This design comes from an exercise in tuning for small area and a short achievable clock period on the open sky130 flow, not from production work.
The RTL was checked by simulation tests, not by an equivalence proof against the original design.
Not every run is shown, and edits may drop behaviour that the tests do not exercise.
Power is estimated from default activity; no workload was simulated.

Fig. 1: run 1, signal wires on met1
Scale bar: 20 um.
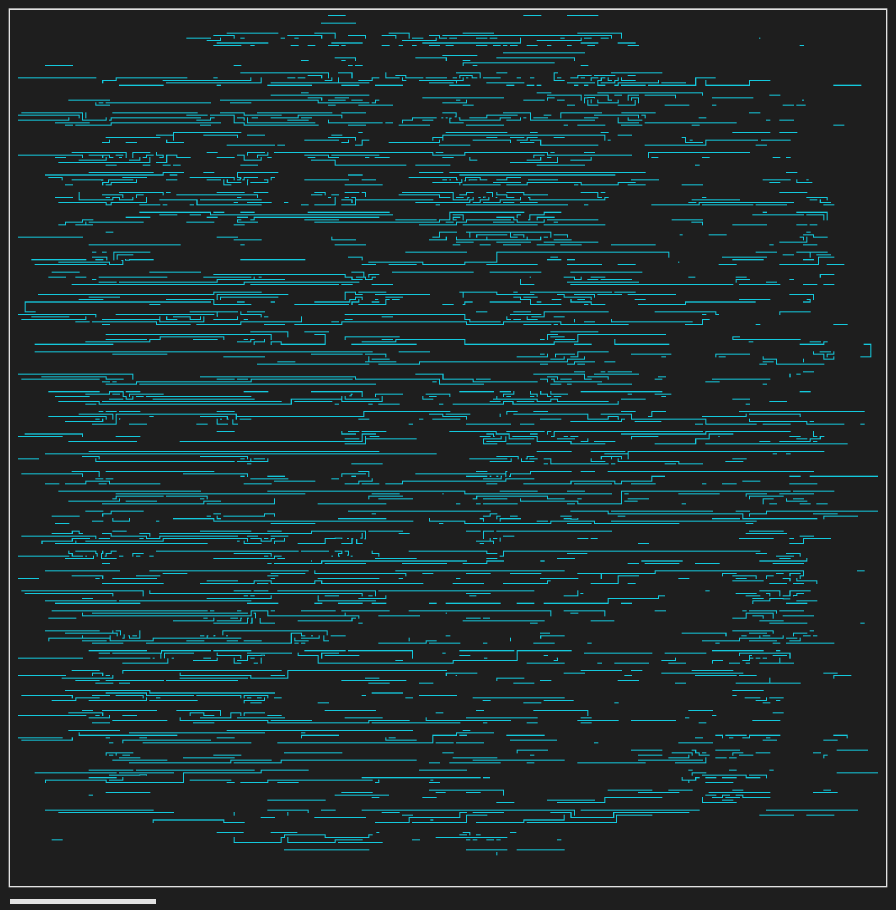
Fig. 2: run 1, signal wires on met2
Scale bar: 20 um.
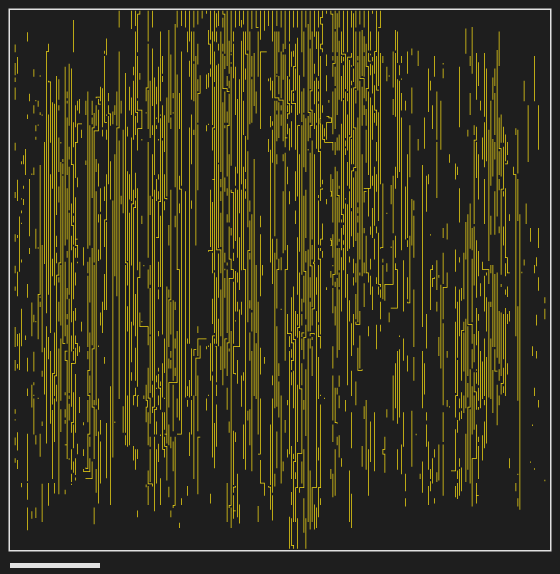
Fig. 3: run 1, signal wires on met3
Scale bar: 20 um.
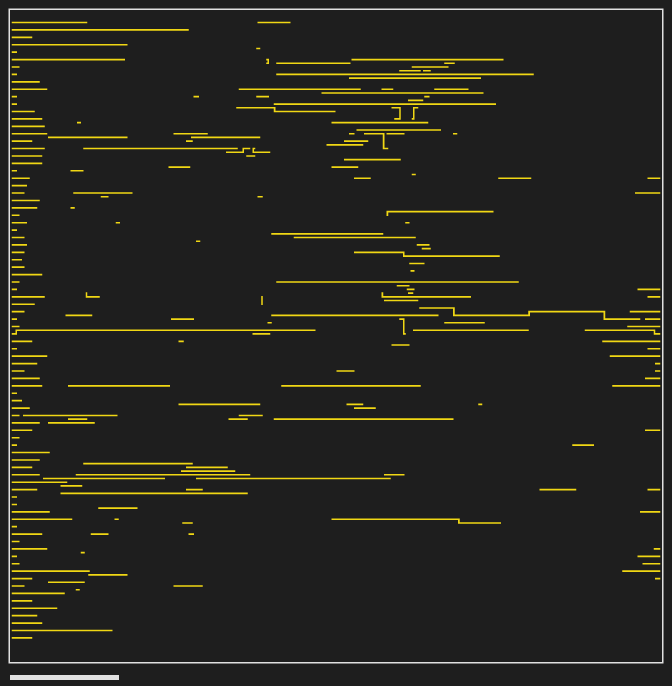
Fig. 4: run 1, signal wires on met4
Cells faint in the background.
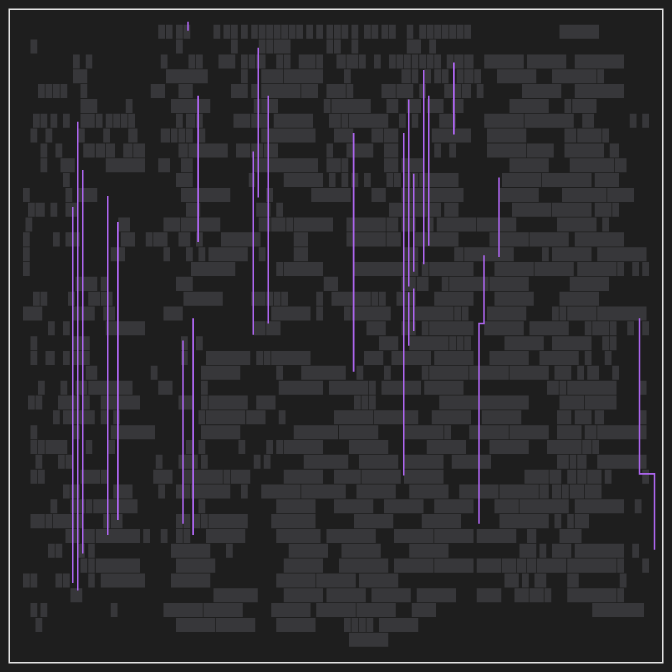
File: flow/design.v
module adder_1bit ( 
    input  a,
    input  b,
    input  cin,
    output sum,
    output cout
);
    assign sum  = a ^ b ^ cin;
    assign cout = (a & b) | (b & cin) | (a & cin);
endmodule
module cim_mac_tree (
    input         clk,
    input         rst_n,
    input         mac_en,
    input  [7:0]  col_mux,
    input  [15:0] data_in,
    input  [7:0]  bank0,  bank1,  bank2,  bank3,
                  bank4,  bank5,  bank6,  bank7,
                  bank8,  bank9,  bank10, bank11,
                  bank12, bank13, bank14, bank15,
    output reg [11:0] sum
);
    wire [15:0] en  = data_in & {16{mac_en}};
    wire [7:0]  col = col_mux & {8{~mac_en}};
    wire g0_0 = ~((bank0[0] & en[0]) | (|(bank0 & col)));
    wire g0_1 = ~(bank0[1] & en[0]);
    wire g0_2 = ~(bank0[2] & en[0]);
    wire g0_3 = ~(bank0[3] & en[0]);
    wire g0_4 = ~(bank0[4] & en[0]);
    wire g0_5 = ~(bank0[5] & en[0]);
    wire g0_6 = ~(bank0[6] & en[0]);
    wire g0_7 = ~(bank0[7] & en[0]);
    wire g1_0 = ~((bank1[0] & en[1]) | (|(bank1 & col)));
    wire g1_1 = ~(bank1[1] & en[1]);
    wire g1_2 = ~(bank1[2] & en[1]);
    wire g1_3 = ~(bank1[3] & en[1]);
    wire g1_4 = ~(bank1[4] & en[1]);
    wire g1_5 = ~(bank1[5] & en[1]);
    wire g1_6 = ~(bank1[6] & en[1]);
    wire g1_7 = ~(bank1[7] & en[1]);
    wire g2_0 = ~((bank2[0] & en[2]) | (|(bank2 & col)));
    wire g2_1 = ~(bank2[1] & en[2]);
    wire g2_2 = ~(bank2[2] & en[2]);
    wire g2_3 = ~(bank2[3] & en[2]);
    wire g2_4 = ~(bank2[4] & en[2]);
    wire g2_5 = ~(bank2[5] & en[2]);
    wire g2_6 = ~(bank2[6] & en[2]);
    wire g2_7 = ~(bank2[7] & en[2]);
    wire g3_0 = ~((bank3[0] & en[3]) | (|(bank3 & col)));
    wire g3_1 = ~(bank3[1] & en[3]);
    wire g3_2 = ~(bank3[2] & en[3]);
    wire g3_3 = ~(bank3[3] & en[3]);
    wire g3_4 = ~(bank3[4] & en[3]);
    wire g3_5 = ~(bank3[5] & en[3]);
    wire g3_6 = ~(bank3[6] & en[3]);
    wire g3_7 = ~(bank3[7] & en[3]);
    wire g4_0 = ~((bank4[0] & en[4]) | (|(bank4 & col)));
    wire g4_1 = ~(bank4[1] & en[4]);
    wire g4_2 = ~(bank4[2] & en[4]);
    wire g4_3 = ~(bank4[3] & en[4]);
    wire g4_4 = ~(bank4[4] & en[4]);
    wire g4_5 = ~(bank4[5] & en[4]);
    wire g4_6 = ~(bank4[6] & en[4]);
    wire g4_7 = ~(bank4[7] & en[4]);
    wire g5_0 = ~((bank5[0] & en[5]) | (|(bank5 & col)));
    wire g5_1 = ~(bank5[1] & en[5]);
    wire g5_2 = ~(bank5[2] & en[5]);
    wire g5_3 = ~(bank5[3] & en[5]);
    wire g5_4 = ~(bank5[4] & en[5]);
    wire g5_5 = ~(bank5[5] & en[5]);
    wire g5_6 = ~(bank5[6] & en[5]);
    wire g5_7 = ~(bank5[7] & en[5]);
    wire g6_0 = ~((bank6[0] & en[6]) | (|(bank6 & col)));
    wire g6_1 = ~(bank6[1] & en[6]);
    wire g6_2 = ~(bank6[2] & en[6]);
    wire g6_3 = ~(bank6[3] & en[6]);
    wire g6_4 = ~(bank6[4] & en[6]);
    wire g6_5 = ~(bank6[5] & en[6]);
    wire g6_6 = ~(bank6[6] & en[6]);
    wire g6_7 = ~(bank6[7] & en[6]);
    wire g7_0 = ~((bank7[0] & en[7]) | (|(bank7 & col)));
    wire g7_1 = ~(bank7[1] & en[7]);
    wire g7_2 = ~(bank7[2] & en[7]);
    wire g7_3 = ~(bank7[3] & en[7]);
    wire g7_4 = ~(bank7[4] & en[7]);
    wire g7_5 = ~(bank7[5] & en[7]);
    wire g7_6 = ~(bank7[6] & en[7]);
    wire g7_7 = ~(bank7[7] & en[7]);
    wire g8_0 = ~((bank8[0] & en[8]) | (|(bank8 & col)));
    wire g8_1 = ~(bank8[1] & en[8]);
    wire g8_2 = ~(bank8[2] & en[8]);
    wire g8_3 = ~(bank8[3] & en[8]);
    wire g8_4 = ~(bank8[4] & en[8]);
    wire g8_5 = ~(bank8[5] & en[8]);
    wire g8_6 = ~(bank8[6] & en[8]);
    wire g8_7 = ~(bank8[7] & en[8]);
    wire g9_0 = ~((bank9[0] & en[9]) | (|(bank9 & col)));
    wire g9_1 = ~(bank9[1] & en[9]);
    wire g9_2 = ~(bank9[2] & en[9]);
    wire g9_3 = ~(bank9[3] & en[9]);
    wire g9_4 = ~(bank9[4] & en[9]);
    wire g9_5 = ~(bank9[5] & en[9]);
    wire g9_6 = ~(bank9[6] & en[9]);
    wire g9_7 = ~(bank9[7] & en[9]);
    wire g10_0 = ~((bank10[0] & en[10]) | (|(bank10 & col)));
    wire g10_1 = ~(bank10[1] & en[10]);
    wire g10_2 = ~(bank10[2] & en[10]);
    wire g10_3 = ~(bank10[3] & en[10]);
    wire g10_4 = ~(bank10[4] & en[10]);
    wire g10_5 = ~(bank10[5] & en[10]);
    wire g10_6 = ~(bank10[6] & en[10]);
    wire g10_7 = ~(bank10[7] & en[10]);
    wire g11_0 = ~((bank11[0] & en[11]) | (|(bank11 & col)));
    wire g11_1 = ~(bank11[1] & en[11]);
    wire g11_2 = ~(bank11[2] & en[11]);
    wire g11_3 = ~(bank11[3] & en[11]);
    wire g11_4 = ~(bank11[4] & en[11]);
    wire g11_5 = ~(bank11[5] & en[11]);
    wire g11_6 = ~(bank11[6] & en[11]);
    wire g11_7 = ~(bank11[7] & en[11]);
    wire g12_0 = ~((bank12[0] & en[12]) | (|(bank12 & col)));
    wire g12_1 = ~(bank12[1] & en[12]);
    wire g12_2 = ~(bank12[2] & en[12]);
    wire g12_3 = ~(bank12[3] & en[12]);
    wire g12_4 = ~(bank12[4] & en[12]);
    wire g12_5 = ~(bank12[5] & en[12]);
    wire g12_6 = ~(bank12[6] & en[12]);
    wire g12_7 = ~(bank12[7] & en[12]);
    wire g13_0 = ~((bank13[0] & en[13]) | (|(bank13 & col)));
    wire g13_1 = ~(bank13[1] & en[13]);
    wire g13_2 = ~(bank13[2] & en[13]);
    wire g13_3 = ~(bank13[3] & en[13]);
    wire g13_4 = ~(bank13[4] & en[13]);
    wire g13_5 = ~(bank13[5] & en[13]);
    wire g13_6 = ~(bank13[6] & en[13]);
    wire g13_7 = ~(bank13[7] & en[13]);
    wire g14_0 = ~((bank14[0] & en[14]) | (|(bank14 & col)));
    wire g14_1 = ~(bank14[1] & en[14]);
    wire g14_2 = ~(bank14[2] & en[14]);
    wire g14_3 = ~(bank14[3] & en[14]);
    wire g14_4 = ~(bank14[4] & en[14]);
    wire g14_5 = ~(bank14[5] & en[14]);
    wire g14_6 = ~(bank14[6] & en[14]);
    wire g14_7 = ~(bank14[7] & en[14]);
    wire g15_0 = ~((bank15[0] & en[15]) | (|(bank15 & col)));
    wire g15_1 = ~(bank15[1] & en[15]);
    wire g15_2 = ~(bank15[2] & en[15]);
    wire g15_3 = ~(bank15[3] & en[15]);
    wire g15_4 = ~(bank15[4] & en[15]);
    wire g15_5 = ~(bank15[5] & en[15]);
    wire g15_6 = ~(bank15[6] & en[15]);
    wire g15_7 = ~(bank15[7] & en[15]);
    wire s1, c2;
    wire s3, c4;
    wire s5, c6;
    wire s7, c8;
    wire s9, c10;
    wire s11, c12;
    wire s13, c14;
    wire s15, c16;
    wire s17, c18;
    wire s19, c20;
    wire s21, c22;
    wire s23, c24;
    wire s25, c26;
    wire s27, c28;
    wire s29, c30;
    wire s31, c32;
    wire s33, c34;
    wire s35, c36;
    wire s37, c38;
    wire s39, c40;
    wire s41, c42;
    wire s43, c44;
    wire s45, c46;
    wire s47, c48;
    wire s49, c50;
    wire s51, c52;
    wire s53, c54;
    wire s55, c56;
    wire s57, c58;
    wire s59, c60;
    wire s61, c62;
    wire s63, c64;
    wire s65, c66;
    wire s67, c68;
    wire s69, c70;
    wire s71, c72;
    wire s73, c74;
    wire s75, c76;
    wire s77, c78;
    wire s79, c80;
    wire s81, c82;
    wire s83, c84;
    wire s85, c86;
    wire s87, c88;
    wire s89, c90;
    wire s91, c92;
    wire s93, c94;
    wire s95, c96;
    wire s97, c98;
    wire s99, c100;
    wire s101, c102;
    wire s103, c104;
    wire s105, c106;
    wire s107, c108;
    wire s109, c110;
    wire s111, c112;
    wire s113, c114;
    wire s115, c116;
    wire s117, c118;
    wire s119, c120;
    wire s121, c122;
    wire s123, c124;
    wire s125, c126;
    wire s127, c128;
    wire s129, c130;
    wire s131, c132;
    wire s133, c134;
    wire s135, c136;
    wire s137, c138;
    wire s139, c140;
    wire s141, c142;
    wire s143, c144;
    wire s145, c146;
    wire s147, c148;
    wire s149, c150;
    wire s151, c152;
    wire s153, c154;
    wire s155, c156;
    wire s157, c158;
    wire s159, c160;
    wire s161, c162;
    wire s163, c164;
    wire s165, c166;
    wire s167, c168;
    wire s169, c170;
    wire s171, c172;
    wire s173, c174;
    wire s175, c176;
    wire s177, c178;
    wire s179, c180;
    wire s181, c182;
    wire s183, c184;
    wire s185, c186;
    wire s187, c188;
    wire s189, c190;
    wire s191, c192;
    wire s193, c194;
    wire s195, c196;
    wire s197, c198;
    wire s199, c200;
    wire s201, c202;
    wire s203, c204;
    wire s205, c206;
    wire s207, c208;
    wire s209, c210;
    wire s211, c212;
    wire s213, c214;
    wire s215, c216;
    wire s217, c218;
    adder_1bit u_s1 (.a(g0_0), .b(g1_0), .cin(g2_0), .sum(s1), .cout(c2));
    adder_1bit u_s3 (.a(g3_0), .b(g4_0), .cin(g5_0), .sum(s3), .cout(c4));
    adder_1bit u_s5 (.a(g6_0), .b(g7_0), .cin(g8_0), .sum(s5), .cout(c6));
    adder_1bit u_s7 (.a(g9_0), .b(g10_0), .cin(g11_0), .sum(s7), .cout(c8));
    adder_1bit u_s9 (.a(g12_0), .b(g13_0), .cin(g14_0), .sum(s9), .cout(c10));
    adder_1bit u_s11 (.a(g15_0), .b(s1), .cin(s3), .sum(s11), .cout(c12));
    adder_1bit u_s13 (.a(s5), .b(s7), .cin(s9), .sum(s13), .cout(c14));
    adder_1bit u_s15 (.a(g0_1), .b(g1_1), .cin(g2_1), .sum(s15), .cout(c16));
    adder_1bit u_s17 (.a(g3_1), .b(g4_1), .cin(g5_1), .sum(s17), .cout(c18));
    adder_1bit u_s19 (.a(g6_1), .b(g7_1), .cin(g8_1), .sum(s19), .cout(c20));
    adder_1bit u_s21 (.a(g9_1), .b(g10_1), .cin(g11_1), .sum(s21), .cout(c22));
    adder_1bit u_s23 (.a(g12_1), .b(g13_1), .cin(g14_1), .sum(s23), .cout(c24));
    adder_1bit u_s25 (.a(g15_1), .b(s15), .cin(s17), .sum(s25), .cout(c26));
    adder_1bit u_s27 (.a(s19), .b(s21), .cin(s23), .sum(s27), .cout(c28));
    adder_1bit u_s29 (.a(s25), .b(s27), .cin(c2), .sum(s29), .cout(c30));
    adder_1bit u_s31 (.a(c4), .b(c6), .cin(c8), .sum(s31), .cout(c32));
    adder_1bit u_s33 (.a(g0_2), .b(g1_2), .cin(g2_2), .sum(s33), .cout(c34));
    adder_1bit u_s35 (.a(g3_2), .b(g4_2), .cin(g5_2), .sum(s35), .cout(c36));
    adder_1bit u_s37 (.a(g6_2), .b(g7_2), .cin(g8_2), .sum(s37), .cout(c38));
    adder_1bit u_s39 (.a(g9_2), .b(g10_2), .cin(g11_2), .sum(s39), .cout(c40));
    adder_1bit u_s41 (.a(g12_2), .b(g13_2), .cin(g14_2), .sum(s41), .cout(c42));
    adder_1bit u_s43 (.a(g15_2), .b(c16), .cin(c18), .sum(s43), .cout(c44));
    adder_1bit u_s45 (.a(c20), .b(c22), .cin(c24), .sum(s45), .cout(c46));
    adder_1bit u_s47 (.a(s33), .b(s35), .cin(s37), .sum(s47), .cout(c48));
    adder_1bit u_s49 (.a(s39), .b(s41), .cin(c26), .sum(s49), .cout(c50));
    adder_1bit u_s51 (.a(c28), .b(s43), .cin(s45), .sum(s51), .cout(c52));
    adder_1bit u_s53 (.a(g0_3), .b(g1_3), .cin(g2_3), .sum(s53), .cout(c54));
    adder_1bit u_s55 (.a(g3_3), .b(g4_3), .cin(g5_3), .sum(s55), .cout(c56));
    adder_1bit u_s57 (.a(g6_3), .b(g7_3), .cin(g8_3), .sum(s57), .cout(c58));
    adder_1bit u_s59 (.a(g9_3), .b(g10_3), .cin(g11_3), .sum(s59), .cout(c60));
    adder_1bit u_s61 (.a(g12_3), .b(g13_3), .cin(g14_3), .sum(s61), .cout(c62));
    adder_1bit u_s63 (.a(g15_3), .b(c34), .cin(c36), .sum(s63), .cout(c64));
    adder_1bit u_s65 (.a(c38), .b(c40), .cin(c42), .sum(s65), .cout(c66));
    adder_1bit u_s67 (.a(s53), .b(s55), .cin(s57), .sum(s67), .cout(c68));
    adder_1bit u_s69 (.a(s59), .b(s61), .cin(c44), .sum(s69), .cout(c70));
    adder_1bit u_s71 (.a(c46), .b(c48), .cin(s63), .sum(s71), .cout(c72));
    adder_1bit u_s73 (.a(g0_4), .b(g1_4), .cin(g2_4), .sum(s73), .cout(c74));
    adder_1bit u_s75 (.a(g3_4), .b(g4_4), .cin(g5_4), .sum(s75), .cout(c76));
    adder_1bit u_s77 (.a(g6_4), .b(g7_4), .cin(g8_4), .sum(s77), .cout(c78));
    adder_1bit u_s79 (.a(g9_4), .b(g10_4), .cin(g11_4), .sum(s79), .cout(c80));
    adder_1bit u_s81 (.a(g12_4), .b(g13_4), .cin(g14_4), .sum(s81), .cout(c82));
    adder_1bit u_s83 (.a(g15_4), .b(c54), .cin(c56), .sum(s83), .cout(c84));
    adder_1bit u_s85 (.a(c58), .b(c60), .cin(c62), .sum(s85), .cout(c86));
    adder_1bit u_s87 (.a(s73), .b(s75), .cin(s77), .sum(s87), .cout(c88));
    adder_1bit u_s89 (.a(s79), .b(s81), .cin(c64), .sum(s89), .cout(c90));
    adder_1bit u_s91 (.a(c66), .b(c68), .cin(s83), .sum(s91), .cout(c92));
    adder_1bit u_s93 (.a(g0_5), .b(g1_5), .cin(g2_5), .sum(s93), .cout(c94));
    adder_1bit u_s95 (.a(g3_5), .b(g4_5), .cin(g5_5), .sum(s95), .cout(c96));
    adder_1bit u_s97 (.a(g6_5), .b(g7_5), .cin(g8_5), .sum(s97), .cout(c98));
    adder_1bit u_s99 (.a(g9_5), .b(g10_5), .cin(g11_5), .sum(s99), .cout(c100));
    adder_1bit u_s101 (.a(g12_5), .b(g13_5), .cin(g14_5), .sum(s101), .cout(c102));
    adder_1bit u_s103 (.a(g15_5), .b(c74), .cin(c76), .sum(s103), .cout(c104));
    adder_1bit u_s105 (.a(c78), .b(c80), .cin(c82), .sum(s105), .cout(c106));
    adder_1bit u_s107 (.a(s93), .b(s95), .cin(s97), .sum(s107), .cout(c108));
    adder_1bit u_s109 (.a(s99), .b(s101), .cin(c84), .sum(s109), .cout(c110));
    adder_1bit u_s111 (.a(c86), .b(c88), .cin(s103), .sum(s111), .cout(c112));
    adder_1bit u_s113 (.a(g0_6), .b(g1_6), .cin(g2_6), .sum(s113), .cout(c114));
    adder_1bit u_s115 (.a(g3_6), .b(g4_6), .cin(g5_6), .sum(s115), .cout(c116));
    adder_1bit u_s117 (.a(g6_6), .b(g7_6), .cin(g8_6), .sum(s117), .cout(c118));
    adder_1bit u_s119 (.a(g9_6), .b(g10_6), .cin(g11_6), .sum(s119), .cout(c120));
    adder_1bit u_s121 (.a(g12_6), .b(g13_6), .cin(g14_6), .sum(s121), .cout(c122));
    adder_1bit u_s123 (.a(g15_6), .b(c94), .cin(c96), .sum(s123), .cout(c124));
    adder_1bit u_s125 (.a(c98), .b(c100), .cin(c102), .sum(s125), .cout(c126));
    adder_1bit u_s127 (.a(s113), .b(s115), .cin(s117), .sum(s127), .cout(c128));
    adder_1bit u_s129 (.a(s119), .b(s121), .cin(c104), .sum(s129), .cout(c130));
    adder_1bit u_s131 (.a(c106), .b(c108), .cin(s123), .sum(s131), .cout(c132));
    adder_1bit u_s133 (.a(g0_7), .b(g1_7), .cin(g2_7), .sum(s133), .cout(c134));
    adder_1bit u_s135 (.a(g3_7), .b(g4_7), .cin(g5_7), .sum(s135), .cout(c136));
    adder_1bit u_s137 (.a(g6_7), .b(g7_7), .cin(g8_7), .sum(s137), .cout(c138));
    adder_1bit u_s139 (.a(g9_7), .b(g10_7), .cin(g11_7), .sum(s139), .cout(c140));
    adder_1bit u_s141 (.a(g12_7), .b(g13_7), .cin(g14_7), .sum(s141), .cout(c142));
    adder_1bit u_s143 (.a(g15_7), .b(c114), .cin(c116), .sum(s143), .cout(c144));
    adder_1bit u_s145 (.a(c118), .b(c120), .cin(c122), .sum(s145), .cout(c146));
    adder_1bit u_s147 (.a(s133), .b(s135), .cin(s137), .sum(s147), .cout(c148));
    adder_1bit u_s149 (.a(s139), .b(s141), .cin(c124), .sum(s149), .cout(c150));
    adder_1bit u_s151 (.a(c126), .b(c128), .cin(s143), .sum(s151), .cout(c152));
    adder_1bit u_s153 (.a(c134), .b(c136), .cin(c138), .sum(s153), .cout(c154));
    adder_1bit u_s155 (.a(c140), .b(c142), .cin(c144), .sum(s155), .cout(c156));
    adder_1bit u_s157 (.a(c146), .b(c148), .cin(s153), .sum(s157), .cout(c158));
    reg  [48:0] r1;
    wire [48:0] d1 = {c158, c156, c154, s157, s155, c152, c150, s151, s149, c132, c130, s147, s145, s131, s129, c112, c110, s127, s125, s111, s109, c92, c90, s107, s105, s91, s89, c72, c70, s87, s85, s71, s69, c52, c50, s67, s65, c32, c30, s51, s49, s47, s31, s29, c14, c12, c10, s13, s11};
    adder_1bit u_s159 (.a(r1[2]), .b(r1[3]), .cin(r1[4]), .sum(s159), .cout(c160));
    adder_1bit u_s161 (.a(r1[5]), .b(r1[6]), .cin(s159), .sum(s161), .cout(c162));
    adder_1bit u_s163 (.a(r1[7]), .b(r1[8]), .cin(r1[9]), .sum(s163), .cout(c164));
    adder_1bit u_s165 (.a(r1[10]), .b(r1[11]), .cin(c160), .sum(s165), .cout(c166));
    adder_1bit u_s167 (.a(s163), .b(c162), .cin(s165), .sum(s167), .cout(c168));
    adder_1bit u_s169 (.a(r1[12]), .b(r1[13]), .cin(r1[14]), .sum(s169), .cout(c170));
    adder_1bit u_s171 (.a(r1[15]), .b(r1[16]), .cin(r1[17]), .sum(s171), .cout(c172));
    adder_1bit u_s173 (.a(c164), .b(s169), .cin(s171), .sum(s173), .cout(c174));
    adder_1bit u_s175 (.a(c166), .b(s173), .cin(c168), .sum(s175), .cout(c176));
    adder_1bit u_s177 (.a(r1[18]), .b(r1[19]), .cin(r1[20]), .sum(s177), .cout(c178));
    adder_1bit u_s179 (.a(r1[21]), .b(r1[22]), .cin(r1[23]), .sum(s179), .cout(c180));
    adder_1bit u_s181 (.a(c170), .b(c172), .cin(s177), .sum(s181), .cout(c182));
    adder_1bit u_s183 (.a(s179), .b(c174), .cin(s181), .sum(s183), .cout(c184));
    adder_1bit u_s185 (.a(r1[24]), .b(r1[25]), .cin(r1[26]), .sum(s185), .cout(c186));
    adder_1bit u_s187 (.a(r1[27]), .b(r1[28]), .cin(r1[29]), .sum(s187), .cout(c188));
    adder_1bit u_s189 (.a(c178), .b(c180), .cin(s185), .sum(s189), .cout(c190));
    adder_1bit u_s191 (.a(s187), .b(c182), .cin(s189), .sum(s191), .cout(c192));
    adder_1bit u_s193 (.a(r1[30]), .b(r1[31]), .cin(r1[32]), .sum(s193), .cout(c194));
    adder_1bit u_s195 (.a(r1[33]), .b(r1[34]), .cin(r1[35]), .sum(s195), .cout(c196));
    adder_1bit u_s197 (.a(c186), .b(c188), .cin(s193), .sum(s197), .cout(c198));
    adder_1bit u_s199 (.a(s195), .b(c190), .cin(s197), .sum(s199), .cout(c200));
    adder_1bit u_s201 (.a(r1[36]), .b(r1[37]), .cin(r1[38]), .sum(s201), .cout(c202));
    adder_1bit u_s203 (.a(r1[39]), .b(r1[40]), .cin(r1[41]), .sum(s203), .cout(c204));
    adder_1bit u_s205 (.a(c194), .b(c196), .cin(s201), .sum(s205), .cout(c206));
    adder_1bit u_s207 (.a(s203), .b(c198), .cin(s205), .sum(s207), .cout(c208));
    adder_1bit u_s209 (.a(r1[42]), .b(r1[43]), .cin(r1[44]), .sum(s209), .cout(c210));
    adder_1bit u_s211 (.a(r1[45]), .b(c202), .cin(c204), .sum(s211), .cout(c212));
    adder_1bit u_s213 (.a(s209), .b(c206), .cin(s211), .sum(s213), .cout(c214));
    adder_1bit u_s215 (.a(r1[46]), .b(r1[47]), .cin(r1[48]), .sum(s215), .cout(c216));
    adder_1bit u_s217 (.a(c210), .b(s215), .cin(c212), .sum(s217), .cout(c218));
    wire [11:0] rowA = {1'b1, c216, c214, c208, c200, c192, c184, s183, s175, s167, s161, r1[0]};
    wire [11:0] rowB = {1'b1, c218, s217, s213, s207, s199, s191, c176, 1'b1, 1'b1, 1'b1, r1[1]};
    wire [11:0] tot = ~(rowA + rowB + 12'd1);
    reg first;
    always @(posedge clk or negedge rst_n) begin
        if (!rst_n) first <= 1'b1;
        else        first <= 1'b0;
    end
    always @(posedge clk) r1 <= d1;
    always @(posedge clk or negedge rst_n) begin
        if (!rst_n) sum <= 12'd0;
        else        sum <= first ? 12'd0 : tot;
    end
endmodule
File: flow/flow/run.sh
#!/bin/bash
# The standard layout (standard.sh, unchanged synthesis), with the
# port buffers made of the smallest buffer instead of the default choice.
set -o pipefail
export BUFFER_PORTS_ARGS="-buffer_cell sky130_fd_sc_hd__buf_1"
bash standard.sh finish > standard_flow.log 2>&1
File: flow/standard.sh
#!/bin/bash
# synth_recipe.tcl (not shown) runs the flow's synth.tcl, then flattens the netlist and writes it again
# the make line also repeats each setting of config.mk as NAME=value (left out here)
make -C /OpenROAD-flow-scripts/flow DESIGN_CONFIG=/design/flow/config.mk WORK_HOME=/design/flow/orfs CLKGATE_MAP_FILE= SYNTH_SCRIPT=/design/flow/synth_recipe.tcl "${@:-finish}"
File: flow/config.mk
export PLATFORM = sky130hd
export DESIGN_NAME = cim_mac_tree
export DESIGN_NICKNAME = cim_mac_tree
export VERILOG_FILES = /design/flow/design.v
export SDC_FILE = /design/flow/constraint.sdc
export NUM_CORES = 4
export LEC_CHECK = 0
export CAP_MARGIN = 20
export CORE_MARGIN = 2
export CORE_UTILIZATION = 40
export SETUP_SLACK_MARGIN = 4.5
export SLEW_MARGIN = 20
export SYNTH_HIERARCHICAL = 1
File: flow/constraint.sdc
create_clock -name core_clock -period 8.0 [get_ports {clk}]
set_input_delay 1.6000 -clock core_clock [delete_from_list [all_inputs] [get_ports {clk}]]
set_output_delay 1.6000 -clock core_clock [all_outputs]
set_load 0.01 [all_outputs]
==> results.py, run 1 <==
metrics = {
    "yosys": {
        "synth_area_mm2": 0.00535,
        "synthMuxAreaShare_pct": 0.679,
        "yosysMostFrequentCell": "nand2_1",
        "synth_warnings": 7,
        "ys_ff_latch": 62,
        "synth_fa_ha_area_share_pct": 42.9,
        "synth_xor_area_share_pct": 0.819,
        "synth_compound_area_share_pct": 13.5,
        "yosys-top-cells-area": "fa_1, dfxtp_1, nand2_1",
        "ys.flop_type": "dfxtp_1",
        "synth_edf_count": 0,
        "synth_fp_nets": 787,
        "ys_types": 35,
    },
    "setup_path": {
        "critical_path_class": "in -> reg",
        "crit_arrival_ps": 3680,
        "critical_path.max_stage_delay_ps": 480,
        "crit_family": "adder cells",
        "crit_path_max_fanout": 16,
    },
    "place": {
        "io_buffers": 166,
        "place.gp.congestion": 1.03,
    },
    "routing": {
        "drt_iter0_markers": 470,
        "post_drt_via_cell_ratio": 5.62,
        "ant_nets": 0,
    },
    "sta": {
        "setup_violations": 0,
        "rsz0062_at_grt": "yes",
        "maxSlewHeadroom_pct": 51.0,
        "fin_skew_ps": 9.67,
        "finalCritPeriodShare_pct": 43.5,
        "hold_viol": 0,
        "worst_pin_slew_ps": 736,
        "fmax_ghz": 0.287,
        "drv_slew": 0,
        "min_period_ps": 3480,
    },
    "floorplanning": {
        "start_util_pct": 40.7,
        "ios": 167,
        "die_w_um": 120,
        "coreArea_mm2": 0.0131,
    },
    "layout": {
        "utilization_pct": 51.8,
        "syn_to_final_growth_pct": 27.3,
        "final_layout_size_suffix_gt1_share_pct": 14.7,
    },
    "clock_tree": {
        "insertion_delay_ps": 330,
        "clkSlewWorstSetupHoldPaths_ps": 50,
        "cts_tree": "built",
        "numCtsBuffers": 9,
        "root_buffer": "clkbuf_16",
        "htree_levels": 3,
    },
    "status": {
        "status": "finished clean",
    },
    "global_route": {
        "grt_pass1_wl_mm": 30.6,
        "track_usage_pct": 29.6,
        "grt_max_degree": 24,
        "globalRouteOverflowTotal": 0,
        "grt_pass1_vias": 5158,
        "antenna_found_initial": 2,
    },
    "power_and_ir_drop": {
        "power_density_mw_per_mm2": 324,
        "ir_drop_uv": 192,
    },
    "job": {
        "drv_cap": 0,
    },
    "min_path": {
        "hp-class": "reg -> reg",
    },
}
-- Fig. 1 (at the start) --
main direction: horizontal
share of all routed wire: 39%

-- Fig. 2 (at the start) --
main direction: vertical
longest straight run: 65.3 um
wire length on this layer: 10200 um
total number of vias: 4806
Post-Route WL: 20.9 mm
met2 usage in global routing: 50.9%

-- Fig. 3 (at the start) --
nets with wire on the layer: 186
share of all routed wire: 7.8%
main direction: horizontal
wire length on this layer: 1640 um
met3 Use GR: 4.85%

-- Fig. 4 (at the start) --
longest straight run: 85.7 um
share of all routed wire: 4.3%
wire length on this layer: 903 um
main direction: vertical
nets with wire on the layer: 23

==> run 1: stage by stage <==
step	instance area (um^2)	hold slack (ps)	std cells	worst slack, ps	power, mW
5_1_grt	6800	651	854	4490	2.36
3_5_place_dp	6150	610	822	3750	1.67
4_1_cts	6610	621	842	4490	2.13
3_3_place_gp	6150	574	822	3740	1.62
2_1_floorplan	5510	559	514	4310	1.37
6_report	6800	618	855	4520	2.20
==> run 1: layer usage <==
layer | global-route usage [%] | share of wire, %
met4 | 11.8 | 4.3
met3 | 4.85 | 7.8
met1 | 37.4 | 39
met2 | 50.9 | 49
met5 | 0 | 0.057
==> run 1: logic make-up (layout without fill, tap and decap cells) <==
logic type | count (synthesis) | after routing
other | 1 | 2
xor gates and xnor gates | 5 | 5
buffers and inverters | 39 | 203
DFF | 62 | 62
and+or+nand+nor | 187 | 187
AOI/OAI and AO/OA | 99 | 99
muxes | 3 | 3
adders and majority gates | 118 | 118
==> run 1: per-module statistics from Yosys (local to each module, per instance) <==
module	flip-flops and latches	times used	cell area, um^2
cim_mac_tree	62	1	3160
adder_1bit	0	109	20.0
==> run 1: worst reg2reg max path: cells and delay by family, from the launching register on <==
| family | cells | cell delay [ps] |
|---|---|---|
| AO/OA/AOI/OAI | 2 | 330 |
| flip-flops | 1 | 340 |
| adder cells (fa/ha/maj) | 4 | 1770 |
| multiplexers | 1 | 290 |
| AND/OR/NAND/NOR | 1 | 620 |
==> run 1: area by class of cell <==
cell class | instances | area, um^2
Antenna cell | 1 | 2.50
Clock buffer | 14 | 285
Clock inverter | 2 | 12.5
Fill cell | 1256 | 6330
Inverter | 4 | 15.0
Multi-Input combinational cell | 413 | 4030
Sequential cell | 62 | 1310
Tap cell | 176 | 220
Timing Repair Buffer | 183 | 925
==> run 1: layout by cell type (no fill, tap or decap), types with 3 or more instances in the layout <==
master and instances:
a21oi_1 18, a222oi_1 16, a22oi_1 32, a31oi_1 18
and2_4 15, buf_1 158, buf_12 6, buf_2 3
buf_4 9, buf_6 3, clkbuf_16 11, dfrtp_1 12
dfxtp_1 48, fa_1 86, fa_2 23, ha_1 8
inv_1 4, nand2_1 137, nand2_2 9, nand2b_1 4
nor2_1 7, nor2b_1 4, o21a_1 4, o21ai_0 4
xor2_1 3
==> run 1: registers in the layout, indices dropped and copies added (netlist names) <==
name	flops
r1	49
sum	12
first	1
==> run 1: timing repair <==
action | in CTS | in global routing
endpoints found under the setup margin | 38 | 12
gates resized for setup | 56 | 16
gates cloned | 2 | 1
buffers inserted | 2 | 11
pin swaps | 10 | 19
==> run 1: path summary, 6_finish.rpt <==
check / start / end / slack, ps / depth (start not counted)
worst min register to register: first / sum[5] / 620 / 1
worst min-delay path: first / sum[5] / 620 / 1
min in group asynchronous: rst_n / sum[5] / 1310 / 1
worst max register to register: r1[3] / sum[9] / 4530 / 8
worst max-delay path: col_mux[2] / r1[1] / 4520 / 6
max in group asynchronous: rst_n / sum[1] / 6220 / 1
==> run 1: report_power, final <==
part | leakage, nW | switching (mW) | internal, mW
Sequential | 0.575 | 0.0388 | 0.397
Clock | 0.144 | 0.136 | 0.245
Combinational | 1.58 | 0.739 | 0.646
Total | 2.29 | 0.913 | 1.29
==> inputs of run 2 (changes only) <==
--- a/flow/config.mk
+++ b/flow/config.mk
@@ -7,7 +7,8 @@
 export LEC_CHECK = 0
 export CAP_MARGIN = 20
 export CORE_MARGIN = 2
-export CORE_UTILIZATION = 40
+export CORE_UTILIZATION = 65
+export CTS_BUF_LIST = sky130_fd_sc_hd__clkbuf_4
 export SETUP_SLACK_MARGIN = 4.5
 export SLEW_MARGIN = 20
 export SYNTH_HIERARCHICAL = 1
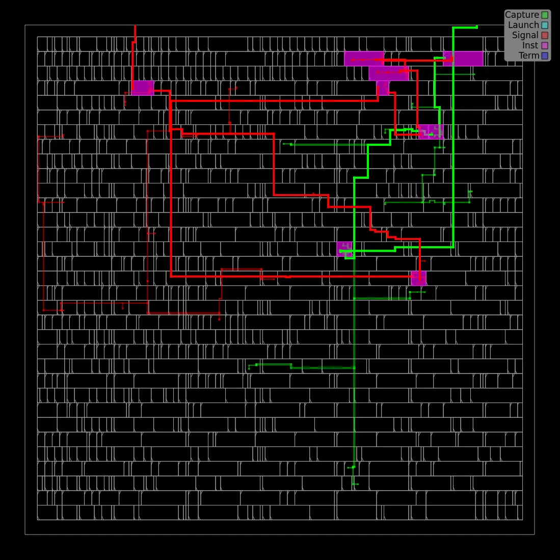
Fig. 5. Path with the least slack (run 2).
final core utilization: 79.0%
TNS Setup: 0 ps
post-route worst setup slack: 4260 ps
fin crit period: 3740 ps
non-filler instance count after layout: 772

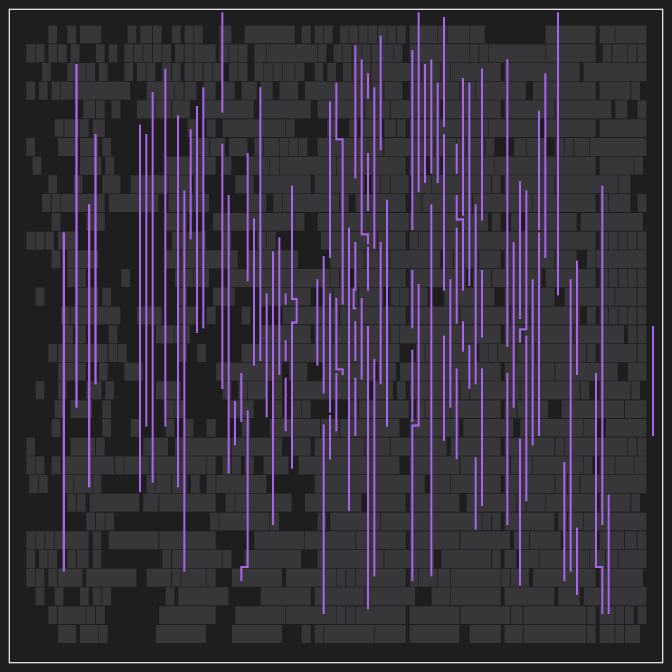
Fig. 6. Signal wires on met4 (run 2).
Cells faint in the background.
main direction: vertical
wire length on this layer: 2360 um
nets with wire on the layer: 96
longest straight run: 56.4 um
share of all routed wire: 10%
Post-Route WL: 23.0 mm
total number of vias: 5414

==> run 2 against run 1 <==
Against the previous run:
- still clean on timing, DRC and antenna
- hold slack worse by 5.4 ps
- combinational power rose by 17%
- fmax down 6.9%
- clock skew rose by 0.67 ps
- sequential power up 0.9%
- flip-flop and latch count stayed put
- area after synthesis unchanged
- core utilization up 27 points
- wire length grew 10%
- clock power shrank 43%
- global-route usage increased by 20 points
- synthesized cell count unchanged
- critical path type unchanged
- critical endpoint unchanged
- largest power group unchanged
==> results.py, run 2 <==
metrics = {
    "sta": {
        "drv_slew": 0,
        "fin_skew_ps": 10.3,
        "rsz0062_at_grt": "yes",
        "hold_viol": 0,
        "setup_violations": 0,
        "whs_ps": 612,
        "finalCritPeriodShare_pct": 46.8,
        "fmax_ghz": 0.267,
        "maxSlewHeadroom_pct": 46.3,
        "worst_pin_slew_ps": 806,
    },
    "setup_path": {
        "critical_path.max_stage_delay_ps": 670,
        "crit_chain": "clkdlybuf4s15_2, a22oi_1, a31oi_1, a21oi_1, fa_1, fa_1",
        "crit_path_max_fanout": 16,
        "r2r-start": "r1[2]",
        "critical_path_class": "in -> reg",
        "crit_arrival_ps": 4030,
        "r2r_slack_ps": 4500,
        "cpMostUsedCell": "fa_1",
        "r2r_end": "sum[9]",
        "cp_data_required_time_ps": 8290,
        "crit_slowest_cell": "a22oi_1",
        "r2r_cells": 8,
    },
    "clock_tree": {
        "clkSlewWorstSetupHoldPaths_ps": 110,
        "numCtsBuffers": 9,
        "root_buffer": "clkbuf_4",
        "cts.sinks": 62,
        "cts_buffer_depth": 2,
        "insertion_delay_ps": 410,
        "cts_tree": "built",
        "htree_levels": 3,
    },
    "place": {
        "place.gp.congestion": 0.995,
        "postPlaceCellArea_mm2": 0.00606,
        "hpwl_mm": 16.8,
        "io_buffers": 166,
    },
    "layout": {
        "seq_area_mm2": 0.00131,
        "reg_top3": "r1: 49 flops, sum: 12 flops, first: 1 flops",
        "mostFrequentLayoutCells": "buf_1, nand2_1, fa_1",
        "largest_reg_flops": 49,
        "syn_to_final_growth_pct": 19.6,
        "largest-register": "r1",
        "final_area_mm2": 0.00639,
        "mostFrequentLayoutCell": "buf_1",
        "fill_cells": 481,
        "multi_input_area_mm2": 0.00404,
        "final_layout_size_suffix_gt1_share_pct": 13.7,
    },
    "yosys": {
        "synth.largest_area_cell": "fa_1",
        "syn_area_per_cell_um2": 10.4,
        "async_flop_share_pct": 21.0,
        "ys.flop_type": "dfxtp_1",
        "yosys-top-cells-count": "nand2_1, fa_1, dfxtp_1",
        "ys_types": 35,
        "yosysMostFrequentCell": "nand2_1",
        "ys_ff_latch": 62,
        "synth_area_mm2": 0.00535,
        "synth_warnings": 7,
        "yosys-top-cells-area": "fa_1, dfxtp_1, nand2_1",
        "postSynthCellCount": 514,
        "synth_fp_nets": 787,
        "synth_edf_count": 0,
        "yosys.area.top_type_share_pct": 40.8,
    },
    "routing": {
        "post_drt_via_cell_ratio": 7.01,
        "ant_nets": 0,
        "drt_iter0_markers": 986,
        "dr.pass1.iters": 9,
    },
    "power_and_ir_drop": {
        "comb_power_share_pct": 71.0,
        "seqPwrFrac_pct": 19.3,
        "switching_share_pct": 49.6,
        "power_density_mw_per_mm2": 356,
        "internal_power_mw": 1.15,
        "p_clk_share_pct": 9.6,
        "ir_drop_uv": 249,
        "netSwitchingPower_mw": 1.13,
    },
    "floorplanning": {
        "start_util_pct": 66.0,
        "die_area_mm2": 0.00896,
        "coreArea_mm2": 0.00809,
        "ios": 167,
        "die_h_um": 94.7,
        "die_w_um": 94.7,
        "rows": 33,
    },
    "status": {
        "status": "finished clean",
    },
    "global_route": {
        "antenna_found_initial": 1,
        "grt_pass1_wl_mm": 31.0,
        "grt_max_degree": 25,
        "globalRouteOverflowTotal": 0,
        "grt_pass1_vias": 5611,
        "track_usage_pct": 49.6,
    },
    "min_path": {
        "hp-class": "reg -> reg",
        "hold-path-cell-count": 3,
        "worstHoldEndpoint": "sum[0]",
        "min_from": "r1[1]",
    },
    "job": {
        "drv_cap": 0,
    },
}
run 2: cell counts after synthesis:
Identical to the previous run, type by type.
run 2: stage by stage:
step           power, mW  instances  setup WS (ps)
2_1_floorplan       1.37        514           4310
3_3_place_gp        1.58        751           3840
3_5_place_dp        1.74        751           3750
4_1_cts             2.04        768           4480
5_1_grt             2.39        772           4240
6_report            2.28        772           4260
run 2: worst max-delay path by stage:
stage,end,slack (ps),from
finish,r1[1],4260,col_mux[3]
global route,r1[1],4240,col_mux[3]
CTS,r1[5],4480,mac_en
detailed placement,r1[5],3750,mac_en
global placement,r1[5],3840,mac_en
floorplan,r1[5],4310,mac_en
run 2: critical path: cells and delay by family:
kind            cells  cell delay, ps
buf+inv             1             390
compound gates      3            1080
fa+ha+maj           2             950
run 2: modules after synthesis (local to each module, per instance):
module / cell area (um^2) / cells inside / flip-flops and latches / copies in the design
cim_mac_tree: 3160 / 405 / 62 / 1
adder_1bit: 20.0 / 1 / 0 / 109
run 2: final cells by class:
cell class | count | area share, %
Antenna cell | 1 | 0.0392
Clock buffer | 9 | 1.06
Clock inverter | 7 | 1.02
Inverter | 4 | 0.235
Multi-Input combinational cell | 413 | 63.3
Sequential cell | 62 | 20.5
Tap cell | 105 | 2.06
Timing Repair Buffer | 171 | 11.9
run 2: cells by family after synthesis:
family	Yosys count	share of synthesized area, %
AND/OR/NAND/NOR	187	14.8
adder cells (fa/ha/maj)	118	42.9
AO/OA/AOI/OAI	99	13.5
flip-flops	62	24.5
buffers and inverters	39	2.74
XOR/XNOR	5	0.819
multiplexers	3	0.679
other	1	0.0702
run 2: repair_timing:
| action | CTS | global route |
|---|---|---|
| gates cloned | 1 | 1 |
| setup endpoints to repair | 35 | 22 |
| pin swaps | 3 | 12 |
| buffers inserted | 0 | 2 |
| hold buffers | 0 | 0 |
| gates resized for setup | 31 | 29 |
run 2: routing by layer:
| layer | GRT usage (%) | wire (um) | up-vias |
|---|---|---|---|
| met4 | 36.8 | 2360 | 2 |
| met3 | 18.3 | 3450 | 214 |
| li1 | - | - | 2029 |
| met2 | 77.8 | 10400 | 661 |
| met1 | 55.2 | 6830 | 2508 |
| met5 | 1.19 | 36 | - |
run 2: power groups by stage:
stage / Clock, mW / Sequential (mW) / Combinational [mW]
after floorplan: 0 / 0.441 / 0.925
after global placement: 0 / 0.436 / 1.14
after detailed placement: 0 / 0.442 / 1.30
after CTS: 0.214 / 0.436 / 1.39
after global routing: 0.233 / 0.446 / 1.71
final: 0.219 / 0.440 / 1.62
==> inputs of run 3 (changes only) <==
--- a/flow/design.v
+++ b/flow/design.v
@@ -18,7 +18,7 @@
                   bank4,  bank5,  bank6,  bank7,
                   bank8,  bank9,  bank10, bank11,
                   bank12, bank13, bank14, bank15,
-    output reg [11:0] sum
+    output [11:0] sum
 );
     wire [15:0] en  = data_in & {16{mac_en}};
     wire [7:0]  col = col_mux & {8{~mac_en}};
@@ -373,14 +373,21 @@
     wire [11:0] rowA = {1'b1, c216, c214, c208, c200, c192, c184, s183, s175, s167, s161, r1[0]};
     wire [11:0] rowB = {1'b1, c218, s217, s213, s207, s199, s191, c176, 1'b1, 1'b1, 1'b1, r1[1]};
     wire [11:0] tot = ~(rowA + rowB + 12'd1);
-    reg first;
+    reg  [11:0] s2;
+    wire [11:0] s2sum = s2;
+    reg first, valid;
     always @(posedge clk or negedge rst_n) begin
-        if (!rst_n) first <= 1'b1;
-        else        first <= 1'b0;
+        if (!rst_n) begin
+            first <= 1'b1;
+            valid <= 1'b0;
+        end else begin
+            first <= 1'b0;
+            valid <= ~first;
+        end
     end
-    always @(posedge clk) r1 <= d1;
-    always @(posedge clk or negedge rst_n) begin
-        if (!rst_n) sum <= 12'd0;
-        else        sum <= first ? 12'd0 : tot;
+    always @(posedge clk) begin
+        r1 <= d1;
+        s2 <= tot;
     end
+    assign sum = s2sum & {12{valid}};
 endmodule
--- a/flow/config.mk
+++ b/flow/config.mk
@@ -7,7 +7,7 @@
 export LEC_CHECK = 0
 export CAP_MARGIN = 20
 export CORE_MARGIN = 2
-export CORE_UTILIZATION = 65
+export CORE_UTILIZATION = 60
 export CTS_BUF_LIST = sky130_fd_sc_hd__clkbuf_4
 export SETUP_SLACK_MARGIN = 4.5
 export SLEW_MARGIN = 20
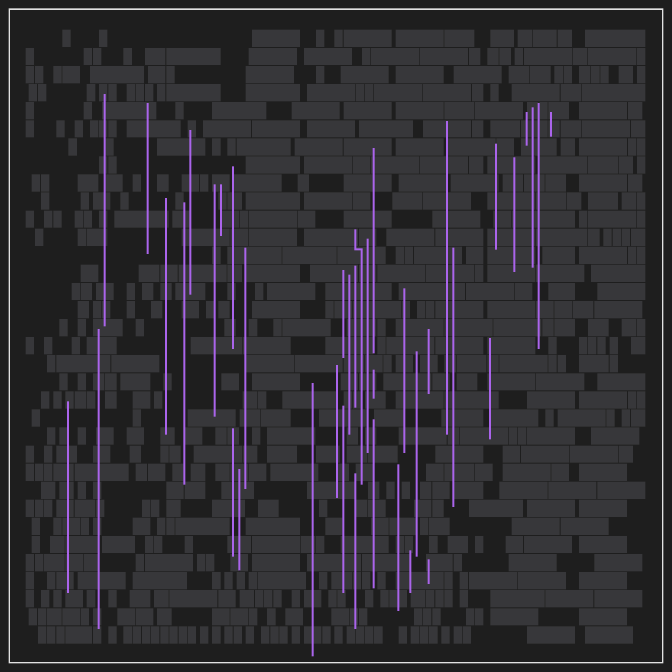
Fig. 7. Signal wires on met4 (run 3).
Cells faint in the background.
main direction: vertical
longest straight run: 46.9 um
nets with wire on the layer: 39
share of all routed wire: 5.2%
wire length on this layer: 970 um

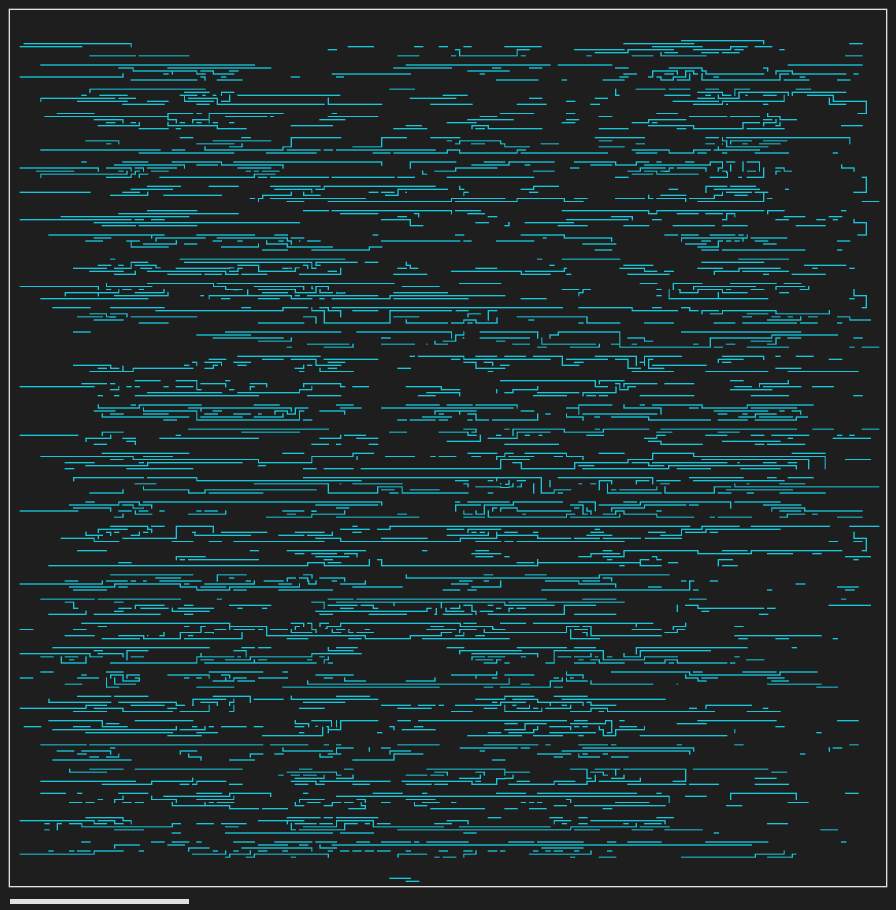
Fig. 8. Signal wires on met1 (run 3).
Scale bar: 20 um.
wire length on this layer: 6390 um
longest straight run: 46.9 um
nets with wire on the layer: 802
share of all routed wire: 34%
main direction: horizontal

==> run 3 against run 2 <==
Against the previous run:
- clock power shrank 13%
- largest power group unchanged
- area after synthesis is 0.56% lower
- largest cell class unchanged
- wire length decreased by 19%
- still clean on timing, DRC and antenna
- critical path type unchanged
- hold slack worse by 160 ps
==> results.py, run 3 <==
metrics = {
    "sta": {
        "finalCritPeriodShare_pct": 43.4,
        "worst_pin_slew_ps": 656,
        "hold_viol": 0,
        "fin_ws_ps": 4520,
        "maxSlewHeadroom_pct": 56.1,
    },
    "routing": {
        "drt_iter0_markers": 350,
        "ant_nets": 0,
        "dr.pass1.iters": 8,
        "wirelength_mm": 18.7,
        "post_drt_via_cell_ratio": 6.37,
    },
    "global_route": {
        "track_usage_pct": 39.4,
        "globalRouteOverflowTotal": 0,
    },
    "yosys": {
        "yosys.area.top_type_share_pct": 41.1,
        "yosysMostFrequentCell": "nand2_1",
        "ys_ff_latch": 63,
        "ys.flop_type": "dfxtp_1",
        "synth_warnings": 7,
        "synth_edf_count": 0,
        "yosys-top-cells-area": "fa_1, dfxtp_1, nand2_1",
        "synthMuxAreaShare_pct": 0.377,
        "synth_compound_area_share_pct": 12.9,
        "postSynthCellCount": 503,
        "synth_xor_area_share_pct": 1.32,
    },
    "clock_tree": {
        "cts_buffer_depth": 2,
        "cts_tree": "built",
        "cts_hold_buffers": 0,
        "htree_levels": 3,
    },
    "layout": {
        "syn_to_final_growth_pct": 19.1,
        "largest_reg_flops": 49,
        "largest-register": "r1",
        "mostFrequentLayoutCells": "buf_1, nand2_1, fa_1",
        "multi_input_area_mm2": 0.00412,
        "reg_top3": "r1: 49 flops, s2: 12 flops",
        "fill_cells": 634,
    },
    "job": {
        "drv_cap": 0,
    },
    "min_path": {
        "hp-class": "reg -> reg",
    },
    "floorplanning": {
        "die_area_mm2": 0.00963,
        "die_h_um": 98.1,
        "start_util_pct": 61.5,
        "rows": 34,
    },
    "setup_path": {
        "r2r_slack_ps": 4540,
        "cp_data_required_time_ps": 8360,
        "critical_path.max_stage_delay_ps": 580,
        "crit_arrival_ps": 3830,
        "cpMostUsedCell": "fa_1",
        "critical_path_class": "in -> reg",
    },
    "power_and_ir_drop": {
        "power.total_mw": 2.09,
        "ir_drop_uv": 278,
        "power_density_mw_per_mm2": 331,
    },
    "place": {
        "place.gp.congestion": 1.04,
        "io_buffers": 166,
        "hpwl_mm": 15.8,
        "place_ws_ps": 3500,
    },
    "status": {
        "status": "finished clean",
    },
}
run 3: cell count changes in the layout (fill, tap and decap cells not counted), sizes merged, moves of 13 or more:
cell    change
a31oi      -16
a211oi     +13
nand3      +14
a222oi     -14
nand2      -32
a22o       +14
a21oi      -15
run 3: final cells by class:
cell class / instances / share of cell area [%]
inverters: 5 / 0.296
clock inverters: 6 / 0.593
repair buffers: 171 / 10.6
multi-input cells: 401 / 65.1
clock buffers: 10 / 1.19
well taps: 108 / 2.13
flip-flops and latches: 63 / 20.1
run 3: worst paths after layout:
kind,from,endpoint,cells past startpoint
max in group asynchronous,rst_n,first,1
max,mac_en,r1[5],6
min in group asynchronous,rst_n,valid,1
min reg2reg,first,valid,1
min,first,valid,1
max reg2reg,r1[2],s2[7],8
run 3: metal layers:
metal	routed length, um	vias to the layer above
met5	0	-
met4	969	0
met3	1980	83
met2	9370	399
met1	6390	2402
li1	-	1982
run 3: repair_timing:
item                       in CTS  in global routing
pin swaps                       0                  2
buffers inserted                0                  1
resized for setup              23                  7
cloned                          0                  0
setup endpoints to repair      44                 16
run 3: worst max-delay path: cells and delay by family:
family | cells | cell delay, ps
and+or+nand+nor | 2 | 400
adders and majority gates | 3 | 1630
buffers and inverters | 1 | 190
run 3: power breakdown:
group	internal [mW]	total, mW	leakage (nW)	switching, mW
Clock	0.0657	0.190	0.0598	0.124
Combinational	0.639	1.44	1.41	0.798
Sequential	0.421	0.466	0.531	0.0455
run 3: logic make-up (layout without fill, tap and decap cells):
| kind of cell | Yosys count | in the layout |
|---|---|---|
| buffers and inverters | 39 | 192 |
| AO/OA/AOI/OAI | 95 | 95 |
| AND/OR/NAND/NOR | 177 | 177 |
| adder cells (fa/ha/maj) | 118 | 118 |
| other | 1 | 1 |
| multiplexers | 2 | 2 |
| XOR/XNOR | 8 | 8 |
| flip-flops | 63 | 63 |
run 3: metrics by stage:
step	instances	cell area [um^2]	utilization [%]	hold WS (ps)
6_report	764	6330	73.3	447
5_1_grt	764	6330	73.3	469
4_1_cts	763	6300	72.9	446
3_5_place_dp	747	6130	70.9	419
3_3_place_gp	747	6120	70.9	412
2_1_floorplan	503	5590	-	405
run 3: modules after synthesis (local to each module, per instance):
module	flip-flops and latches	cell area [um^2]	cells inside
cim_mac_tree	63	3130	394
adder_1bit	0	20.0	1
==> inputs of run 4 (changes only) <==
--- a/flow/config.mk
+++ b/flow/config.mk
@@ -8,7 +8,7 @@
 export CAP_MARGIN = 20
 export CORE_MARGIN = 2
 export CORE_UTILIZATION = 60
-export CTS_BUF_LIST = sky130_fd_sc_hd__clkbuf_4
+export CTS_BUF_LIST = sky130_fd_sc_hd__clkbuf_2 sky130_fd_sc_hd__clkbuf_4
 export SETUP_SLACK_MARGIN = 4.5
 export SLEW_MARGIN = 20
 export SYNTH_HIERARCHICAL = 1
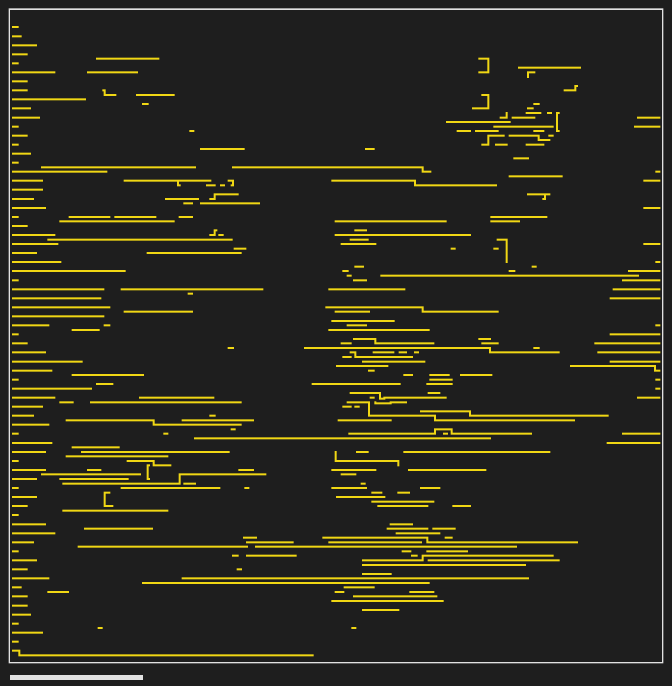
Fig. 9. Signal wires on met3 (run 4).
Scale bar: 20 um.
nets with wire on the layer: 219
wire length on this layer: 1980 um
main direction: horizontal
share of all routed wire: 11%

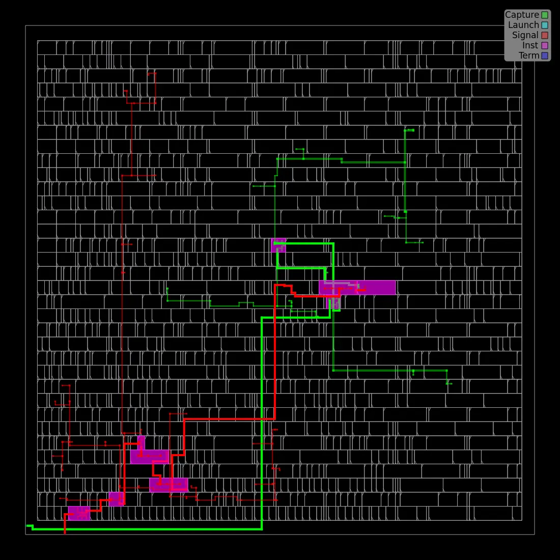
Fig. 10. Path with the least slack (run 4).
fin crit period: 3480 ps
non-filler instance count after layout: 764
post-route worst setup slack: 4520 ps
final core utilization: 73.3%

==> run 4 against run 3 <==
Against the previous run:
- still clean on timing, DRC and antenna
- flip-flop and latch count unchanged
- first-iteration DRC count is the same
- fmax unchanged
- sequential share of layout area unchanged
- combinational power is essentially flat
- sequential power is essentially flat
- core utilization stayed put
- critical endpoint unchanged
==> results.py, run 4 <==
metrics = {
    "status": {
        "status": "finished clean",
    },
    "power_and_ir_drop": {
        "seqPwrFrac_pct": 22.3,
        "internal_power_mw": 1.13,
        "switching_share_pct": 46.2,
        "p_leak_nw": 2.00,
        "comb_power_share_pct": 68.6,
        "p_clk_share_pct": 9.1,
        "power_density_mw_per_mm2": 331,
        "netSwitchingPower_mw": 0.968,
        "ir_drop_uv": 278,
    },
    "clock_tree": {
        "cts_hold_buffers": 0,
        "insertion_delay_ps": 410,
        "root_buffer": "clkbuf_4",
        "cts_buffer_depth": 2,
        "numCtsBuffers": 9,
        "clkSlewWorstSetupHoldPaths_ps": 120,
        "htree_levels": 3,
        "cts_tree": "built",
        "cts.sinks": 63,
    },
    "sta": {
        "setup_violations": 0,
        "fmax_ghz": 0.288,
        "worst_pin_slew_ps": 656,
        "drv_slew": 0,
        "fin_tns_setup_ps": 0,
        "maxSlewHeadroom_pct": 56.1,
        "fin_skew_ps": 18.4,
        "finalCritPeriodShare_pct": 43.4,
        "hold_viol": 0,
        "rsz0062_at_grt": "no",
        "whs_ps": 447,
    },
    "layout": {
        "largest_reg_flops": 49,
        "mostFrequentLayoutCell": "buf_1",
        "syn_to_final_growth_pct": 19.1,
        "reg_top3": "r1: 49 flops, s2: 12 flops",
        "multi_input_area_mm2": 0.00412,
        "final_layout_size_suffix_gt1_share_pct": 14.9,
        "fill_cells": 634,
        "largest-register": "r1",
        "seq_area_mm2": 0.00127,
        "mostFrequentLayoutCells": "buf_1, nand2_1, fa_1",
        "nNetsFinal": 924,
        "diodes": 0,
    },
    "floorplanning": {
        "die_area_mm2": 0.00963,
        "start_util_pct": 61.5,
        "die_w_um": 98.1,
        "rows": 34,
        "die_h_um": 98.1,
        "ios": 167,
        "coreArea_mm2": 0.00864,
    },
    "yosys": {
        "ys_ff_latch": 63,
        "syn_area_per_cell_um2": 10.6,
        "synth.largest_area_cell": "fa_1",
        "synth_warnings": 7,
        "synth_area_mm2": 0.00532,
        "yosys.area.top_type_share_pct": 41.1,
        "synth_edf_count": 0,
        "ys.flop_type": "dfxtp_1",
        "ys_seq_area_share_pct": 23.9,
        "synth_fp_nets": 776,
        "async_flop_share_pct": 3.17,
        "postSynthCellCount": 503,
        "yosys-top-cells-count": "nand2_1, fa_1, dfxtp_1",
        "yosys-top-cells-area": "fa_1, dfxtp_1, nand2_1",
        "ys_types": 40,
        "yosysMostFrequentCell": "nand2_1",
    },
    "routing": {
        "drt-wirelength-per-cell_um": 24.5,
        "dr.pass1.iters": 8,
        "post_drt_via_cell_ratio": 6.37,
        "drc": 0,
        "wirelength_mm": 18.7,
        "vias": 4866,
        "drt_iter0_markers": 350,
        "ant_nets": 0,
    },
    "global_route": {
        "track_usage_pct": 39.4,
        "globalRouteOverflowTotal": 0,
        "grt_pass1_vias": 5273,
        "grt_pass1_wl_mm": 27.8,
        "grt_max_degree": 25,
        "antenna_found_initial": 0,
    },
    "setup_path": {
        "crit_path_max_fanout": 24,
        "cp_data_required_time_ps": 8360,
        "end_kind": "flip-flop",
        "critical_path_class": "in -> reg",
        "crit_arrival_ps": 3830,
        "startpoint_type": "input port",
    },
    "place": {
        "place.gp.congestion": 1.04,
        "io_buffers": 166,
        "hpwl_mm": 15.8,
        "place_ws_ps": 3500,
    },
    "min_path": {
        "hp-class": "reg -> reg",
    },
    "job": {
        "drv_cap": 0,
    },
}
-- run 4: cell counts after synthesis --
No cell type changed its count.
-- run 4: final timing paths --
| kind | start | cells after the start | slack [ps] | to |
|---|---|---|---|---|
| worst max-delay path | mac_en | 6 | 4520 | r1[5] |
| worst min-delay path | first | 1 | 450 | valid |
| worst max register to register | r1[2] | 8 | 4540 | s2[7] |
| worst min register to register | first | 1 | 450 | valid |
| max in group asynchronous | rst_n | 1 | 6840 | first |
| min in group asynchronous | rst_n | 1 | 950 | valid |
-- run 4: cells by family after synthesis --
family	share of synthesized area [%]
AOI/OAI and AO/OA	12.9
xor gates and xnor gates	1.32
adders and majority gates	43.2
buffers and inverters	2.90
DFF	23.9
muxes	0.377
other	0.0706
and+or+nand+nor	15.3
-- run 4: critical path, cell delays in order --
cell and delay, ps:
buf_6 190, and2_2 300, nand2_1 100, fa_1 490, fa_1 580, fa_1 560
-- run 4: timing repair --
item,in CTS,in global routing
endpoints found under the setup margin,44,16
setup buffers,0,1
gates resized for setup,23,7
pin swaps,0,2
-- run 4: power groups by stage --
stage,Clock (mW),Combinational [mW],Sequential (mW)
after floorplan,0,0.911,0.453
after global placement,0,1.13,0.464
after detailed placement,0,1.24,0.472
after CTS,0.190,1.34,0.465
after global routing,0.204,1.51,0.472
final,0.190,1.44,0.466
-- run 4: through the flow --
stage / total power, mW / std cells / area, um^2
CTS: 2.00 / 763 / 6300
floorplan: 1.36 / 503 / 5590
global placement: 1.59 / 747 / 6120
finish: 2.09 / 764 / 6330
detailed placement: 1.71 / 747 / 6130
global route: 2.19 / 764 / 6330
-- run 4: Yosys stat by module (local to each module, per instance) --
| module | cells inside | flops+latches |
|---|---|---|
| adder_1bit | 1 | 0 |
| cim_mac_tree | 394 | 63 |
-- run 4: final cells by class --
cell class / instances / share of cell area (%)
inverters: 5 / 0.296
clock buffers: 10 / 1.19
clock inverters: 6 / 0.593
multi-input cells: 401 / 65.1
well taps: 108 / 2.13
repair buffers: 171 / 10.6
flip-flops and latches: 63 / 20.1
-- run 4: routing by layer --
| layer | up-vias | track usage [%] | part of all wire, % |
|---|---|---|---|
| li1 | 1982 | - | - |
| met1 | 2402 | 44.3 | 34 |
| met2 | 399 | 69.5 | 50 |
| met3 | 83 | 10.8 | 11 |
| met4 | 0 | 18.3 | 5.2 |
| met5 | - | 0 | 0 |
==> inputs of run 5 (changes only) <==
--- a/flow/config.mk
+++ b/flow/config.mk
@@ -8,7 +8,7 @@
 export CAP_MARGIN = 20
 export CORE_MARGIN = 2
 export CORE_UTILIZATION = 60
-export CTS_BUF_LIST = sky130_fd_sc_hd__clkbuf_2 sky130_fd_sc_hd__clkbuf_4
+export CTS_BUF_LIST = sky130_fd_sc_hd__clkbuf_4 sky130_fd_sc_hd__clkbuf_8
 export SETUP_SLACK_MARGIN = 4.5
 export SLEW_MARGIN = 20
 export SYNTH_HIERARCHICAL = 1
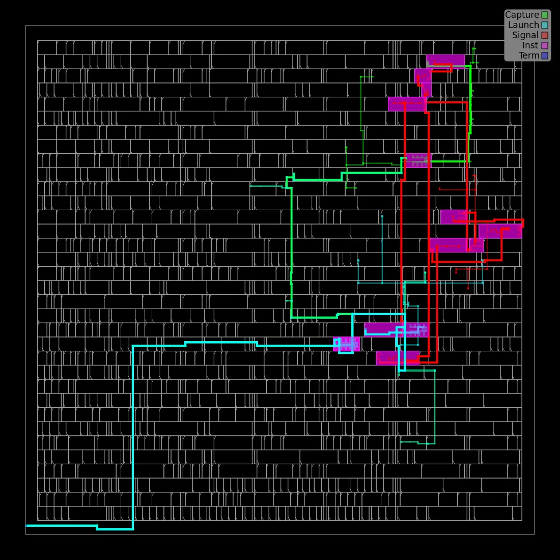
Fig. 11. Path with the least slack (run 5).
post-route worst setup slack: 4540 ps
fin crit period: 3460 ps

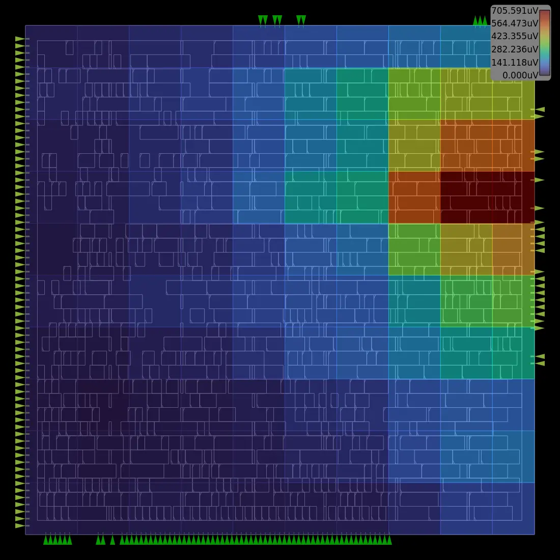
Fig. 12. Supply voltage drop heat map (run 5).
Switch Pwr: 0.983 mW
Cell Pwr Density: 335 mW/mm^2
Tot Pwr: 2.15 mW

==> run 5 against run 4 <==
Against the previous run:
- non-clock buffer count down 1
- clock power is 34% higher
- synthesized cell count unchanged
- clock skew decreased by 9.8 ps
- register-to-register slack about the same
- combinational power is essentially flat
- critical path depth is 2 higher
- highest routed layer is now met5
- largest cell class unchanged
- cell count decreased by 0.13%
- sequential share of layout area decreased by 0.29 points
- via count down 1.6%
- critical path type is now reg -> reg
- setup slack better by 12 ps
- still clean on timing, DRC and antenna
==> results.py, run 5 <==
metrics = {
    "routing": {
        "drt-wirelength-per-cell_um": 24.5,
        "dr.pass1.iters": 5,
        "post_drt_via_cell_ratio": 6.28,
        "wirelength_mm": 18.7,
        "drc": 0,
        "ant_nets": 0,
        "vias": 4788,
    },
    "yosys": {
        "ys_types": 40,
        "synth_fp_nets": 776,
        "synth_warnings": 7,
        "ys.flop_type": "dfxtp_1",
        "syn_area_per_cell_um2": 10.6,
        "ys_ff_latch": 63,
        "yosys-top-cells-count": "nand2_1, fa_1, dfxtp_1",
        "synth_area_mm2": 0.00532,
        "ys_seq_area_share_pct": 23.9,
        "synth_edf_count": 0,
        "yosys.area.top_type_share_pct": 41.1,
        "postSynthCellCount": 503,
        "yosysMostFrequentCell": "nand2_1",
        "synth.largest_area_cell": "fa_1",
    },
    "floorplanning": {
        "die_h_um": 98.1,
        "start_util_pct": 61.5,
        "coreArea_mm2": 0.00864,
        "die_area_mm2": 0.00963,
        "die_w_um": 98.1,
        "ios": 167,
    },
    "global_route": {
        "grt_max_degree": 25,
        "track_usage_pct": 39.8,
        "antenna_found_initial": 1,
        "grt_pass1_vias": 5367,
        "globalRouteOverflowTotal": 0,
    },
    "setup_path": {
        "r2r_cells": 8,
        "crit_chain": "fa_1, fa_2, fa_1, fa_2, or4b_4, a22oi_1, a21oi_1, xnor2_1",
        "startpoint_type": "flip-flop",
        "crit_path_max_fanout": 3,
        "r2r_slack_ps": 4540,
        "crit_slowest_cell": "or4b_4",
        "r2r_end": "s2[9]",
        "cp_data_required_time_ps": 8230,
        "critical_path_class": "reg -> reg",
    },
    "sta": {
        "hold_viol": 0,
        "fmax_ghz": 0.289,
        "fin_tns_setup_ps": 0,
        "setup_violations": 0,
        "rsz0062_at_grt": "yes",
        "finalCritPeriodShare_pct": 43.3,
        "maxSlewHeadroom_pct": 65.5,
        "worst_pin_slew_ps": 517,
        "drv_slew": 0,
    },
    "min_path": {
        "hold-path-cell-count": 1,
        "min_from": "first",
        "worstHoldEndpoint": "valid",
    },
    "layout": {
        "reg_top3": "r1: 49 flops, s2: 12 flops",
        "largest-register": "r1",
        "mostFrequentLayoutCells": "buf_1, nand2_1, fa_1",
        "seq_area_mm2": 0.00127,
        "syn_to_final_growth_pct": 20.9,
        "fill_cells": 625,
        "final_layout_size_suffix_gt1_share_pct": 15.6,
        "multi_input_area_mm2": 0.00415,
    },
    "clock_tree": {
        "cts_buffer_depth": 2,
        "insertion_delay_ps": 340,
        "postCtsSetupBuffers": 0,
        "cts_tree": "built",
        "numCtsBuffers": 9,
        "clkSlewWorstSetupHoldPaths_ps": 70,
        "htree_levels": 3,
        "root_buffer": "clkbuf_8",
    },
    "place": {
        "place_ws_ps": 3500,
        "hpwl_mm": 15.8,
        "io_buffers": 166,
        "place.gp.congestion": 1.04,
    },
    "job": {
        "drv_cap": 0,
    },
    "power_and_ir_drop": {
        "ir_drop_uv": 298,
        "p_leak_nw": 2.04,
    },
    "status": {
        "status": "finished clean",
    },
}
## run 5: cell counts after synthesis
Identical to the previous run, type by type.
## run 5: timing repair
item                                   4_1_cts  5_1_grt
hold buffers                                 0        0
endpoints found under the hold margin        0        0
resized for setup                           28       15
pin swaps                                    0        5
setup endpoints to repair                   50       14
## run 5: worst max path at each step
| stage | from | end | slack [ps] |
|---|---|---|---|
| 6_report | r1[4] | s2[9] | 4540 |
| 3_5_place_dp | mac_en | r1[0] | 3500 |
| 5_1_grt | r1[4] | s2[10] | 4500 |
| 3_3_place_gp | mac_en | r1[1] | 3300 |
| 2_1_floorplan | mac_en | r1[5] | 4300 |
| 4_1_cts | r1[2] | s2[10] | 4510 |
## run 5: critical path: cells and delay by family (launching register included)
family	cells	cell delay, ps
compound gates	2	420
xor+xnor	1	140
fa+ha+maj	4	1880
simple gates	1	570
flops	1	350
## run 5: area by class of cell
cell class                 instances  area share [%]
clock inverter                     5           0.526
multi-input combinational        401            64.6
sequential                        63            19.8
clock buffer                      11            2.26
inverter                           5           0.292
timing repair buffer             170            10.4
tap                              108            2.10
## run 5: per-stage QoR
stage / total power, mW / hold slack (ps) / utilization [%] / cells / area, um^2
detailed placement: 1.71 / 419 / 70.9 / 747 / 6130
floorplan: 1.36 / 405 / - / 503 / 5590
CTS: 2.04 / 437 / 73.7 / 763 / 6370
finish: 2.15 / 437 / 74.4 / 763 / 6430
global route: 2.26 / 459 / 74.4 / 763 / 6430
global placement: 1.59 / 412 / 70.9 / 747 / 6120
## run 5: per-layer routing
layer / up-vias / GRT usage [%] / wire length [um]
li1: 1980 / - / -
met1: 2339 / 44.7 / 6430
met2: 371 / 70.2 / 9290
met3: 96 / 10.5 / 1830
met4: 2 / 19.6 / 1120
met5: - / 0 / 13
## run 5: cells by family (layout without fill, tap and decap cells)
kind of cell    Yosys count  in the layout  synth area share, %
fa+ha+maj               118            118                 43.2
simple gates            177            177                 15.3
flops                    63             63                 23.9
other cells               1              1               0.0706
xor+xnor                  8              8                 1.32
buf+inv                  39            191                 2.90
mux                       2              2                0.377
compound gates           95             95                 12.9
## run 5: Yosys stat by module (local to each module, per instance)
module,copies in the design,cells,cell area (um^2),flops+latches
cim_mac_tree,1,394,3130,63
adder_1bit,109,1,20.0,0
## run 5: where the power goes
part / switching (mW) / leakage (nW) / total (mW) / internal, mW
clock: 0.131 / 0.0887 / 0.254 / 0.124
sequential: 0.0460 / 0.531 / 0.468 / 0.421
combinational: 0.806 / 1.42 / 1.43 / 0.623
total: 0.983 / 2.04 / 2.15 / 1.17
==> inputs of run 6 (changes only) <==
--- a/flow/config.mk
+++ b/flow/config.mk
@@ -5,6 +5,7 @@
 export SDC_FILE = /design/flow/constraint.sdc
 export NUM_CORES = 4
 export LEC_CHECK = 0
+export ABC_AREA = 1
 export CAP_MARGIN = 20
 export CORE_MARGIN = 2
 export CORE_UTILIZATION = 60
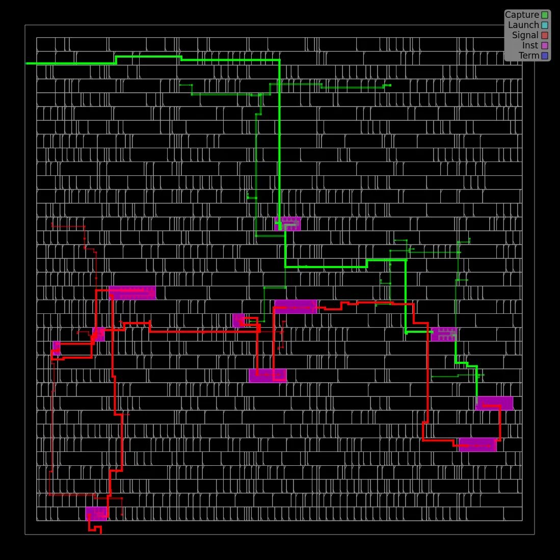
Fig. 13. Path with the least slack (run 6).
post-route worst setup slack: 4520 ps
non-filler instance count after layout: 941
final core utilization: 74.3%
fin crit period: 3480 ps

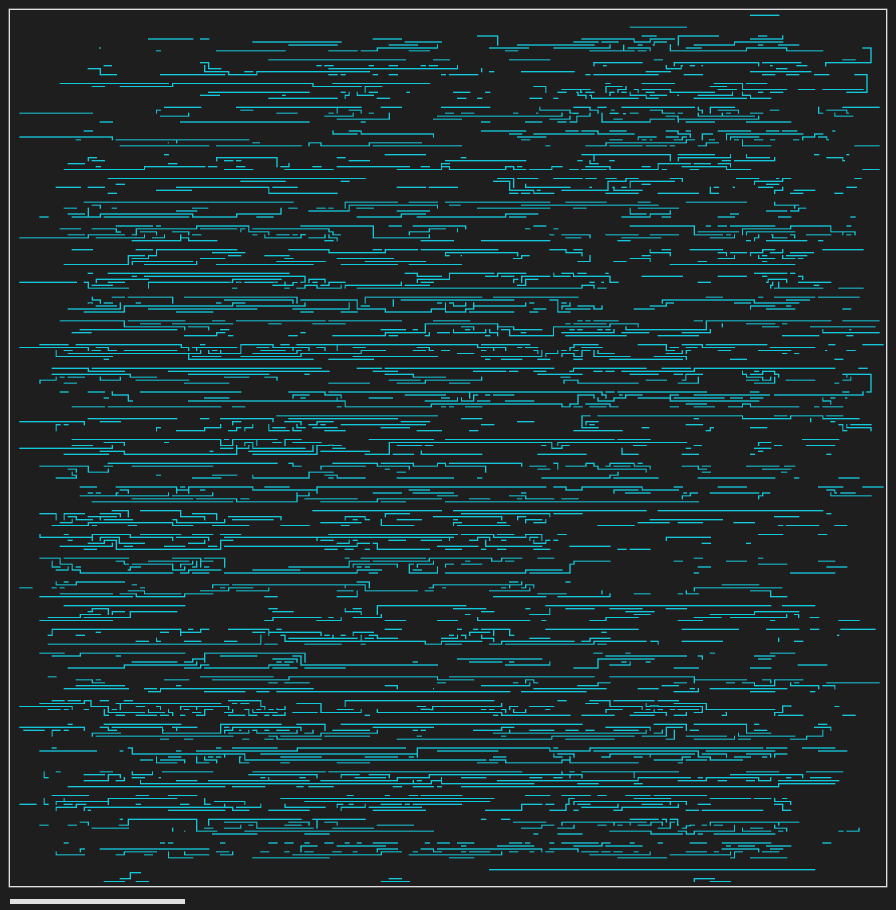
Fig. 14. Signal wires on met1 (run 6).
Scale bar: 20 um.
longest straight run: 37.3 um
nets with wire on the layer: 971
wire length on this layer: 7300 um
main direction: horizontal
GRT met1 Usage: 50.9%
Post-Route WL: 19.7 mm

==> run 6 against run 5 <==
Against the previous run:
- core utilization is 0.10 points lower
- wire length is 5.4% higher
- synthesized cell count is 29% higher
- sequential share of layout area is 1.0 points lower
- cell count is 23% higher
- hold slack worse by 7.1 ps
- critical path depth stayed put
- non-clock buffer count is 7 higher
- flip-flop and latch count stayed put
- register-to-register slack better by 180 ps
- critical path type is now in -> reg
==> results.py, run 6 <==
metrics = {
    "sta": {
        "hold_viol": 0,
        "finalCritPeriodShare_pct": 43.4,
        "rsz0062_at_grt": "no",
        "setup_violations": 0,
    },
    "min_path": {
        "hold-path-cell-count": 1,
        "min_from": "first",
        "worstHoldEndpoint": "valid",
    },
    "yosys": {
        "postSynthCellCount": 648,
        "synth_warnings": 7,
        "ys.flop_type": "dfxtp_1",
        "ys_types": 24,
        "ys_ff_latch": 63,
        "synth_fp_nets": 921,
        "synth.largest_area_cell": "fa_1",
        "ys_seq_area_share_pct": 22.8,
        "syn_area_per_cell_um2": 8.60,
    },
    "global_route": {
        "track_usage_pct": 40.9,
        "busiest_layer": "met2",
    },
    "job": {
        "drv_cap": 0,
    },
    "layout": {
        "largest-register": "r1",
        "fill_cells": 676,
    },
    "floorplanning": {
        "die_h_um": 100,
        "coreArea_mm2": 0.00911,
    },
    "place": {
        "io_buffers": 166,
    },
    "status": {
        "status": "finished clean",
    },
    "routing": {
        "post_drt_via_cell_ratio": 5.75,
        "ant_nets": 0,
        "drt-wirelength-per-cell_um": 20.9,
        "vias": 5414,
    },
    "power_and_ir_drop": {
        "internal_power_mw": 1.07,
        "power_density_mw_per_mm2": 315,
        "p_leak_nw": 2.59,
        "switching_share_pct": 50.1,
    },
    "clock_tree": {
        "cts_hold_buffers": 0,
        "insertion_delay_ps": 350,
        "clkSlewWorstSetupHoldPaths_ps": 80,
        "htree_levels": 3,
    },
    "setup_path": {
        "crit_slowest_cell": "fa_2",
        "cp-startpoint": "mac_en",
        "startpoint_type": "input port",
        "critical_path_class": "in -> reg",
    },
}
## run 6: cell count changes in the layout (fill, tap and decap cells not counted), moves of 13 or more
| cell | delta |
|---|---|
| a22o_1 | -14 |
| nand3_1 | +24 |
| nand2_1 | +188 |
| inv_1 | +32 |
| nor3_2 | +13 |
| a22oi_1 | -31 |
| and2_1 | -13 |
| inv_4 | +14 |
## run 6: how the worst max path moves through the flow
stage / to / slack, ps / cells after the start
2_1_floorplan: r1[5] / 4430 / 8
3_3_place_gp: r1[0] / 3420 / 8
3_5_place_dp: r1[0] / 3690 / 8
4_1_cts: r1[5] / 4510 / 8
5_1_grt: r1[23] / 4500 / 9
6_report: r1[5] / 4520 / 8
## run 6: worst max-delay path, delay by kind of cell
kind	cells	cell delay [ps]
simple gates	2	160
fa+ha+maj	3	1540
buf+inv	3	400
## run 6: per-module statistics from Yosys (local to each module, per instance)
module	flip-flops and latches	area [um^2]	cells	times used
cim_mac_tree	63	3390	539	1
adder_1bit	0	20.0	1	109
## run 6: cells by family after synthesis
kind of cell	after synthesis	synth area share (%)
buffers and inverters	64	5.09
DFF	63	22.8
AOI/OAI and AO/OA	22	2.02
xor gates and xnor gates	5	0.786
and+or+nand+nor	375	28.1
adders and majority gates	118	41.2
other	1	0.0673
## run 6: area by class of cell
cell class | count | area (um^2) | share of cell area, %
clock inverter | 5 | 35.0 | 0.518
clock buffer | 11 | 139 | 2.05
inverter | 53 | 234 | 3.46
tap | 111 | 139 | 2.05
timing repair buffer | 177 | 801 | 11.8
sequential | 63 | 1270 | 18.8
multi-input combinational | 521 | 4150 | 61.3
## run 6: power by group through the flow
| stage | Combinational, mW | Clock (mW) | Sequential, mW |
|---|---|---|---|
| floorplan | 0.921 | 0 | 0.454 |
| global placement | 1.15 | 0 | 0.467 |
| detailed placement | 1.31 | 0 | 0.473 |
| CTS | 1.35 | 0.255 | 0.466 |
| global route | 1.52 | 0.267 | 0.472 |
| finish | 1.42 | 0.254 | 0.466 |
## run 6: through the flow
stage	cells	worst slack [ps]	power (mW)	util [%]	hold WS [ps]
3_3_place_gp	915	3420	1.62	69.5	413
6_report	941	4520	2.14	74.3	430
4_1_cts	937	4510	2.07	72.8	436
5_1_grt	941	4500	2.26	74.3	441
3_5_place_dp	916	3690	1.78	69.7	416
2_1_floorplan	648	4430	1.38	-	405
## run 6: what timing repair did
item	CTS	global route
setup buffers	4	2
endpoints found under the hold margin	0	0
gates resized for setup	22	22
cloned	1	2
pin swaps	2	6
setup endpoints to repair	28	20
## run 6: per-layer routing
metal / wire length (um) / share of wire [%]
met2: 9730 / 49
met3: 1670 / 8.5
met4: 982 / 5.0
met5: 0 / 0
met1: 7300 / 37
==> inputs of run 7 (changes only) <==
--- a/flow/config.mk
+++ b/flow/config.mk
@@ -5,11 +5,11 @@
 export SDC_FILE = /design/flow/constraint.sdc
 export NUM_CORES = 4
 export LEC_CHECK = 0
-export ABC_AREA = 1
 export CAP_MARGIN = 20
 export CORE_MARGIN = 2
 export CORE_UTILIZATION = 60
 export CTS_BUF_LIST = sky130_fd_sc_hd__clkbuf_4 sky130_fd_sc_hd__clkbuf_8
+export PLACE_DENSITY = 0.75
 export SETUP_SLACK_MARGIN = 4.5
 export SLEW_MARGIN = 20
 export SYNTH_HIERARCHICAL = 1
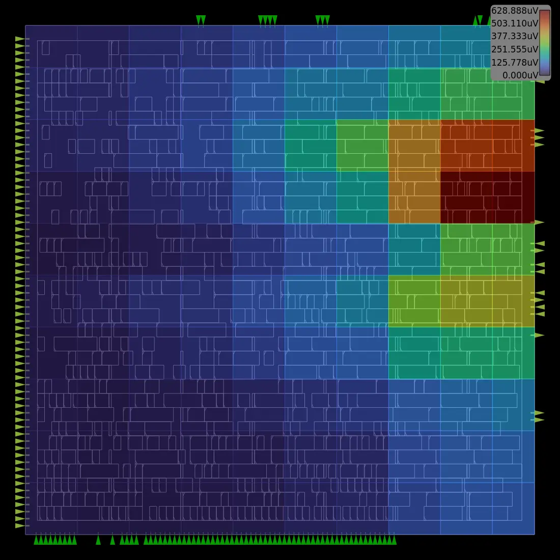
Fig. 15. Supply voltage drop heat map (run 7).
Tot Pwr: 2.06 mW
Switch Pwr: 0.903 mW
Cell Pwr Density: 321 mW/mm^2
internal power: 1.16 mW

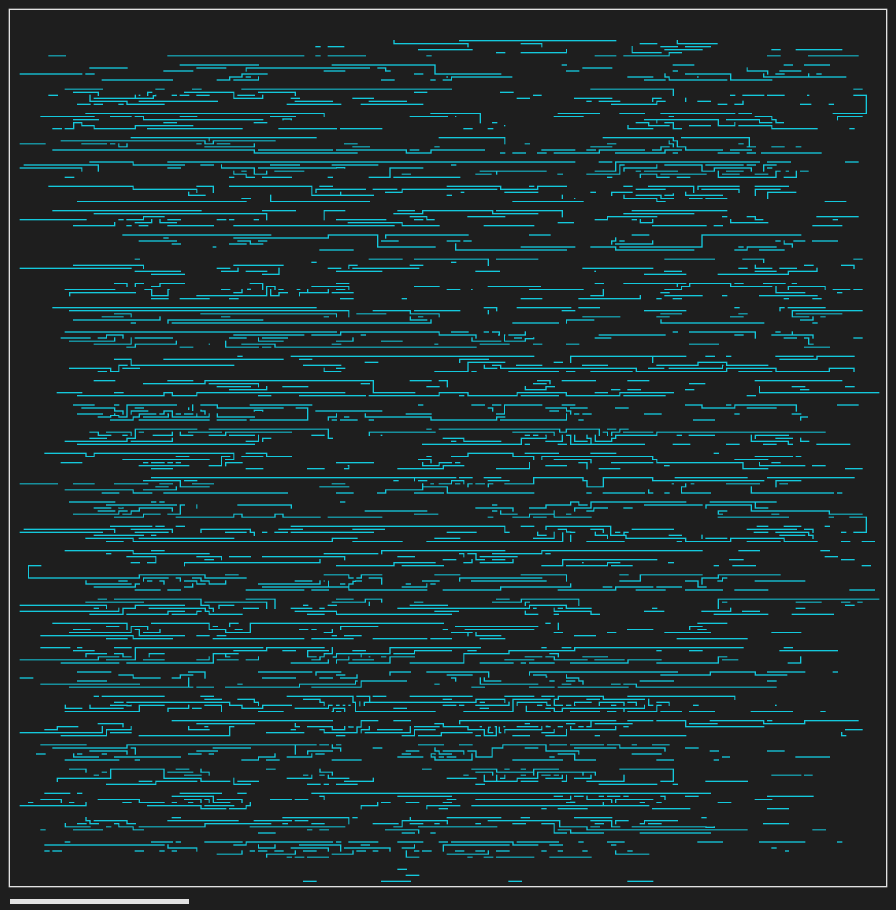
Fig. 16. Signal wires on met1 (run 7).
Scale bar: 20 um.
share of all routed wire: 33%
nets with wire on the layer: 794
main direction: horizontal
wire length on this layer: 6280 um
longest straight run: 45.5 um
Post-Route WL: 19.0 mm
GRT met1 Usage: 46.1%

==> run 7 against run 6 <==
Against the previous run:
- still clean
- critical path depth shrank 1
- sequential power shrank 0.9%
- setup slack lost 16 ps
- clock power is essentially flat
- hold slack gained 6.4 ps
- clock skew is essentially flat
- final area shrank 5.3%
- register-to-register slack lost 130 ps
- synthesized cell count shrank 22%
- die area shrank 4.5%
- combinational power shrank 6%
- critical endpoint is now r1[1]
- largest power group unchanged
==> results.py, run 7 <==
metrics = {
    "yosys": {
        "ys_seq_area_share_pct": 23.9,
        "synth_edf_count": 0,
        "postSynthCellCount": 503,
        "syn_area_per_cell_um2": 10.6,
        "yosys.area.top_type_share_pct": 41.1,
        "synth.largest_area_cell": "fa_1",
        "yosysMostFrequentCell": "nand2_1",
        "synth_fp_nets": 776,
        "async_flop_share_pct": 3.17,
        "synth_warnings": 7,
        "yosys-top-cells-area": "fa_1, dfxtp_1, nand2_1",
        "ys_types": 40,
        "yosys-top-cells-count": "nand2_1, fa_1, dfxtp_1",
        "ys.flop_type": "dfxtp_1",
        "ys_ff_latch": 63,
    },
    "setup_path": {
        "critical_path_class": "in -> reg",
        "crit_path_max_fanout": 24,
        "end_kind": "flip-flop",
        "crit_arrival_ps": 3730,
        "critical_path.max_stage_delay_ps": 470,
        "crit_slowest_cell": "fa_1",
        "r2r_cells": 8,
        "startpoint_type": "input port",
        "crit_buf_inv": 2,
        "path_depth": 7,
        "cp_data_required_time_ps": 8240,
        "crit_family": "adder cells",
        "crit_chain": "buf_12, nor2b_1, buf_4, a222oi_1, and4_1, fa_1, fa_1",
    },
    "routing": {
        "ant_nets": 0,
        "post_drt_via_cell_ratio": 6.34,
        "vias": 4845,
        "dr.pass1.iters": 13,
        "drt-wirelength-per-cell_um": 24.9,
        "drt_iter0_markers": 398,
        "drc": 0,
    },
    "layout": {
        "utilization_pct": 74.2,
        "nNetsFinal": 924,
        "finalNonFillerCells": 764,
        "largest-register": "r1",
        "reg_top3": "r1: 49 flops, s2: 12 flops",
        "final_layout_size_suffix_gt1_share_pct": 15.1,
        "syn_to_final_growth_pct": 20.6,
        "mostFrequentLayoutCell": "buf_1",
        "diodes": 0,
        "largest_reg_flops": 49,
        "final_area_mm2": 0.00641,
        "mostFrequentLayoutCells": "buf_1, nand2_1, fa_1",
    },
    "place": {
        "postPlaceCellArea_mm2": 0.00613,
        "hpwl_mm": 15.7,
        "place_inst": 747,
        "io_buffers": 166,
        "place.gp.congestion": 1.13,
    },
    "clock_tree": {
        "htree_levels": 3,
        "cts_hold_buffers": 0,
        "cts.sinks": 63,
        "cts_tree": "built",
        "insertion_delay_ps": 360,
        "root_buffer": "clkbuf_8",
        "cts_buffer_depth": 2,
        "clkSlewWorstSetupHoldPaths_ps": 70,
        "numCtsBuffers": 9,
    },
    "min_path": {
        "hp-class": "reg -> reg",
        "hold-path-cell-count": 1,
    },
    "job": {
        "drv_cap": 0,
    },
    "sta": {
        "drv_slew": 0,
        "finalCritPeriodShare_pct": 43.6,
        "fin_skew_ps": 11.5,
        "setup_violations": 0,
        "hold_viol": 0,
        "rsz0062_at_grt": "no",
        "min_period_ps": 3490,
    },
    "global_route": {
        "globalRouteOverflowTotal": 0,
        "track_usage_pct": 40.6,
        "grt_pass1_vias": 5345,
        "busiest_layer": "met2",
        "antenna_found_initial": 0,
        "grt_pass1_wl_mm": 28.3,
        "grt_max_degree": 25,
    },
    "floorplanning": {
        "die_w_um": 98.1,
        "start_util_pct": 61.5,
        "ios": 167,
        "rows": 34,
        "die_h_um": 98.1,
        "coreArea_mm2": 0.00864,
    },
    "status": {
        "status": "finished clean",
    },
    "power_and_ir_drop": {
        "ir_drop_uv": 304,
        "p_leak_nw": 2.05,
    },
}
==> run 7: path summary, 6_finish.rpt <==
check | start | endpoint | slack [ps]
setup reg to reg | r1[2] | s2[11] | 4590
max in group asynchronous | rst_n | first | 6790
setup / recovery | mac_en | r1[1] | 4510
min in group asynchronous | rst_n | valid | 1010
hold / removal | first | valid | 440
hold reg to reg | first | valid | 440
==> run 7: layout make-up <==
cell class,instances,area (um^2)
inverters,5,18.8
well taps,108,135
clock inverters,4,22.5
repair buffers,171,681
clock buffers,12,153
fillers,593,2230
multi-input cells,401,4130
flip-flops and latches,63,1270
==> run 7: per-stage QoR <==
step	hold slack, ps	worst slack, ps	power [mW]
2_1_floorplan	405	4300	1.36
3_3_place_gp	412	3370	1.59
5_1_grt	465	4490	2.21
4_1_cts	440	4500	1.96
3_5_place_dp	422	3490	1.68
6_report	436	4510	2.06
==> run 7: cells by family after synthesis <==
family,synth area share (%)
multiplexers,0.377
adder cells (fa/ha/maj),43.2
AO/OA/AOI/OAI,12.9
other,0.0706
AND/OR/NAND/NOR,15.3
XOR/XNOR,1.32
buffers and inverters,2.90
flip-flops,23.9
==> run 7: routing by layer <==
layer  share of wire [%]  up-vias  wire (um)
met3                  12      121       2210
met5                   0        -          0
met2                  48      436       9100
met1                  33     2307       6280
met4                 7.6        0       1450
li1                    -     1981          -
==> run 7: repair_timing <==
action,CTS,global route
gates resized for setup,29,10
buffers inserted,0,1
pin swaps,2,5
cloned,0,0
endpoints found under the setup margin,47,7
==> run 7: power by group <==
group / leakage, nW / total (mW) / internal [mW] / switching [mW]
combinational: 1.43 / 1.34 / 0.608 / 0.737
sequential: 0.530 / 0.462 / 0.421 / 0.0415
clock: 0.0930 / 0.251 / 0.126 / 0.125
==> run 7: per-module statistics from Yosys, one instance, submodules excluded <==
module / cells inside / area, um^2 / copies in the design / flops+latches
cim_mac_tree: 394 / 3130 / 1 / 63
adder_1bit: 1 / 20.0 / 109 / 0
==> inputs of run 8 (changes only) <==
--- a/flow/config.mk
+++ b/flow/config.mk
@@ -9,7 +9,7 @@
 export CORE_MARGIN = 2
 export CORE_UTILIZATION = 60
 export CTS_BUF_LIST = sky130_fd_sc_hd__clkbuf_4 sky130_fd_sc_hd__clkbuf_8
-export PLACE_DENSITY = 0.75
+export GPL_ROUTABILITY_DRIVEN = 0
 export SETUP_SLACK_MARGIN = 4.5
 export SLEW_MARGIN = 20
 export SYNTH_HIERARCHICAL = 1
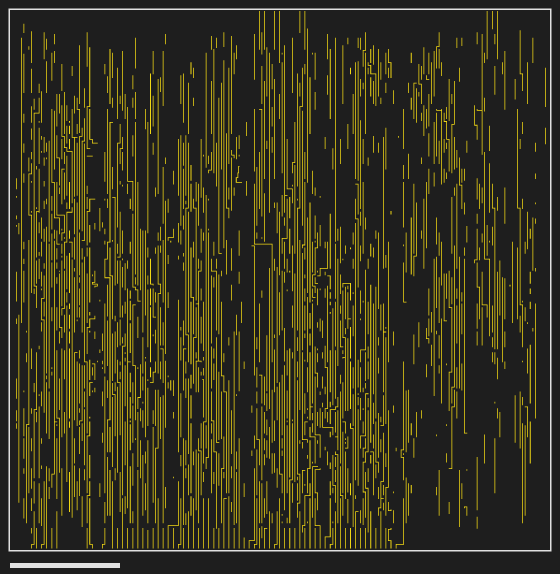
Fig. 17. Signal wires on met2 (run 8).
Scale bar: 20 um.
main direction: vertical
longest straight run: 51.7 um
wire length on this layer: 7950 um
nets with wire on the layer: 823
Post-Route WL: 16.9 mm
total number of vias: 4698
met2 usage in global routing: 61.4%

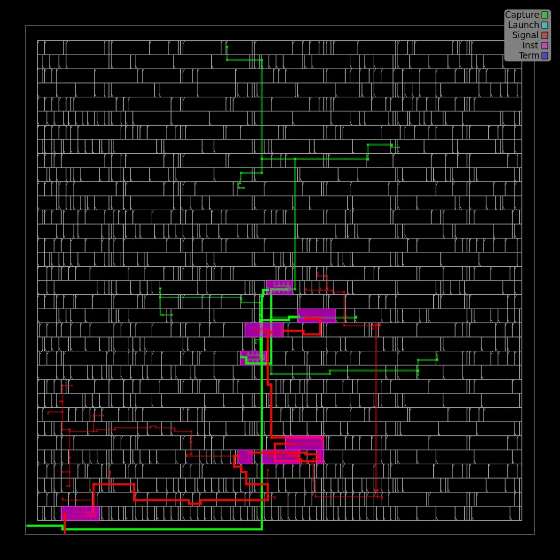
Fig. 18. Path with the least slack (run 8).
fin crit period: 3450 ps
final core utilization: 73.7%
post-route worst setup slack: 4550 ps
non-filler instance count after layout: 761

==> run 8 against run 7 <==
Against the previous run:
- setup slack improved by 38 ps
- first-iteration DRC count rose by 11%
- cell count fell by 0.39%
- largest cell class unchanged
- non-clock buffer count fell by 3
- still clean on timing, DRC and antenna
- die area is the same
- critical endpoint is now r1[5]
- synthesized cell count did not move
- wire length fell by 11%
- critical path type unchanged
==> results.py, run 8 <==
metrics = {
    "min_path": {
        "min_from": "first",
        "hp-class": "reg -> reg",
    },
    "power_and_ir_drop": {
        "switching_share_pct": 42.4,
        "p_clk_share_pct": 13.1,
        "power.total_mw": 1.89,
        "seqPwrFrac_pct": 24.4,
        "internal_power_mw": 1.09,
        "ir_drop_uv": 199,
        "comb_power_share_pct": 62.5,
        "power_density_mw_per_mm2": 296,
        "p_leak_nw": 2.04,
        "netSwitchingPower_mw": 0.801,
    },
    "clock_tree": {
        "postCtsSetupBuffers": 0,
        "clkSlewWorstSetupHoldPaths_ps": 70,
        "root_buffer": "clkbuf_8",
        "cts_tree": "built",
        "insertion_delay_ps": 350,
        "htree_levels": 3,
        "numCtsBuffers": 9,
        "cts.sinks": 63,
        "cts_buffer_depth": 2,
        "cts_hold_buffers": 0,
    },
    "setup_path": {
        "r2r_end": "s2[11]",
        "end_kind": "flip-flop",
        "r2r_slack_ps": 4560,
        "r2r_cells": 8,
        "crit_chain": "buf_12, and2_2, nand2_1, fa_1, fa_1, fa_1",
        "crit_path_max_fanout": 24,
        "critPathCapture": "r1[5]",
        "startpoint_type": "input port",
        "critical_path_class": "in -> reg",
        "critical_path.max_stage_delay_ps": 580,
        "cp_data_required_time_ps": 8220,
        "crit_arrival_ps": 3670,
        "crit_slowest_cell": "fa_1",
        "r2r-start": "r1[3]",
    },
    "yosys": {
        "ys_seq_area_share_pct": 23.9,
        "yosys-top-cells-count": "nand2_1, fa_1, dfxtp_1",
        "synth_edf_count": 0,
        "synth_warnings": 7,
        "postSynthCellCount": 503,
        "ys_types": 40,
        "syn_area_per_cell_um2": 10.6,
        "yosysMostFrequentCell": "nand2_1",
        "ys_ff_latch": 63,
        "ys.flop_type": "dfxtp_1",
        "yosys.area.top_type_share_pct": 41.1,
        "yosys-top-cells-area": "fa_1, dfxtp_1, nand2_1",
        "synth_fp_nets": 776,
        "synth.largest_area_cell": "fa_1",
        "async_flop_share_pct": 3.17,
    },
    "layout": {
        "final_layout_size_suffix_gt1_share_pct": 14.2,
        "nNetsFinal": 921,
        "diodes": 0,
        "mostFrequentLayoutCells": "buf_1, nand2_1, fa_1",
        "fill_cells": 643,
        "final_area_mm2": 0.00637,
        "largest-register": "r1",
        "mostFrequentLayoutCell": "buf_1",
        "syn_to_final_growth_pct": 19.8,
        "largest_reg_flops": 49,
        "reg_top3": "r1: 49 flops, s2: 12 flops",
    },
    "sta": {
        "setup_violations": 0,
        "finalCritPeriodShare_pct": 43.2,
        "hold_viol": 0,
        "drv_slew": 0,
        "fin_skew_ps": 8.61,
        "rsz0062_at_grt": "no",
    },
    "routing": {
        "drc": 0,
        "drt-wirelength-per-cell_um": 22.3,
        "dr.pass1.iters": 6,
        "ant_nets": 0,
        "drt_iter0_markers": 442,
        "post_drt_via_cell_ratio": 6.17,
    },
    "place": {
        "hpwl_mm": 14.4,
        "io_buffers": 166,
        "postPlaceCellArea_mm2": 0.00611,
    },
    "global_route": {
        "antenna_found_initial": 0,
        "grt_pass1_wl_mm": 26.0,
        "globalRouteOverflowTotal": 0,
        "track_usage_pct": 36.8,
        "grt_pass1_vias": 5099,
    },
    "floorplanning": {
        "die_w_um": 98.1,
        "die_h_um": 98.1,
        "rows": 34,
        "die_area_mm2": 0.00963,
        "ios": 167,
        "coreArea_mm2": 0.00864,
        "start_util_pct": 61.5,
    },
    "status": {
        "status": "finished clean",
    },
}
run 8: cell counts after synthesis:
Identical to the previous run, type by type.
run 8: cells by family after synthesis:
| kind of cell | after synthesis | synth area share [%] |
|---|---|---|
| and+or+nand+nor | 177 | 15.3 |
| adders and majority gates | 118 | 43.2 |
| AOI/OAI and AO/OA | 95 | 12.9 |
| DFF | 63 | 23.9 |
| buffers and inverters | 39 | 2.90 |
| xor gates and xnor gates | 8 | 1.32 |
| muxes | 2 | 0.377 |
| other | 1 | 0.0706 |
run 8: critical path: cells and delay by family:
family	cells	cell delay (ps)
adder cells (fa/ha/maj)	3	1520
buffers and inverters	1	150
AND/OR/NAND/NOR	2	390
run 8: repair_timing:
item                       in CTS  in global routing
pin swaps                       0                  2
setup endpoints to repair      48                  8
hold endpoints to repair        0                  0
resized for setup              33                  5
run 8: Yosys stat by module (local to each module, per instance):
module | copies in the design | cell area [um^2]
cim_mac_tree | 1 | 3130
adder_1bit | 109 | 20.0
run 8: metal layers:
| layer | vias up | part of all wire [%] | track usage (%) |
|---|---|---|---|
| met5 | - | 0 | 0 |
| met3 | 114 | 12 | 11.0 |
| met1 | 2197 | 34 | 42.8 |
| li1 | 1975 | - | - |
| met2 | 412 | 47 | 61.4 |
| met4 | 0 | 7.6 | 20.0 |
run 8: cell type report:
class | instances | area, um^2 | area share (%)
Multi-Input combinational cell | 401 | 4110 | 64.6
Sequential cell | 63 | 1270 | 20.0
Timing Repair Buffer | 168 | 654 | 10.3
Clock buffer | 11 | 139 | 2.18
Tap cell | 108 | 135 | 2.12
Clock inverter | 5 | 35.0 | 0.550
Inverter | 5 | 18.8 | 0.295
run 8: how the worst min path moves through the flow:
stage          endpoint  slack (ps)  depth (start not counted)
2_1_floorplan     valid         410                          1
3_3_place_gp      valid         410                          1
3_5_place_dp      valid         420                          1
4_1_cts           valid         440                          1
5_1_grt           valid         460                          1
6_report          valid         440                          1
run 8: per-stage QoR:
stage | cells | hold slack (ps) | setup slack, ps
after floorplan | 503 | 405 | 4300
after global placement | 745 | 412 | 3470
after detailed placement | 745 | 425 | 3380
after CTS | 761 | 444 | 4520
after global routing | 761 | 460 | 4500
final | 761 | 436 | 4550
run 8: power groups by stage:
stage | clock (mW) | combinational (mW) | sequential (mW)
2_1_floorplan | 0 | 0.911 | 0.453
3_3_place_gp | 0 | 1.13 | 0.464
3_5_place_dp | 0 | 1.17 | 0.468
4_1_cts | 0.251 | 1.18 | 0.460
5_1_grt | 0.263 | 1.33 | 0.468
6_report | 0.247 | 1.18 | 0.460
==> inputs of run 9 (changes only) <==
--- a/flow/config.mk
+++ b/flow/config.mk
@@ -10,6 +10,7 @@
 export CORE_UTILIZATION = 60
 export CTS_BUF_LIST = sky130_fd_sc_hd__clkbuf_4 sky130_fd_sc_hd__clkbuf_8
 export GPL_ROUTABILITY_DRIVEN = 0
+export GPL_TIMING_DRIVEN = 0
 export SETUP_SLACK_MARGIN = 4.5
 export SLEW_MARGIN = 20
 export SYNTH_HIERARCHICAL = 1
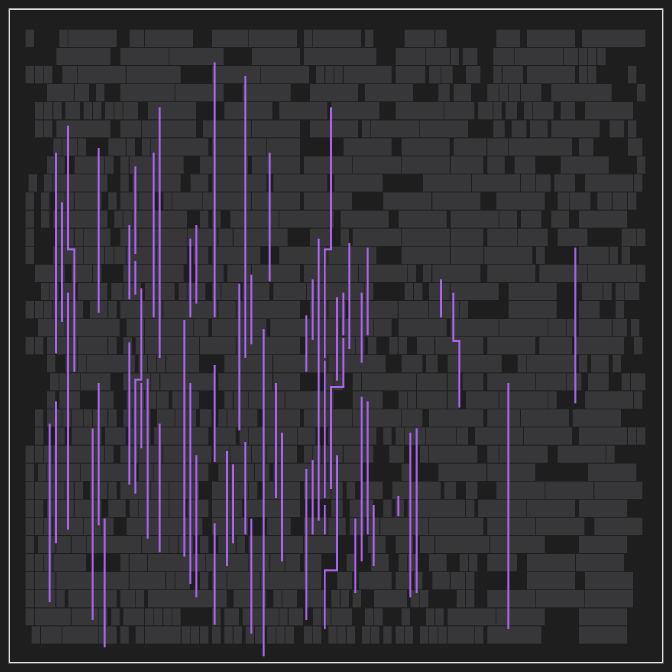
Fig. 19. Signal wires on met4 (run 9).
Cells faint in the background.
nets with wire on the layer: 63
main direction: vertical
share of all routed wire: 7.4%
Post-Route WL: 18.1 mm
total number of vias: 5023

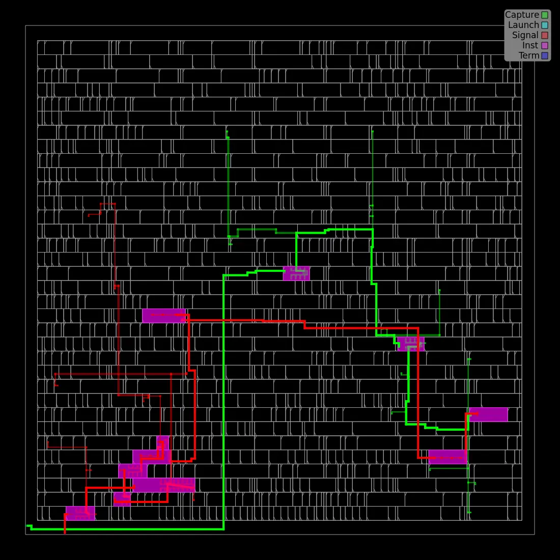
Fig. 20. Path with the least slack (run 9).
non-filler instance count after layout: 812
post-route worst setup slack: 4390 ps
fin crit period: 3610 ps

==> run 9 against run 8 <==
Against the previous run:
- hold slack better by 2.9 ps
- largest power group unchanged
- sequential power down 1%
- critical path type unchanged
- highest routed layer is now met5
- first-iteration DRC count up 12%
==> results.py, run 9 <==
metrics = {
    "sta": {
        "finalCritPeriodShare_pct": 45.2,
        "setup_violations": 0,
        "drv_slew": 0,
    },
    "clock_tree": {
        "cts_tree": "built",
        "numCtsBuffers": 9,
        "cts_hold_buffers": 0,
        "insertion_delay_ps": 330,
        "cts.sinks": 63,
        "root_buffer": "clkbuf_8",
        "htree_levels": 3,
    },
    "floorplanning": {
        "start_util_pct": 61.5,
        "die_h_um": 98.1,
        "coreArea_mm2": 0.00864,
        "ios": 167,
        "rows": 34,
        "die_area_mm2": 0.00963,
    },
    "layout": {
        "largest-register": "r1",
        "multi_input_area_mm2": 0.00430,
        "fill_cells": 502,
        "utilization_pct": 83.3,
        "reg_top3": "r1: 49 flops, s2: 12 flops",
        "largest_reg_flops": 49,
        "nNetsFinal": 972,
    },
    "setup_path": {
        "end_kind": "flip-flop",
        "startpoint_type": "input port",
        "critical_path_class": "in -> reg",
        "r2r_end": "s2[11]",
        "r2r_cells": 8,
        "r2r-start": "r1[2]",
        "r2r_slack_ps": 4650,
    },
    "place": {
        "place_ws_ps": 3660,
        "hpwl_mm": 14.6,
        "io_buffers": 166,
        "place_inst": 777,
    },
    "min_path": {
        "worstHoldEndpoint": "valid",
        "hp-class": "reg -> reg",
        "min_from": "first",
    },
    "yosys": {
        "synth_warnings": 7,
        "syn_area_per_cell_um2": 10.6,
        "synth.largest_area_cell": "fa_1",
        "ys_seq_area_share_pct": 23.9,
        "yosysMostFrequentCell": "nand2_1",
        "ys_types": 40,
        "yosys.area.top_type_share_pct": 41.1,
        "yosys-top-cells-area": "fa_1, dfxtp_1, nand2_1",
        "async_flop_share_pct": 3.17,
        "ys_ff_latch": 63,
        "synth_edf_count": 0,
        "postSynthCellCount": 503,
    },
    "power_and_ir_drop": {
        "power_density_mw_per_mm2": 283,
        "power.total_mw": 2.03,
    },
    "status": {
        "status": "finished clean",
    },
    "routing": {
        "drt_iter0_markers": 494,
        "ant_nets": 0,
    },
    "global_route": {
        "grt_pass1_vias": 5256,
        "track_usage_pct": 38.1,
        "globalRouteOverflowTotal": 0,
    },
}
## run 9: cell types whose count changed in the layout (fill, tap and decap cells not counted), sizes merged
cell / before / now
clkinvlp: 1 / 2
buf: 168 / 203
inv: 5 / 6
clkinv: 4 / 2
clkbuf: 11 / 25
bufbuf: 0 / 1
bufinv: 0 / 1
## run 9: report_power, final
group | internal, mW | leakage [nW] | switching (mW)
Sequential | 0.420 | 0.530 | 0.0333
Combinational | 0.604 | 1.79 | 0.688
Clock | 0.153 | 0.0989 | 0.132
## run 9: worst max path at each step
stage | from | endpoint | slack [ps] | depth (start not counted)
after floorplan | mac_en | r1[5] | 4300 | 8
after global placement | mac_en | r1[0] | 3690 | 9
final | mac_en | r1[5] | 4390 | 8
after global routing | mac_en | r1[5] | 4380 | 8
after CTS | mac_en | r1[5] | 4420 | 9
after detailed placement | mac_en | r1[5] | 3660 | 8
## run 9: area by class of cell
| class | instances | area share [%] |
|---|---|---|
| clock buffer | 10 | 1.91 |
| sequential | 63 | 17.7 |
| tap | 108 | 1.88 |
| clock inverter | 6 | 0.939 |
| multi-input combinational | 401 | 59.8 |
| buffer | 34 | 5.67 |
| inverter | 5 | 0.261 |
| timing repair buffer | 185 | 11.8 |
## run 9: cell families (layout without fill, tap and decap cells)
kind of cell / after synthesis / count (layout) / synth area share [%]
AO/OA/AOI/OAI: 95 / 95 / 12.9
XOR/XNOR: 8 / 8 / 1.32
adder cells (fa/ha/maj): 118 / 118 / 43.2
buffers and inverters: 39 / 240 / 2.90
flip-flops: 63 / 63 / 23.9
multiplexers: 2 / 2 / 0.377
other: 1 / 1 / 0.0706
AND/OR/NAND/NOR: 177 / 177 / 15.3
## run 9: modules after synthesis, one instance, submodules excluded
| module | cell area [um^2] | times used | cells | flops+latches |
|---|---|---|---|---|
| cim_mac_tree | 3130 | 1 | 394 | 63 |
| adder_1bit | 20.0 | 109 | 1 | 0 |
## run 9: metal layers
layer | vias up | routed length [um] | GRT usage [%] | part of all wire (%)
met5 | - | 13 | 0 | 0.072
met4 | 2 | 1330 | 20.8 | 7.4
met3 | 132 | 2430 | 11.5 | 13
met2 | 476 | 8540 | 63.9 | 47
met1 | 2331 | 5780 | 43.9 | 32
li1 | 2082 | - | - | -
## run 9: critical path, delay by kind of cell
kind | cells | cell delay (ps)
simple gates | 2 | 200
buf+inv | 3 | 440
fa+ha+maj | 3 | 1590
## run 9: timing repair
| action | 4_1_cts | 5_1_grt |
|---|---|---|
| setup buffers | 7 | 10 |
| pin swaps | 26 | 35 |
| endpoints found under the setup margin | 36 | 22 |
| cloned | 2 | 0 |
| gates resized for setup | 88 | 64 |
==> inputs of run 10 (changes only) <==
--- a/flow/config.mk
+++ b/flow/config.mk
@@ -10,7 +10,6 @@
 export CORE_UTILIZATION = 60
 export CTS_BUF_LIST = sky130_fd_sc_hd__clkbuf_4 sky130_fd_sc_hd__clkbuf_8
 export GPL_ROUTABILITY_DRIVEN = 0
-export GPL_TIMING_DRIVEN = 0
-export SETUP_SLACK_MARGIN = 4.5
+export SETUP_SLACK_MARGIN = 4.6
 export SLEW_MARGIN = 20
 export SYNTH_HIERARCHICAL = 1
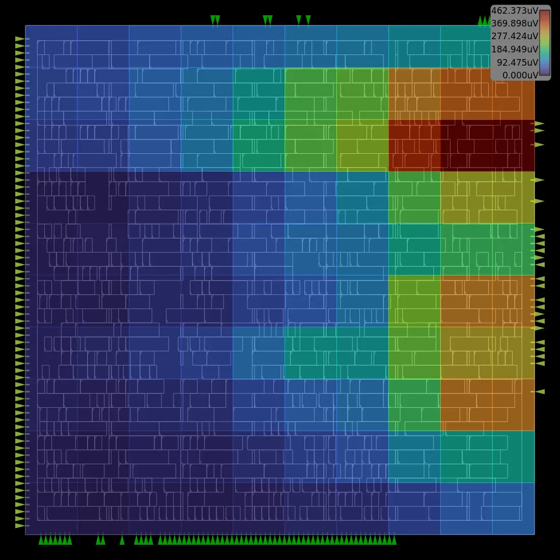
Fig. 21. Supply voltage drop heat map (run 10).
Cell Pwr Density: 314 mW/mm^2
Switch Pwr: 0.862 mW
Tot Pwr: 2.05 mW
internal power: 1.19 mW

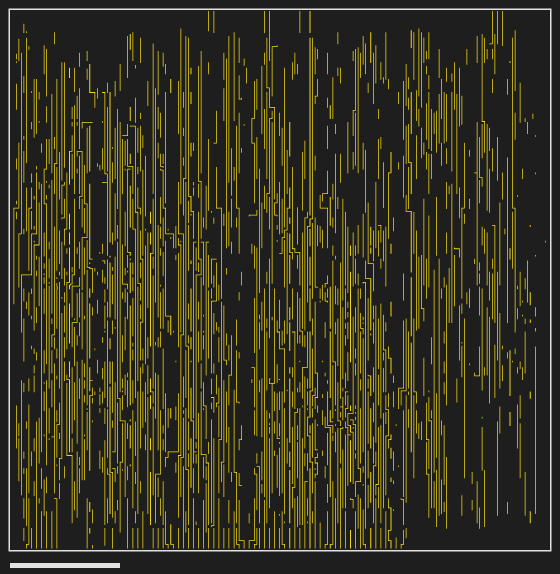
Fig. 22. Signal wires on met2 (run 10).
Scale bar: 20 um.
share of all routed wire: 49%
nets with wire on the layer: 819
longest straight run: 49.0 um
main direction: vertical
wire length on this layer: 8300 um

==> run 10 against run 9 <==
Against the previous run:
- still clean
- fmax rose by 7.2%
- non-clock buffer count is 50 lower
- register-to-register slack gained 40 ps
- hold slack worse by 3.1 ps
- die area unchanged
- total power up 0.89%
- clock-buffer cell count is the same
- sequential power rose by 1%
- synthesized cell count is the same
- via count shrank 8.2%
- sequential share of layout area grew 1.8 points
- critical path type unchanged
- critical endpoint is now r1[1]
==> results.py, run 10 <==
metrics = {
    "layout": {
        "utilization_pct": 75.6,
        "largest-register": "r1",
        "reg_top3": "r1: 49 flops, s2: 12 flops",
        "largest_reg_flops": 49,
        "finalNonFillerCells": 762,
        "nNetsFinal": 922,
        "fill_cells": 635,
    },
    "floorplanning": {
        "coreArea_mm2": 0.00864,
        "die_area_mm2": 0.00963,
        "rows": 34,
        "die_h_um": 98.1,
        "start_util_pct": 61.5,
    },
    "routing": {
        "vias": 4612,
        "wirelength_mm": 16.9,
        "ant_nets": 0,
    },
    "min_path": {
        "min_from": "first",
        "hp-class": "reg -> reg",
    },
    "yosys": {
        "syn_area_per_cell_um2": 10.6,
        "synth_edf_count": 0,
        "yosysMostFrequentCell": "nand2_1",
        "yosys-top-cells-area": "fa_1, dfxtp_1, nand2_1",
        "ys_seq_area_share_pct": 23.9,
        "yosys.area.top_type_share_pct": 41.1,
        "ys_types": 40,
        "postSynthCellCount": 503,
        "async_flop_share_pct": 3.17,
        "synth_warnings": 7,
        "synth.largest_area_cell": "fa_1",
        "ys_ff_latch": 63,
    },
    "power_and_ir_drop": {
        "comb_power_share_pct": 62.4,
        "switching_share_pct": 42.1,
        "seqPwrFrac_pct": 22.4,
        "p_clk_share_pct": 15.1,
    },
    "setup_path": {
        "startpoint_type": "input port",
        "cp-startpoint": "mac_en",
        "r2r_slack_ps": 4690,
        "critical_path_class": "in -> reg",
        "end_kind": "flip-flop",
        "r2r-start": "r1[3]",
    },
    "sta": {
        "setup_violations": 0,
        "drv_slew": 0,
        "finalCritPeriodShare_pct": 42.1,
        "min_period_ps": 3370,
        "hold_viol": 0,
    },
    "global_route": {
        "globalRouteOverflowTotal": 0,
        "grt_pass1_vias": 5039,
        "track_usage_pct": 37.1,
    },
    "clock_tree": {
        "htree_levels": 3,
        "cts_tree": "built",
        "root_buffer": "clkbuf_8",
        "insertion_delay_ps": 340,
        "cts.sinks": 63,
        "numCtsBuffers": 9,
        "cts_hold_buffers": 0,
    },
    "place": {
        "place_inst": 744,
        "io_buffers": 166,
    },
    "status": {
        "status": "finished clean",
    },
}
-- run 10: cell types whose count changed in the layout (fill, tap and decap cells not counted), moves of 7 or more --
cell / previous run / this run
a22oi_1: 21 / 33
a22oi_2: 12 / 0
and2_1: 21 / 13
and2_4: 7 / 14
buf_4: 18 / 1
buf_8: 13 / 0
clkbuf_8: 20 / 9
nand2_1: 82 / 97
nand2_2: 25 / 17
nand2_4: 8 / 1
-- run 10: logic make-up (layout without fill, tap and decap cells) --
kind of cell / count (synthesis) / count (layout) / share of synthesized area, %
flip-flops: 63 / 63 / 23.9
buffers and inverters: 39 / 190 / 2.90
other: 1 / 1 / 0.0706
adder cells (fa/ha/maj): 118 / 118 / 43.2
AND/OR/NAND/NOR: 177 / 177 / 15.3
AO/OA/AOI/OAI: 95 / 95 / 12.9
multiplexers: 2 / 2 / 0.377
XOR/XNOR: 8 / 8 / 1.32
-- run 10: timing repair --
item                                    in CTS  in global routing
resized for setup                           47                  6
endpoints found under the setup margin      48                 12
gates cloned                                 0                  1
buffers inserted                             0                  1
pin swaps                                    3                  7
-- run 10: worst paths after layout --
| check | end | depth (start not counted) |
|---|---|---|
| worst min register to register | valid | 1 |
| max in group asynchronous | first | 1 |
| min in group asynchronous | valid | 1 |
| worst min-delay path | valid | 1 |
| worst max-delay path | r1[1] | 6 |
| worst max register to register | s2[11] | 8 |
-- run 10: critical path, cell delays in order --
cell and delay [ps]:
clkbuf_16 160, nor2b_4 410, a22oi_1 170, and4_1 250, fa_1 510, fa_1 480
-- run 10: cell type report --
type | instances | area [um^2] | area share [%]
clock inverters | 6 | 83.8 | 1.28
repair buffers | 169 | 691 | 10.6
well taps | 108 | 135 | 2.07
inverters | 5 | 18.8 | 0.287
multi-input cells | 401 | 4200 | 64.3
flip-flops and latches | 63 | 1270 | 19.5
clock buffers | 10 | 131 | 2.01
-- run 10: Yosys stat by module, one instance, submodules excluded --
module / cell area, um^2 / flip-flops and latches
adder_1bit: 20.0 / 0
cim_mac_tree: 3130 / 63
-- run 10: through the flow --
| step | setup slack [ps] | hold slack, ps |
|---|---|---|
| final | 4630 | 436 |
| after global routing | 4580 | 453 |
| after CTS | 4620 | 441 |
| after global placement | 3380 | 412 |
| after detailed placement | 3310 | 422 |
| after floorplan | 4300 | 405 |
-- run 10: power by group through the flow --
stage                     combinational [mW]  clock (mW)  sequential (mW)
final                                   1.28       0.310            0.460
after global routing                    1.42       0.326            0.468
after CTS                               1.21       0.313            0.460
after detailed placement                1.20           0            0.468
after global placement                  1.14           0            0.465
after floorplan                        0.914           0            0.453
-- run 10: per-layer routing --
metal	wire [um]	vias to the layer above	part of all wire (%)	global-route usage, %
li1	-	1979	-	-
met4	909	0	5.4	15.3
met2	8300	361	49	64.9
met3	1880	97	11	8.88
met1	5860	2175	35	44.0
met5	0	-	0	0
==> inputs of run 11 (changes only) <==
--- a/flow/config.mk
+++ b/flow/config.mk
@@ -9,7 +9,6 @@
 export CORE_MARGIN = 2
 export CORE_UTILIZATION = 60
 export CTS_BUF_LIST = sky130_fd_sc_hd__clkbuf_4 sky130_fd_sc_hd__clkbuf_8
-export GPL_ROUTABILITY_DRIVEN = 0
-export SETUP_SLACK_MARGIN = 4.6
+export SETUP_SLACK_MARGIN = 4.3
 export SLEW_MARGIN = 20
 export SYNTH_HIERARCHICAL = 1
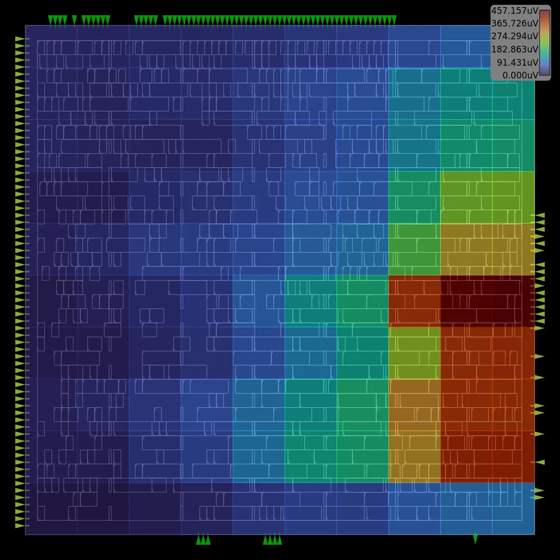
Fig. 23. Supply voltage drop heat map (run 11).
Tot Pwr: 2.03 mW
Switch Pwr: 0.897 mW
Cell Pwr Density: 325 mW/mm^2
internal power: 1.13 mW

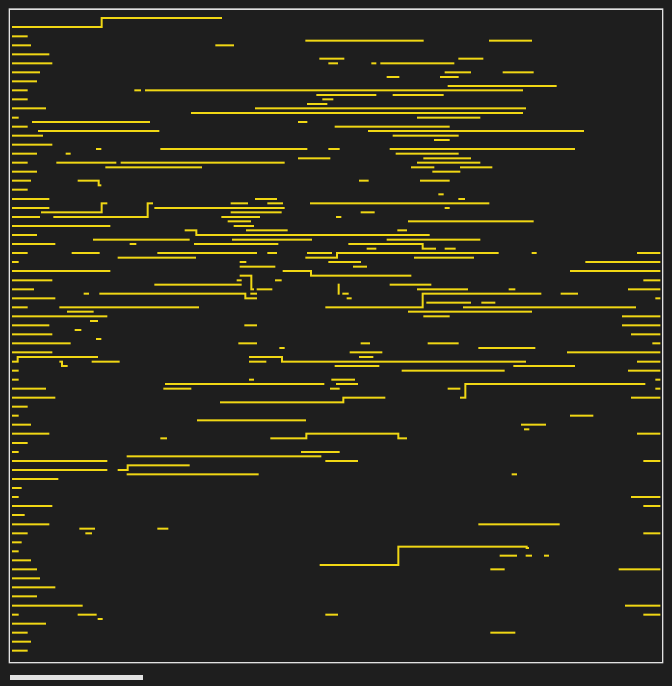
Fig. 24. Signal wires on met3 (run 11).
Scale bar: 20 um.
share of all routed wire: 10%
main direction: horizontal

==> run 11 against run 10 <==
Against the previous run:
- die area unchanged
- fmax fell by 7.4%
- first-iteration DRC count up 10%
- critical path depth is the same
- non-clock buffer count is the same
- critical path type unchanged
==> results.py, run 11 <==
metrics = {
    "status": {
        "status": "finished clean",
    },
    "sta": {
        "fin_skew_ps": 13.1,
        "min_period_ps": 3640,
        "hold_viol": 0,
        "drv_slew": 0,
        "setup_violations": 0,
    },
    "place": {
        "io_buffers": 166,
        "place_inst": 746,
    },
    "floorplanning": {
        "die_h_um": 98.1,
        "rows": 34,
        "die_area_mm2": 0.00963,
        "coreArea_mm2": 0.00864,
        "start_util_pct": 61.5,
    },
    "setup_path": {
        "critical_path_class": "in -> reg",
        "startpoint_type": "input port",
        "crit_slowest_cell": "fa_1",
        "crit_family": "adder cells",
        "path_depth": 6,
        "cpMostUsedCell": "fa_1",
        "r2r_cells": 8,
        "critical_path.max_stage_delay_ps": 580,
        "r2r_slack_ps": 4500,
        "r2r-start": "r1[3]",
        "crit_buf_inv": 1,
        "end_kind": "flip-flop",
        "r2r_end": "s2[10]",
        "crit_chain": "buf_4, and2_1, nand2_1, fa_1, fa_1, fa_1",
    },
    "yosys": {
        "postSynthCellCount": 503,
        "synth_simple_gate_area_share_pct": 15.3,
        "synth_compound_area_share_pct": 12.9,
        "ys_ff_latch": 63,
        "ys_types": 40,
        "synth_top_family_by_area": "adder cells",
        "synth_xor_area_share_pct": 1.32,
        "yosys.area.top_type_share_pct": 41.1,
        "yosysMostFrequentCell": "nand2_1",
        "ys_seq_area_share_pct": 23.9,
        "synthMuxAreaShare_pct": 0.377,
        "async_flop_share_pct": 3.17,
        "synth.largest_area_cell": "fa_1",
        "synth_warnings": 7,
    },
    "layout": {
        "utilization_pct": 72.3,
        "largest_reg_flops": 49,
        "largest-register": "r1",
        "finalNonFillerCells": 762,
        "reg_top3": "r1: 49 flops, s2: 12 flops",
        "nNetsFinal": 922,
    },
    "global_route": {
        "globalRouteOverflowTotal": 0,
        "grt_pass1_vias": 5226,
        "track_usage_pct": 38.5,
    },
    "clock_tree": {
        "cts.sinks": 63,
        "cts_tree": "built",
        "cts_hold_buffers": 0,
        "numCtsBuffers": 9,
        "root_buffer": "clkbuf_8",
    },
    "routing": {
        "vias": 4694,
        "wirelength_mm": 18.0,
    },
    "power_and_ir_drop": {
        "switching_share_pct": 44.2,
        "seqPwrFrac_pct": 22.9,
        "comb_power_share_pct": 62.4,
    },
    "min_path": {
        "hold-path-cell-count": 1,
        "hp-class": "reg -> reg",
        "worstHoldEndpoint": "valid",
        "min_from": "first",
    },
}
==> run 11: cell families (layout without fill, tap and decap cells) <==
group | count (synthesis) | count (layout)
AO/OA/AOI/OAI | 95 | 95
multiplexers | 2 | 2
adder cells (fa/ha/maj) | 118 | 118
flip-flops | 63 | 63
XOR/XNOR | 8 | 8
other | 1 | 1
buffers and inverters | 39 | 190
AND/OR/NAND/NOR | 177 | 177
==> run 11: routing by layer <==
metal  track usage (%)  wire length [um]  up-vias
met3              11.2              1830       92
met4              18.6               959        2
met1              44.0              6260     2269
met5                 0                10        -
met2              66.3              8920      352
li1                  -                 -     1979
==> run 11: worst max-delay path by stage <==
| stage | from | end |
|---|---|---|
| floorplan | mac_en | r1[5] |
| global placement | mac_en | r1[1] |
| detailed placement | mac_en | r1[5] |
| CTS | mac_en | r1[1] |
| global route | mac_en | r1[1] |
| finish | mac_en | r1[5] |
==> run 11: what timing repair did <==
item	CTS	global route
buffers inserted	0	0
setup endpoints to repair	36	21
gates resized for setup	12	11
==> run 11: per-module statistics from Yosys (local to each module, per instance) <==
module	times used	flops+latches	cells	cell area (um^2)
adder_1bit	109	0	1	20.0
cim_mac_tree	1	63	394	3130
==> run 11: layout make-up <==
type	count	area [um^2]
Clock buffer	10	138
Clock inverter	6	72.6
Fill cell	650	2390
Inverter	5	18.8
Multi-Input combinational cell	401	3960
Sequential cell	63	1270
Tap cell	108	135
Timing Repair Buffer	169	649
==> run 11: power groups by stage <==
stage	combinational, mW	sequential, mW	clock, mW
final	1.27	0.464	0.299
after global routing	1.36	0.471	0.313
after CTS	1.24	0.464	0.301
after floorplan	0.902	0.453	0
after global placement	1.12	0.465	0
after detailed placement	1.21	0.471	0
==> run 11: metrics by stage <==
stage               setup WS, ps  power (mW)  hold WS [ps]
global route                4320        2.15           451
floorplan                   4300        1.36           405
CTS                         4290        2.01           441
global placement            3460        1.58           413
detailed placement          3520        1.69           421
finish                      4360        2.03           436

==> notes/layouts.md <==
Pictures saved along the way, in no particular order.

Path with the least slack.
Plate I
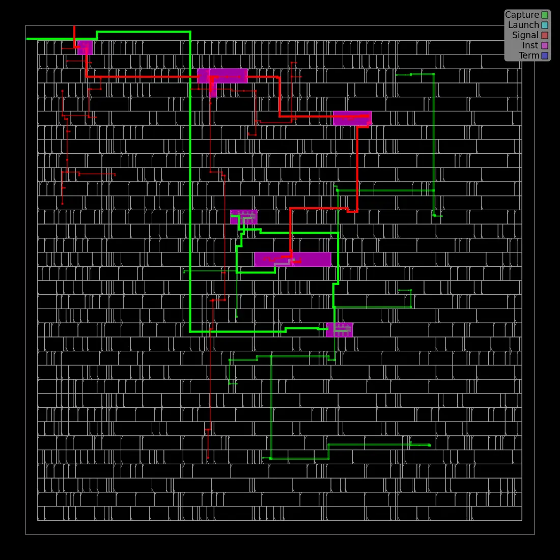
Plate II
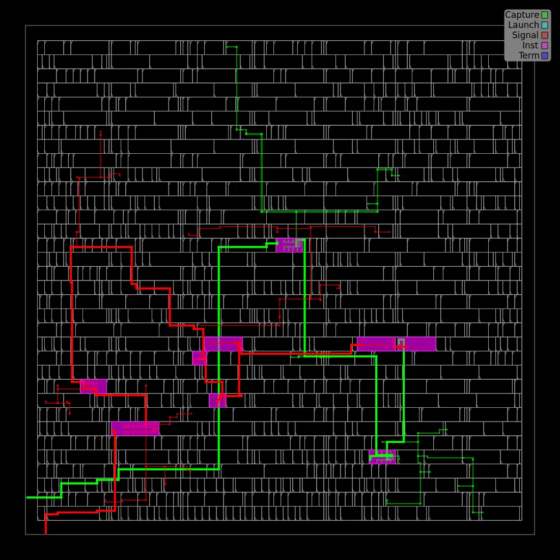
Plate III
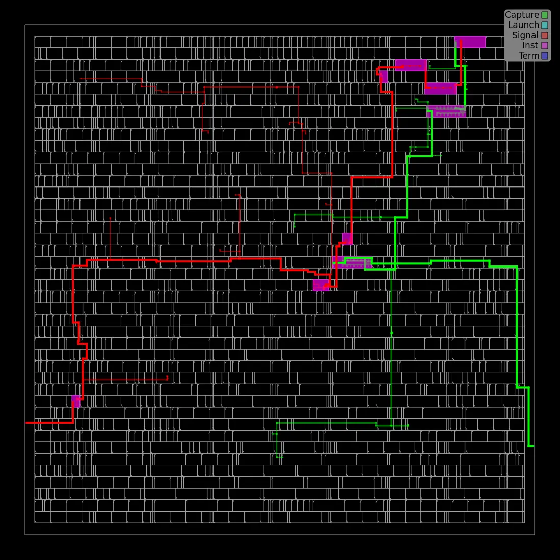
Plate I is run 11.
Plate III is run 1.
Plate II is run 10.


==> gallery <==
Supply voltage drop heat map.
panel A
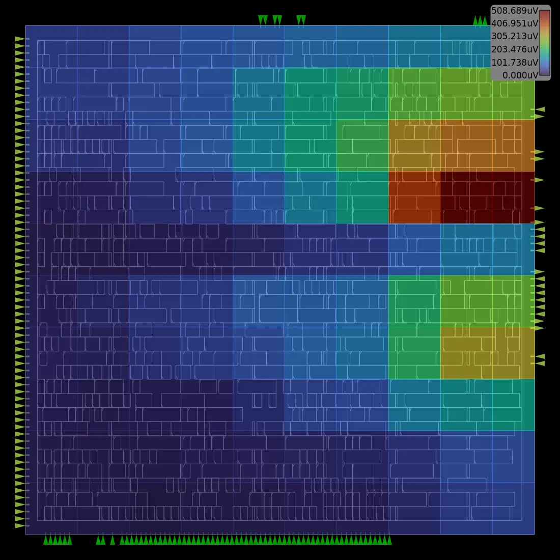
panel B
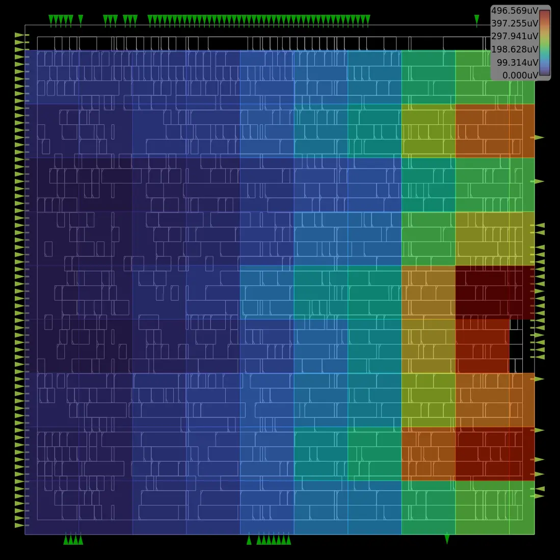
panel C
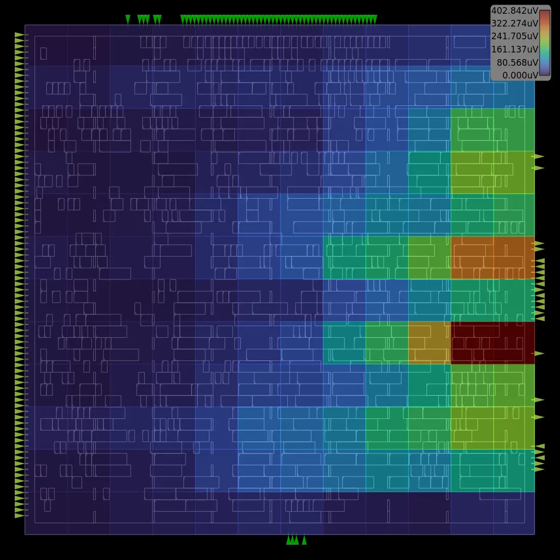
panel D
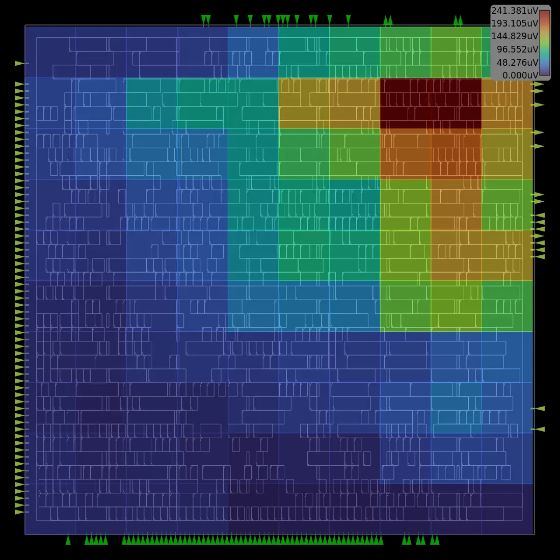
For run 6, see panel D.
For run 8, see panel A.
For run 1, see panel C.
For run 2, see panel B.

-- port drivers added, routing unchanged --
The results above use ideal ports. As a check the final layouts listed here were re-extracted and re-timed, cells and wires unchanged.
Step 1 sets driving cells, clkbuf_16 on the clock port and buf_2 on the other inputs (assumed; they add their load-dependent delay and slew).
Step 2 adds t to the input delays and takes it off the output delays; t is the mean of the earliest and latest rising clock arrival at the registers after step 1. Input paths then give back, and output paths get back, about the clock's delay inside the block.
a / b / c = no drivers / after step 1 / after step 2; a / b = the first two.
| run | t, ns | setup slack, ns | clock arrival spread, ns |
|---|---|---|---|
| run 1 | 0.359 | 4.516 / 4.527 / 4.167 | 0.011 / 0.011 |
| run 2 | 0.437 | 4.258 / 4.259 / 3.822 | 0.011 / 0.010 |
| run 3 | 0.432 | 4.525 / 4.520 / 4.088 | 0.018 / 0.018 |
| run 4 | 0.432 | 4.525 / 4.520 / 4.088 | 0.018 / 0.018 |
| run 5 | 0.376 | 4.537 / 4.537 / 4.187 | 0.009 / 0.009 |
| run 6 | 0.379 | 4.524 / 4.519 / 4.140 | 0.012 / 0.012 |
| run 7 | 0.388 | 4.509 / 4.483 / 4.095 | 0.011 / 0.012 |
| run 8 | 0.380 | 4.547 / 4.519 / 4.140 | 0.012 / 0.011 |
| run 9 | 0.365 | 4.386 / 4.371 / 4.006 | 0.017 / 0.016 |
| run 10 | 0.374 | 4.628 / 4.574 / 4.200 | 0.011 / 0.011 |
| run 11 | 0.403 | 4.358 / 4.373 / 3.970 | 0.014 / 0.013 |
After both steps every run listed still meets setup and hold.
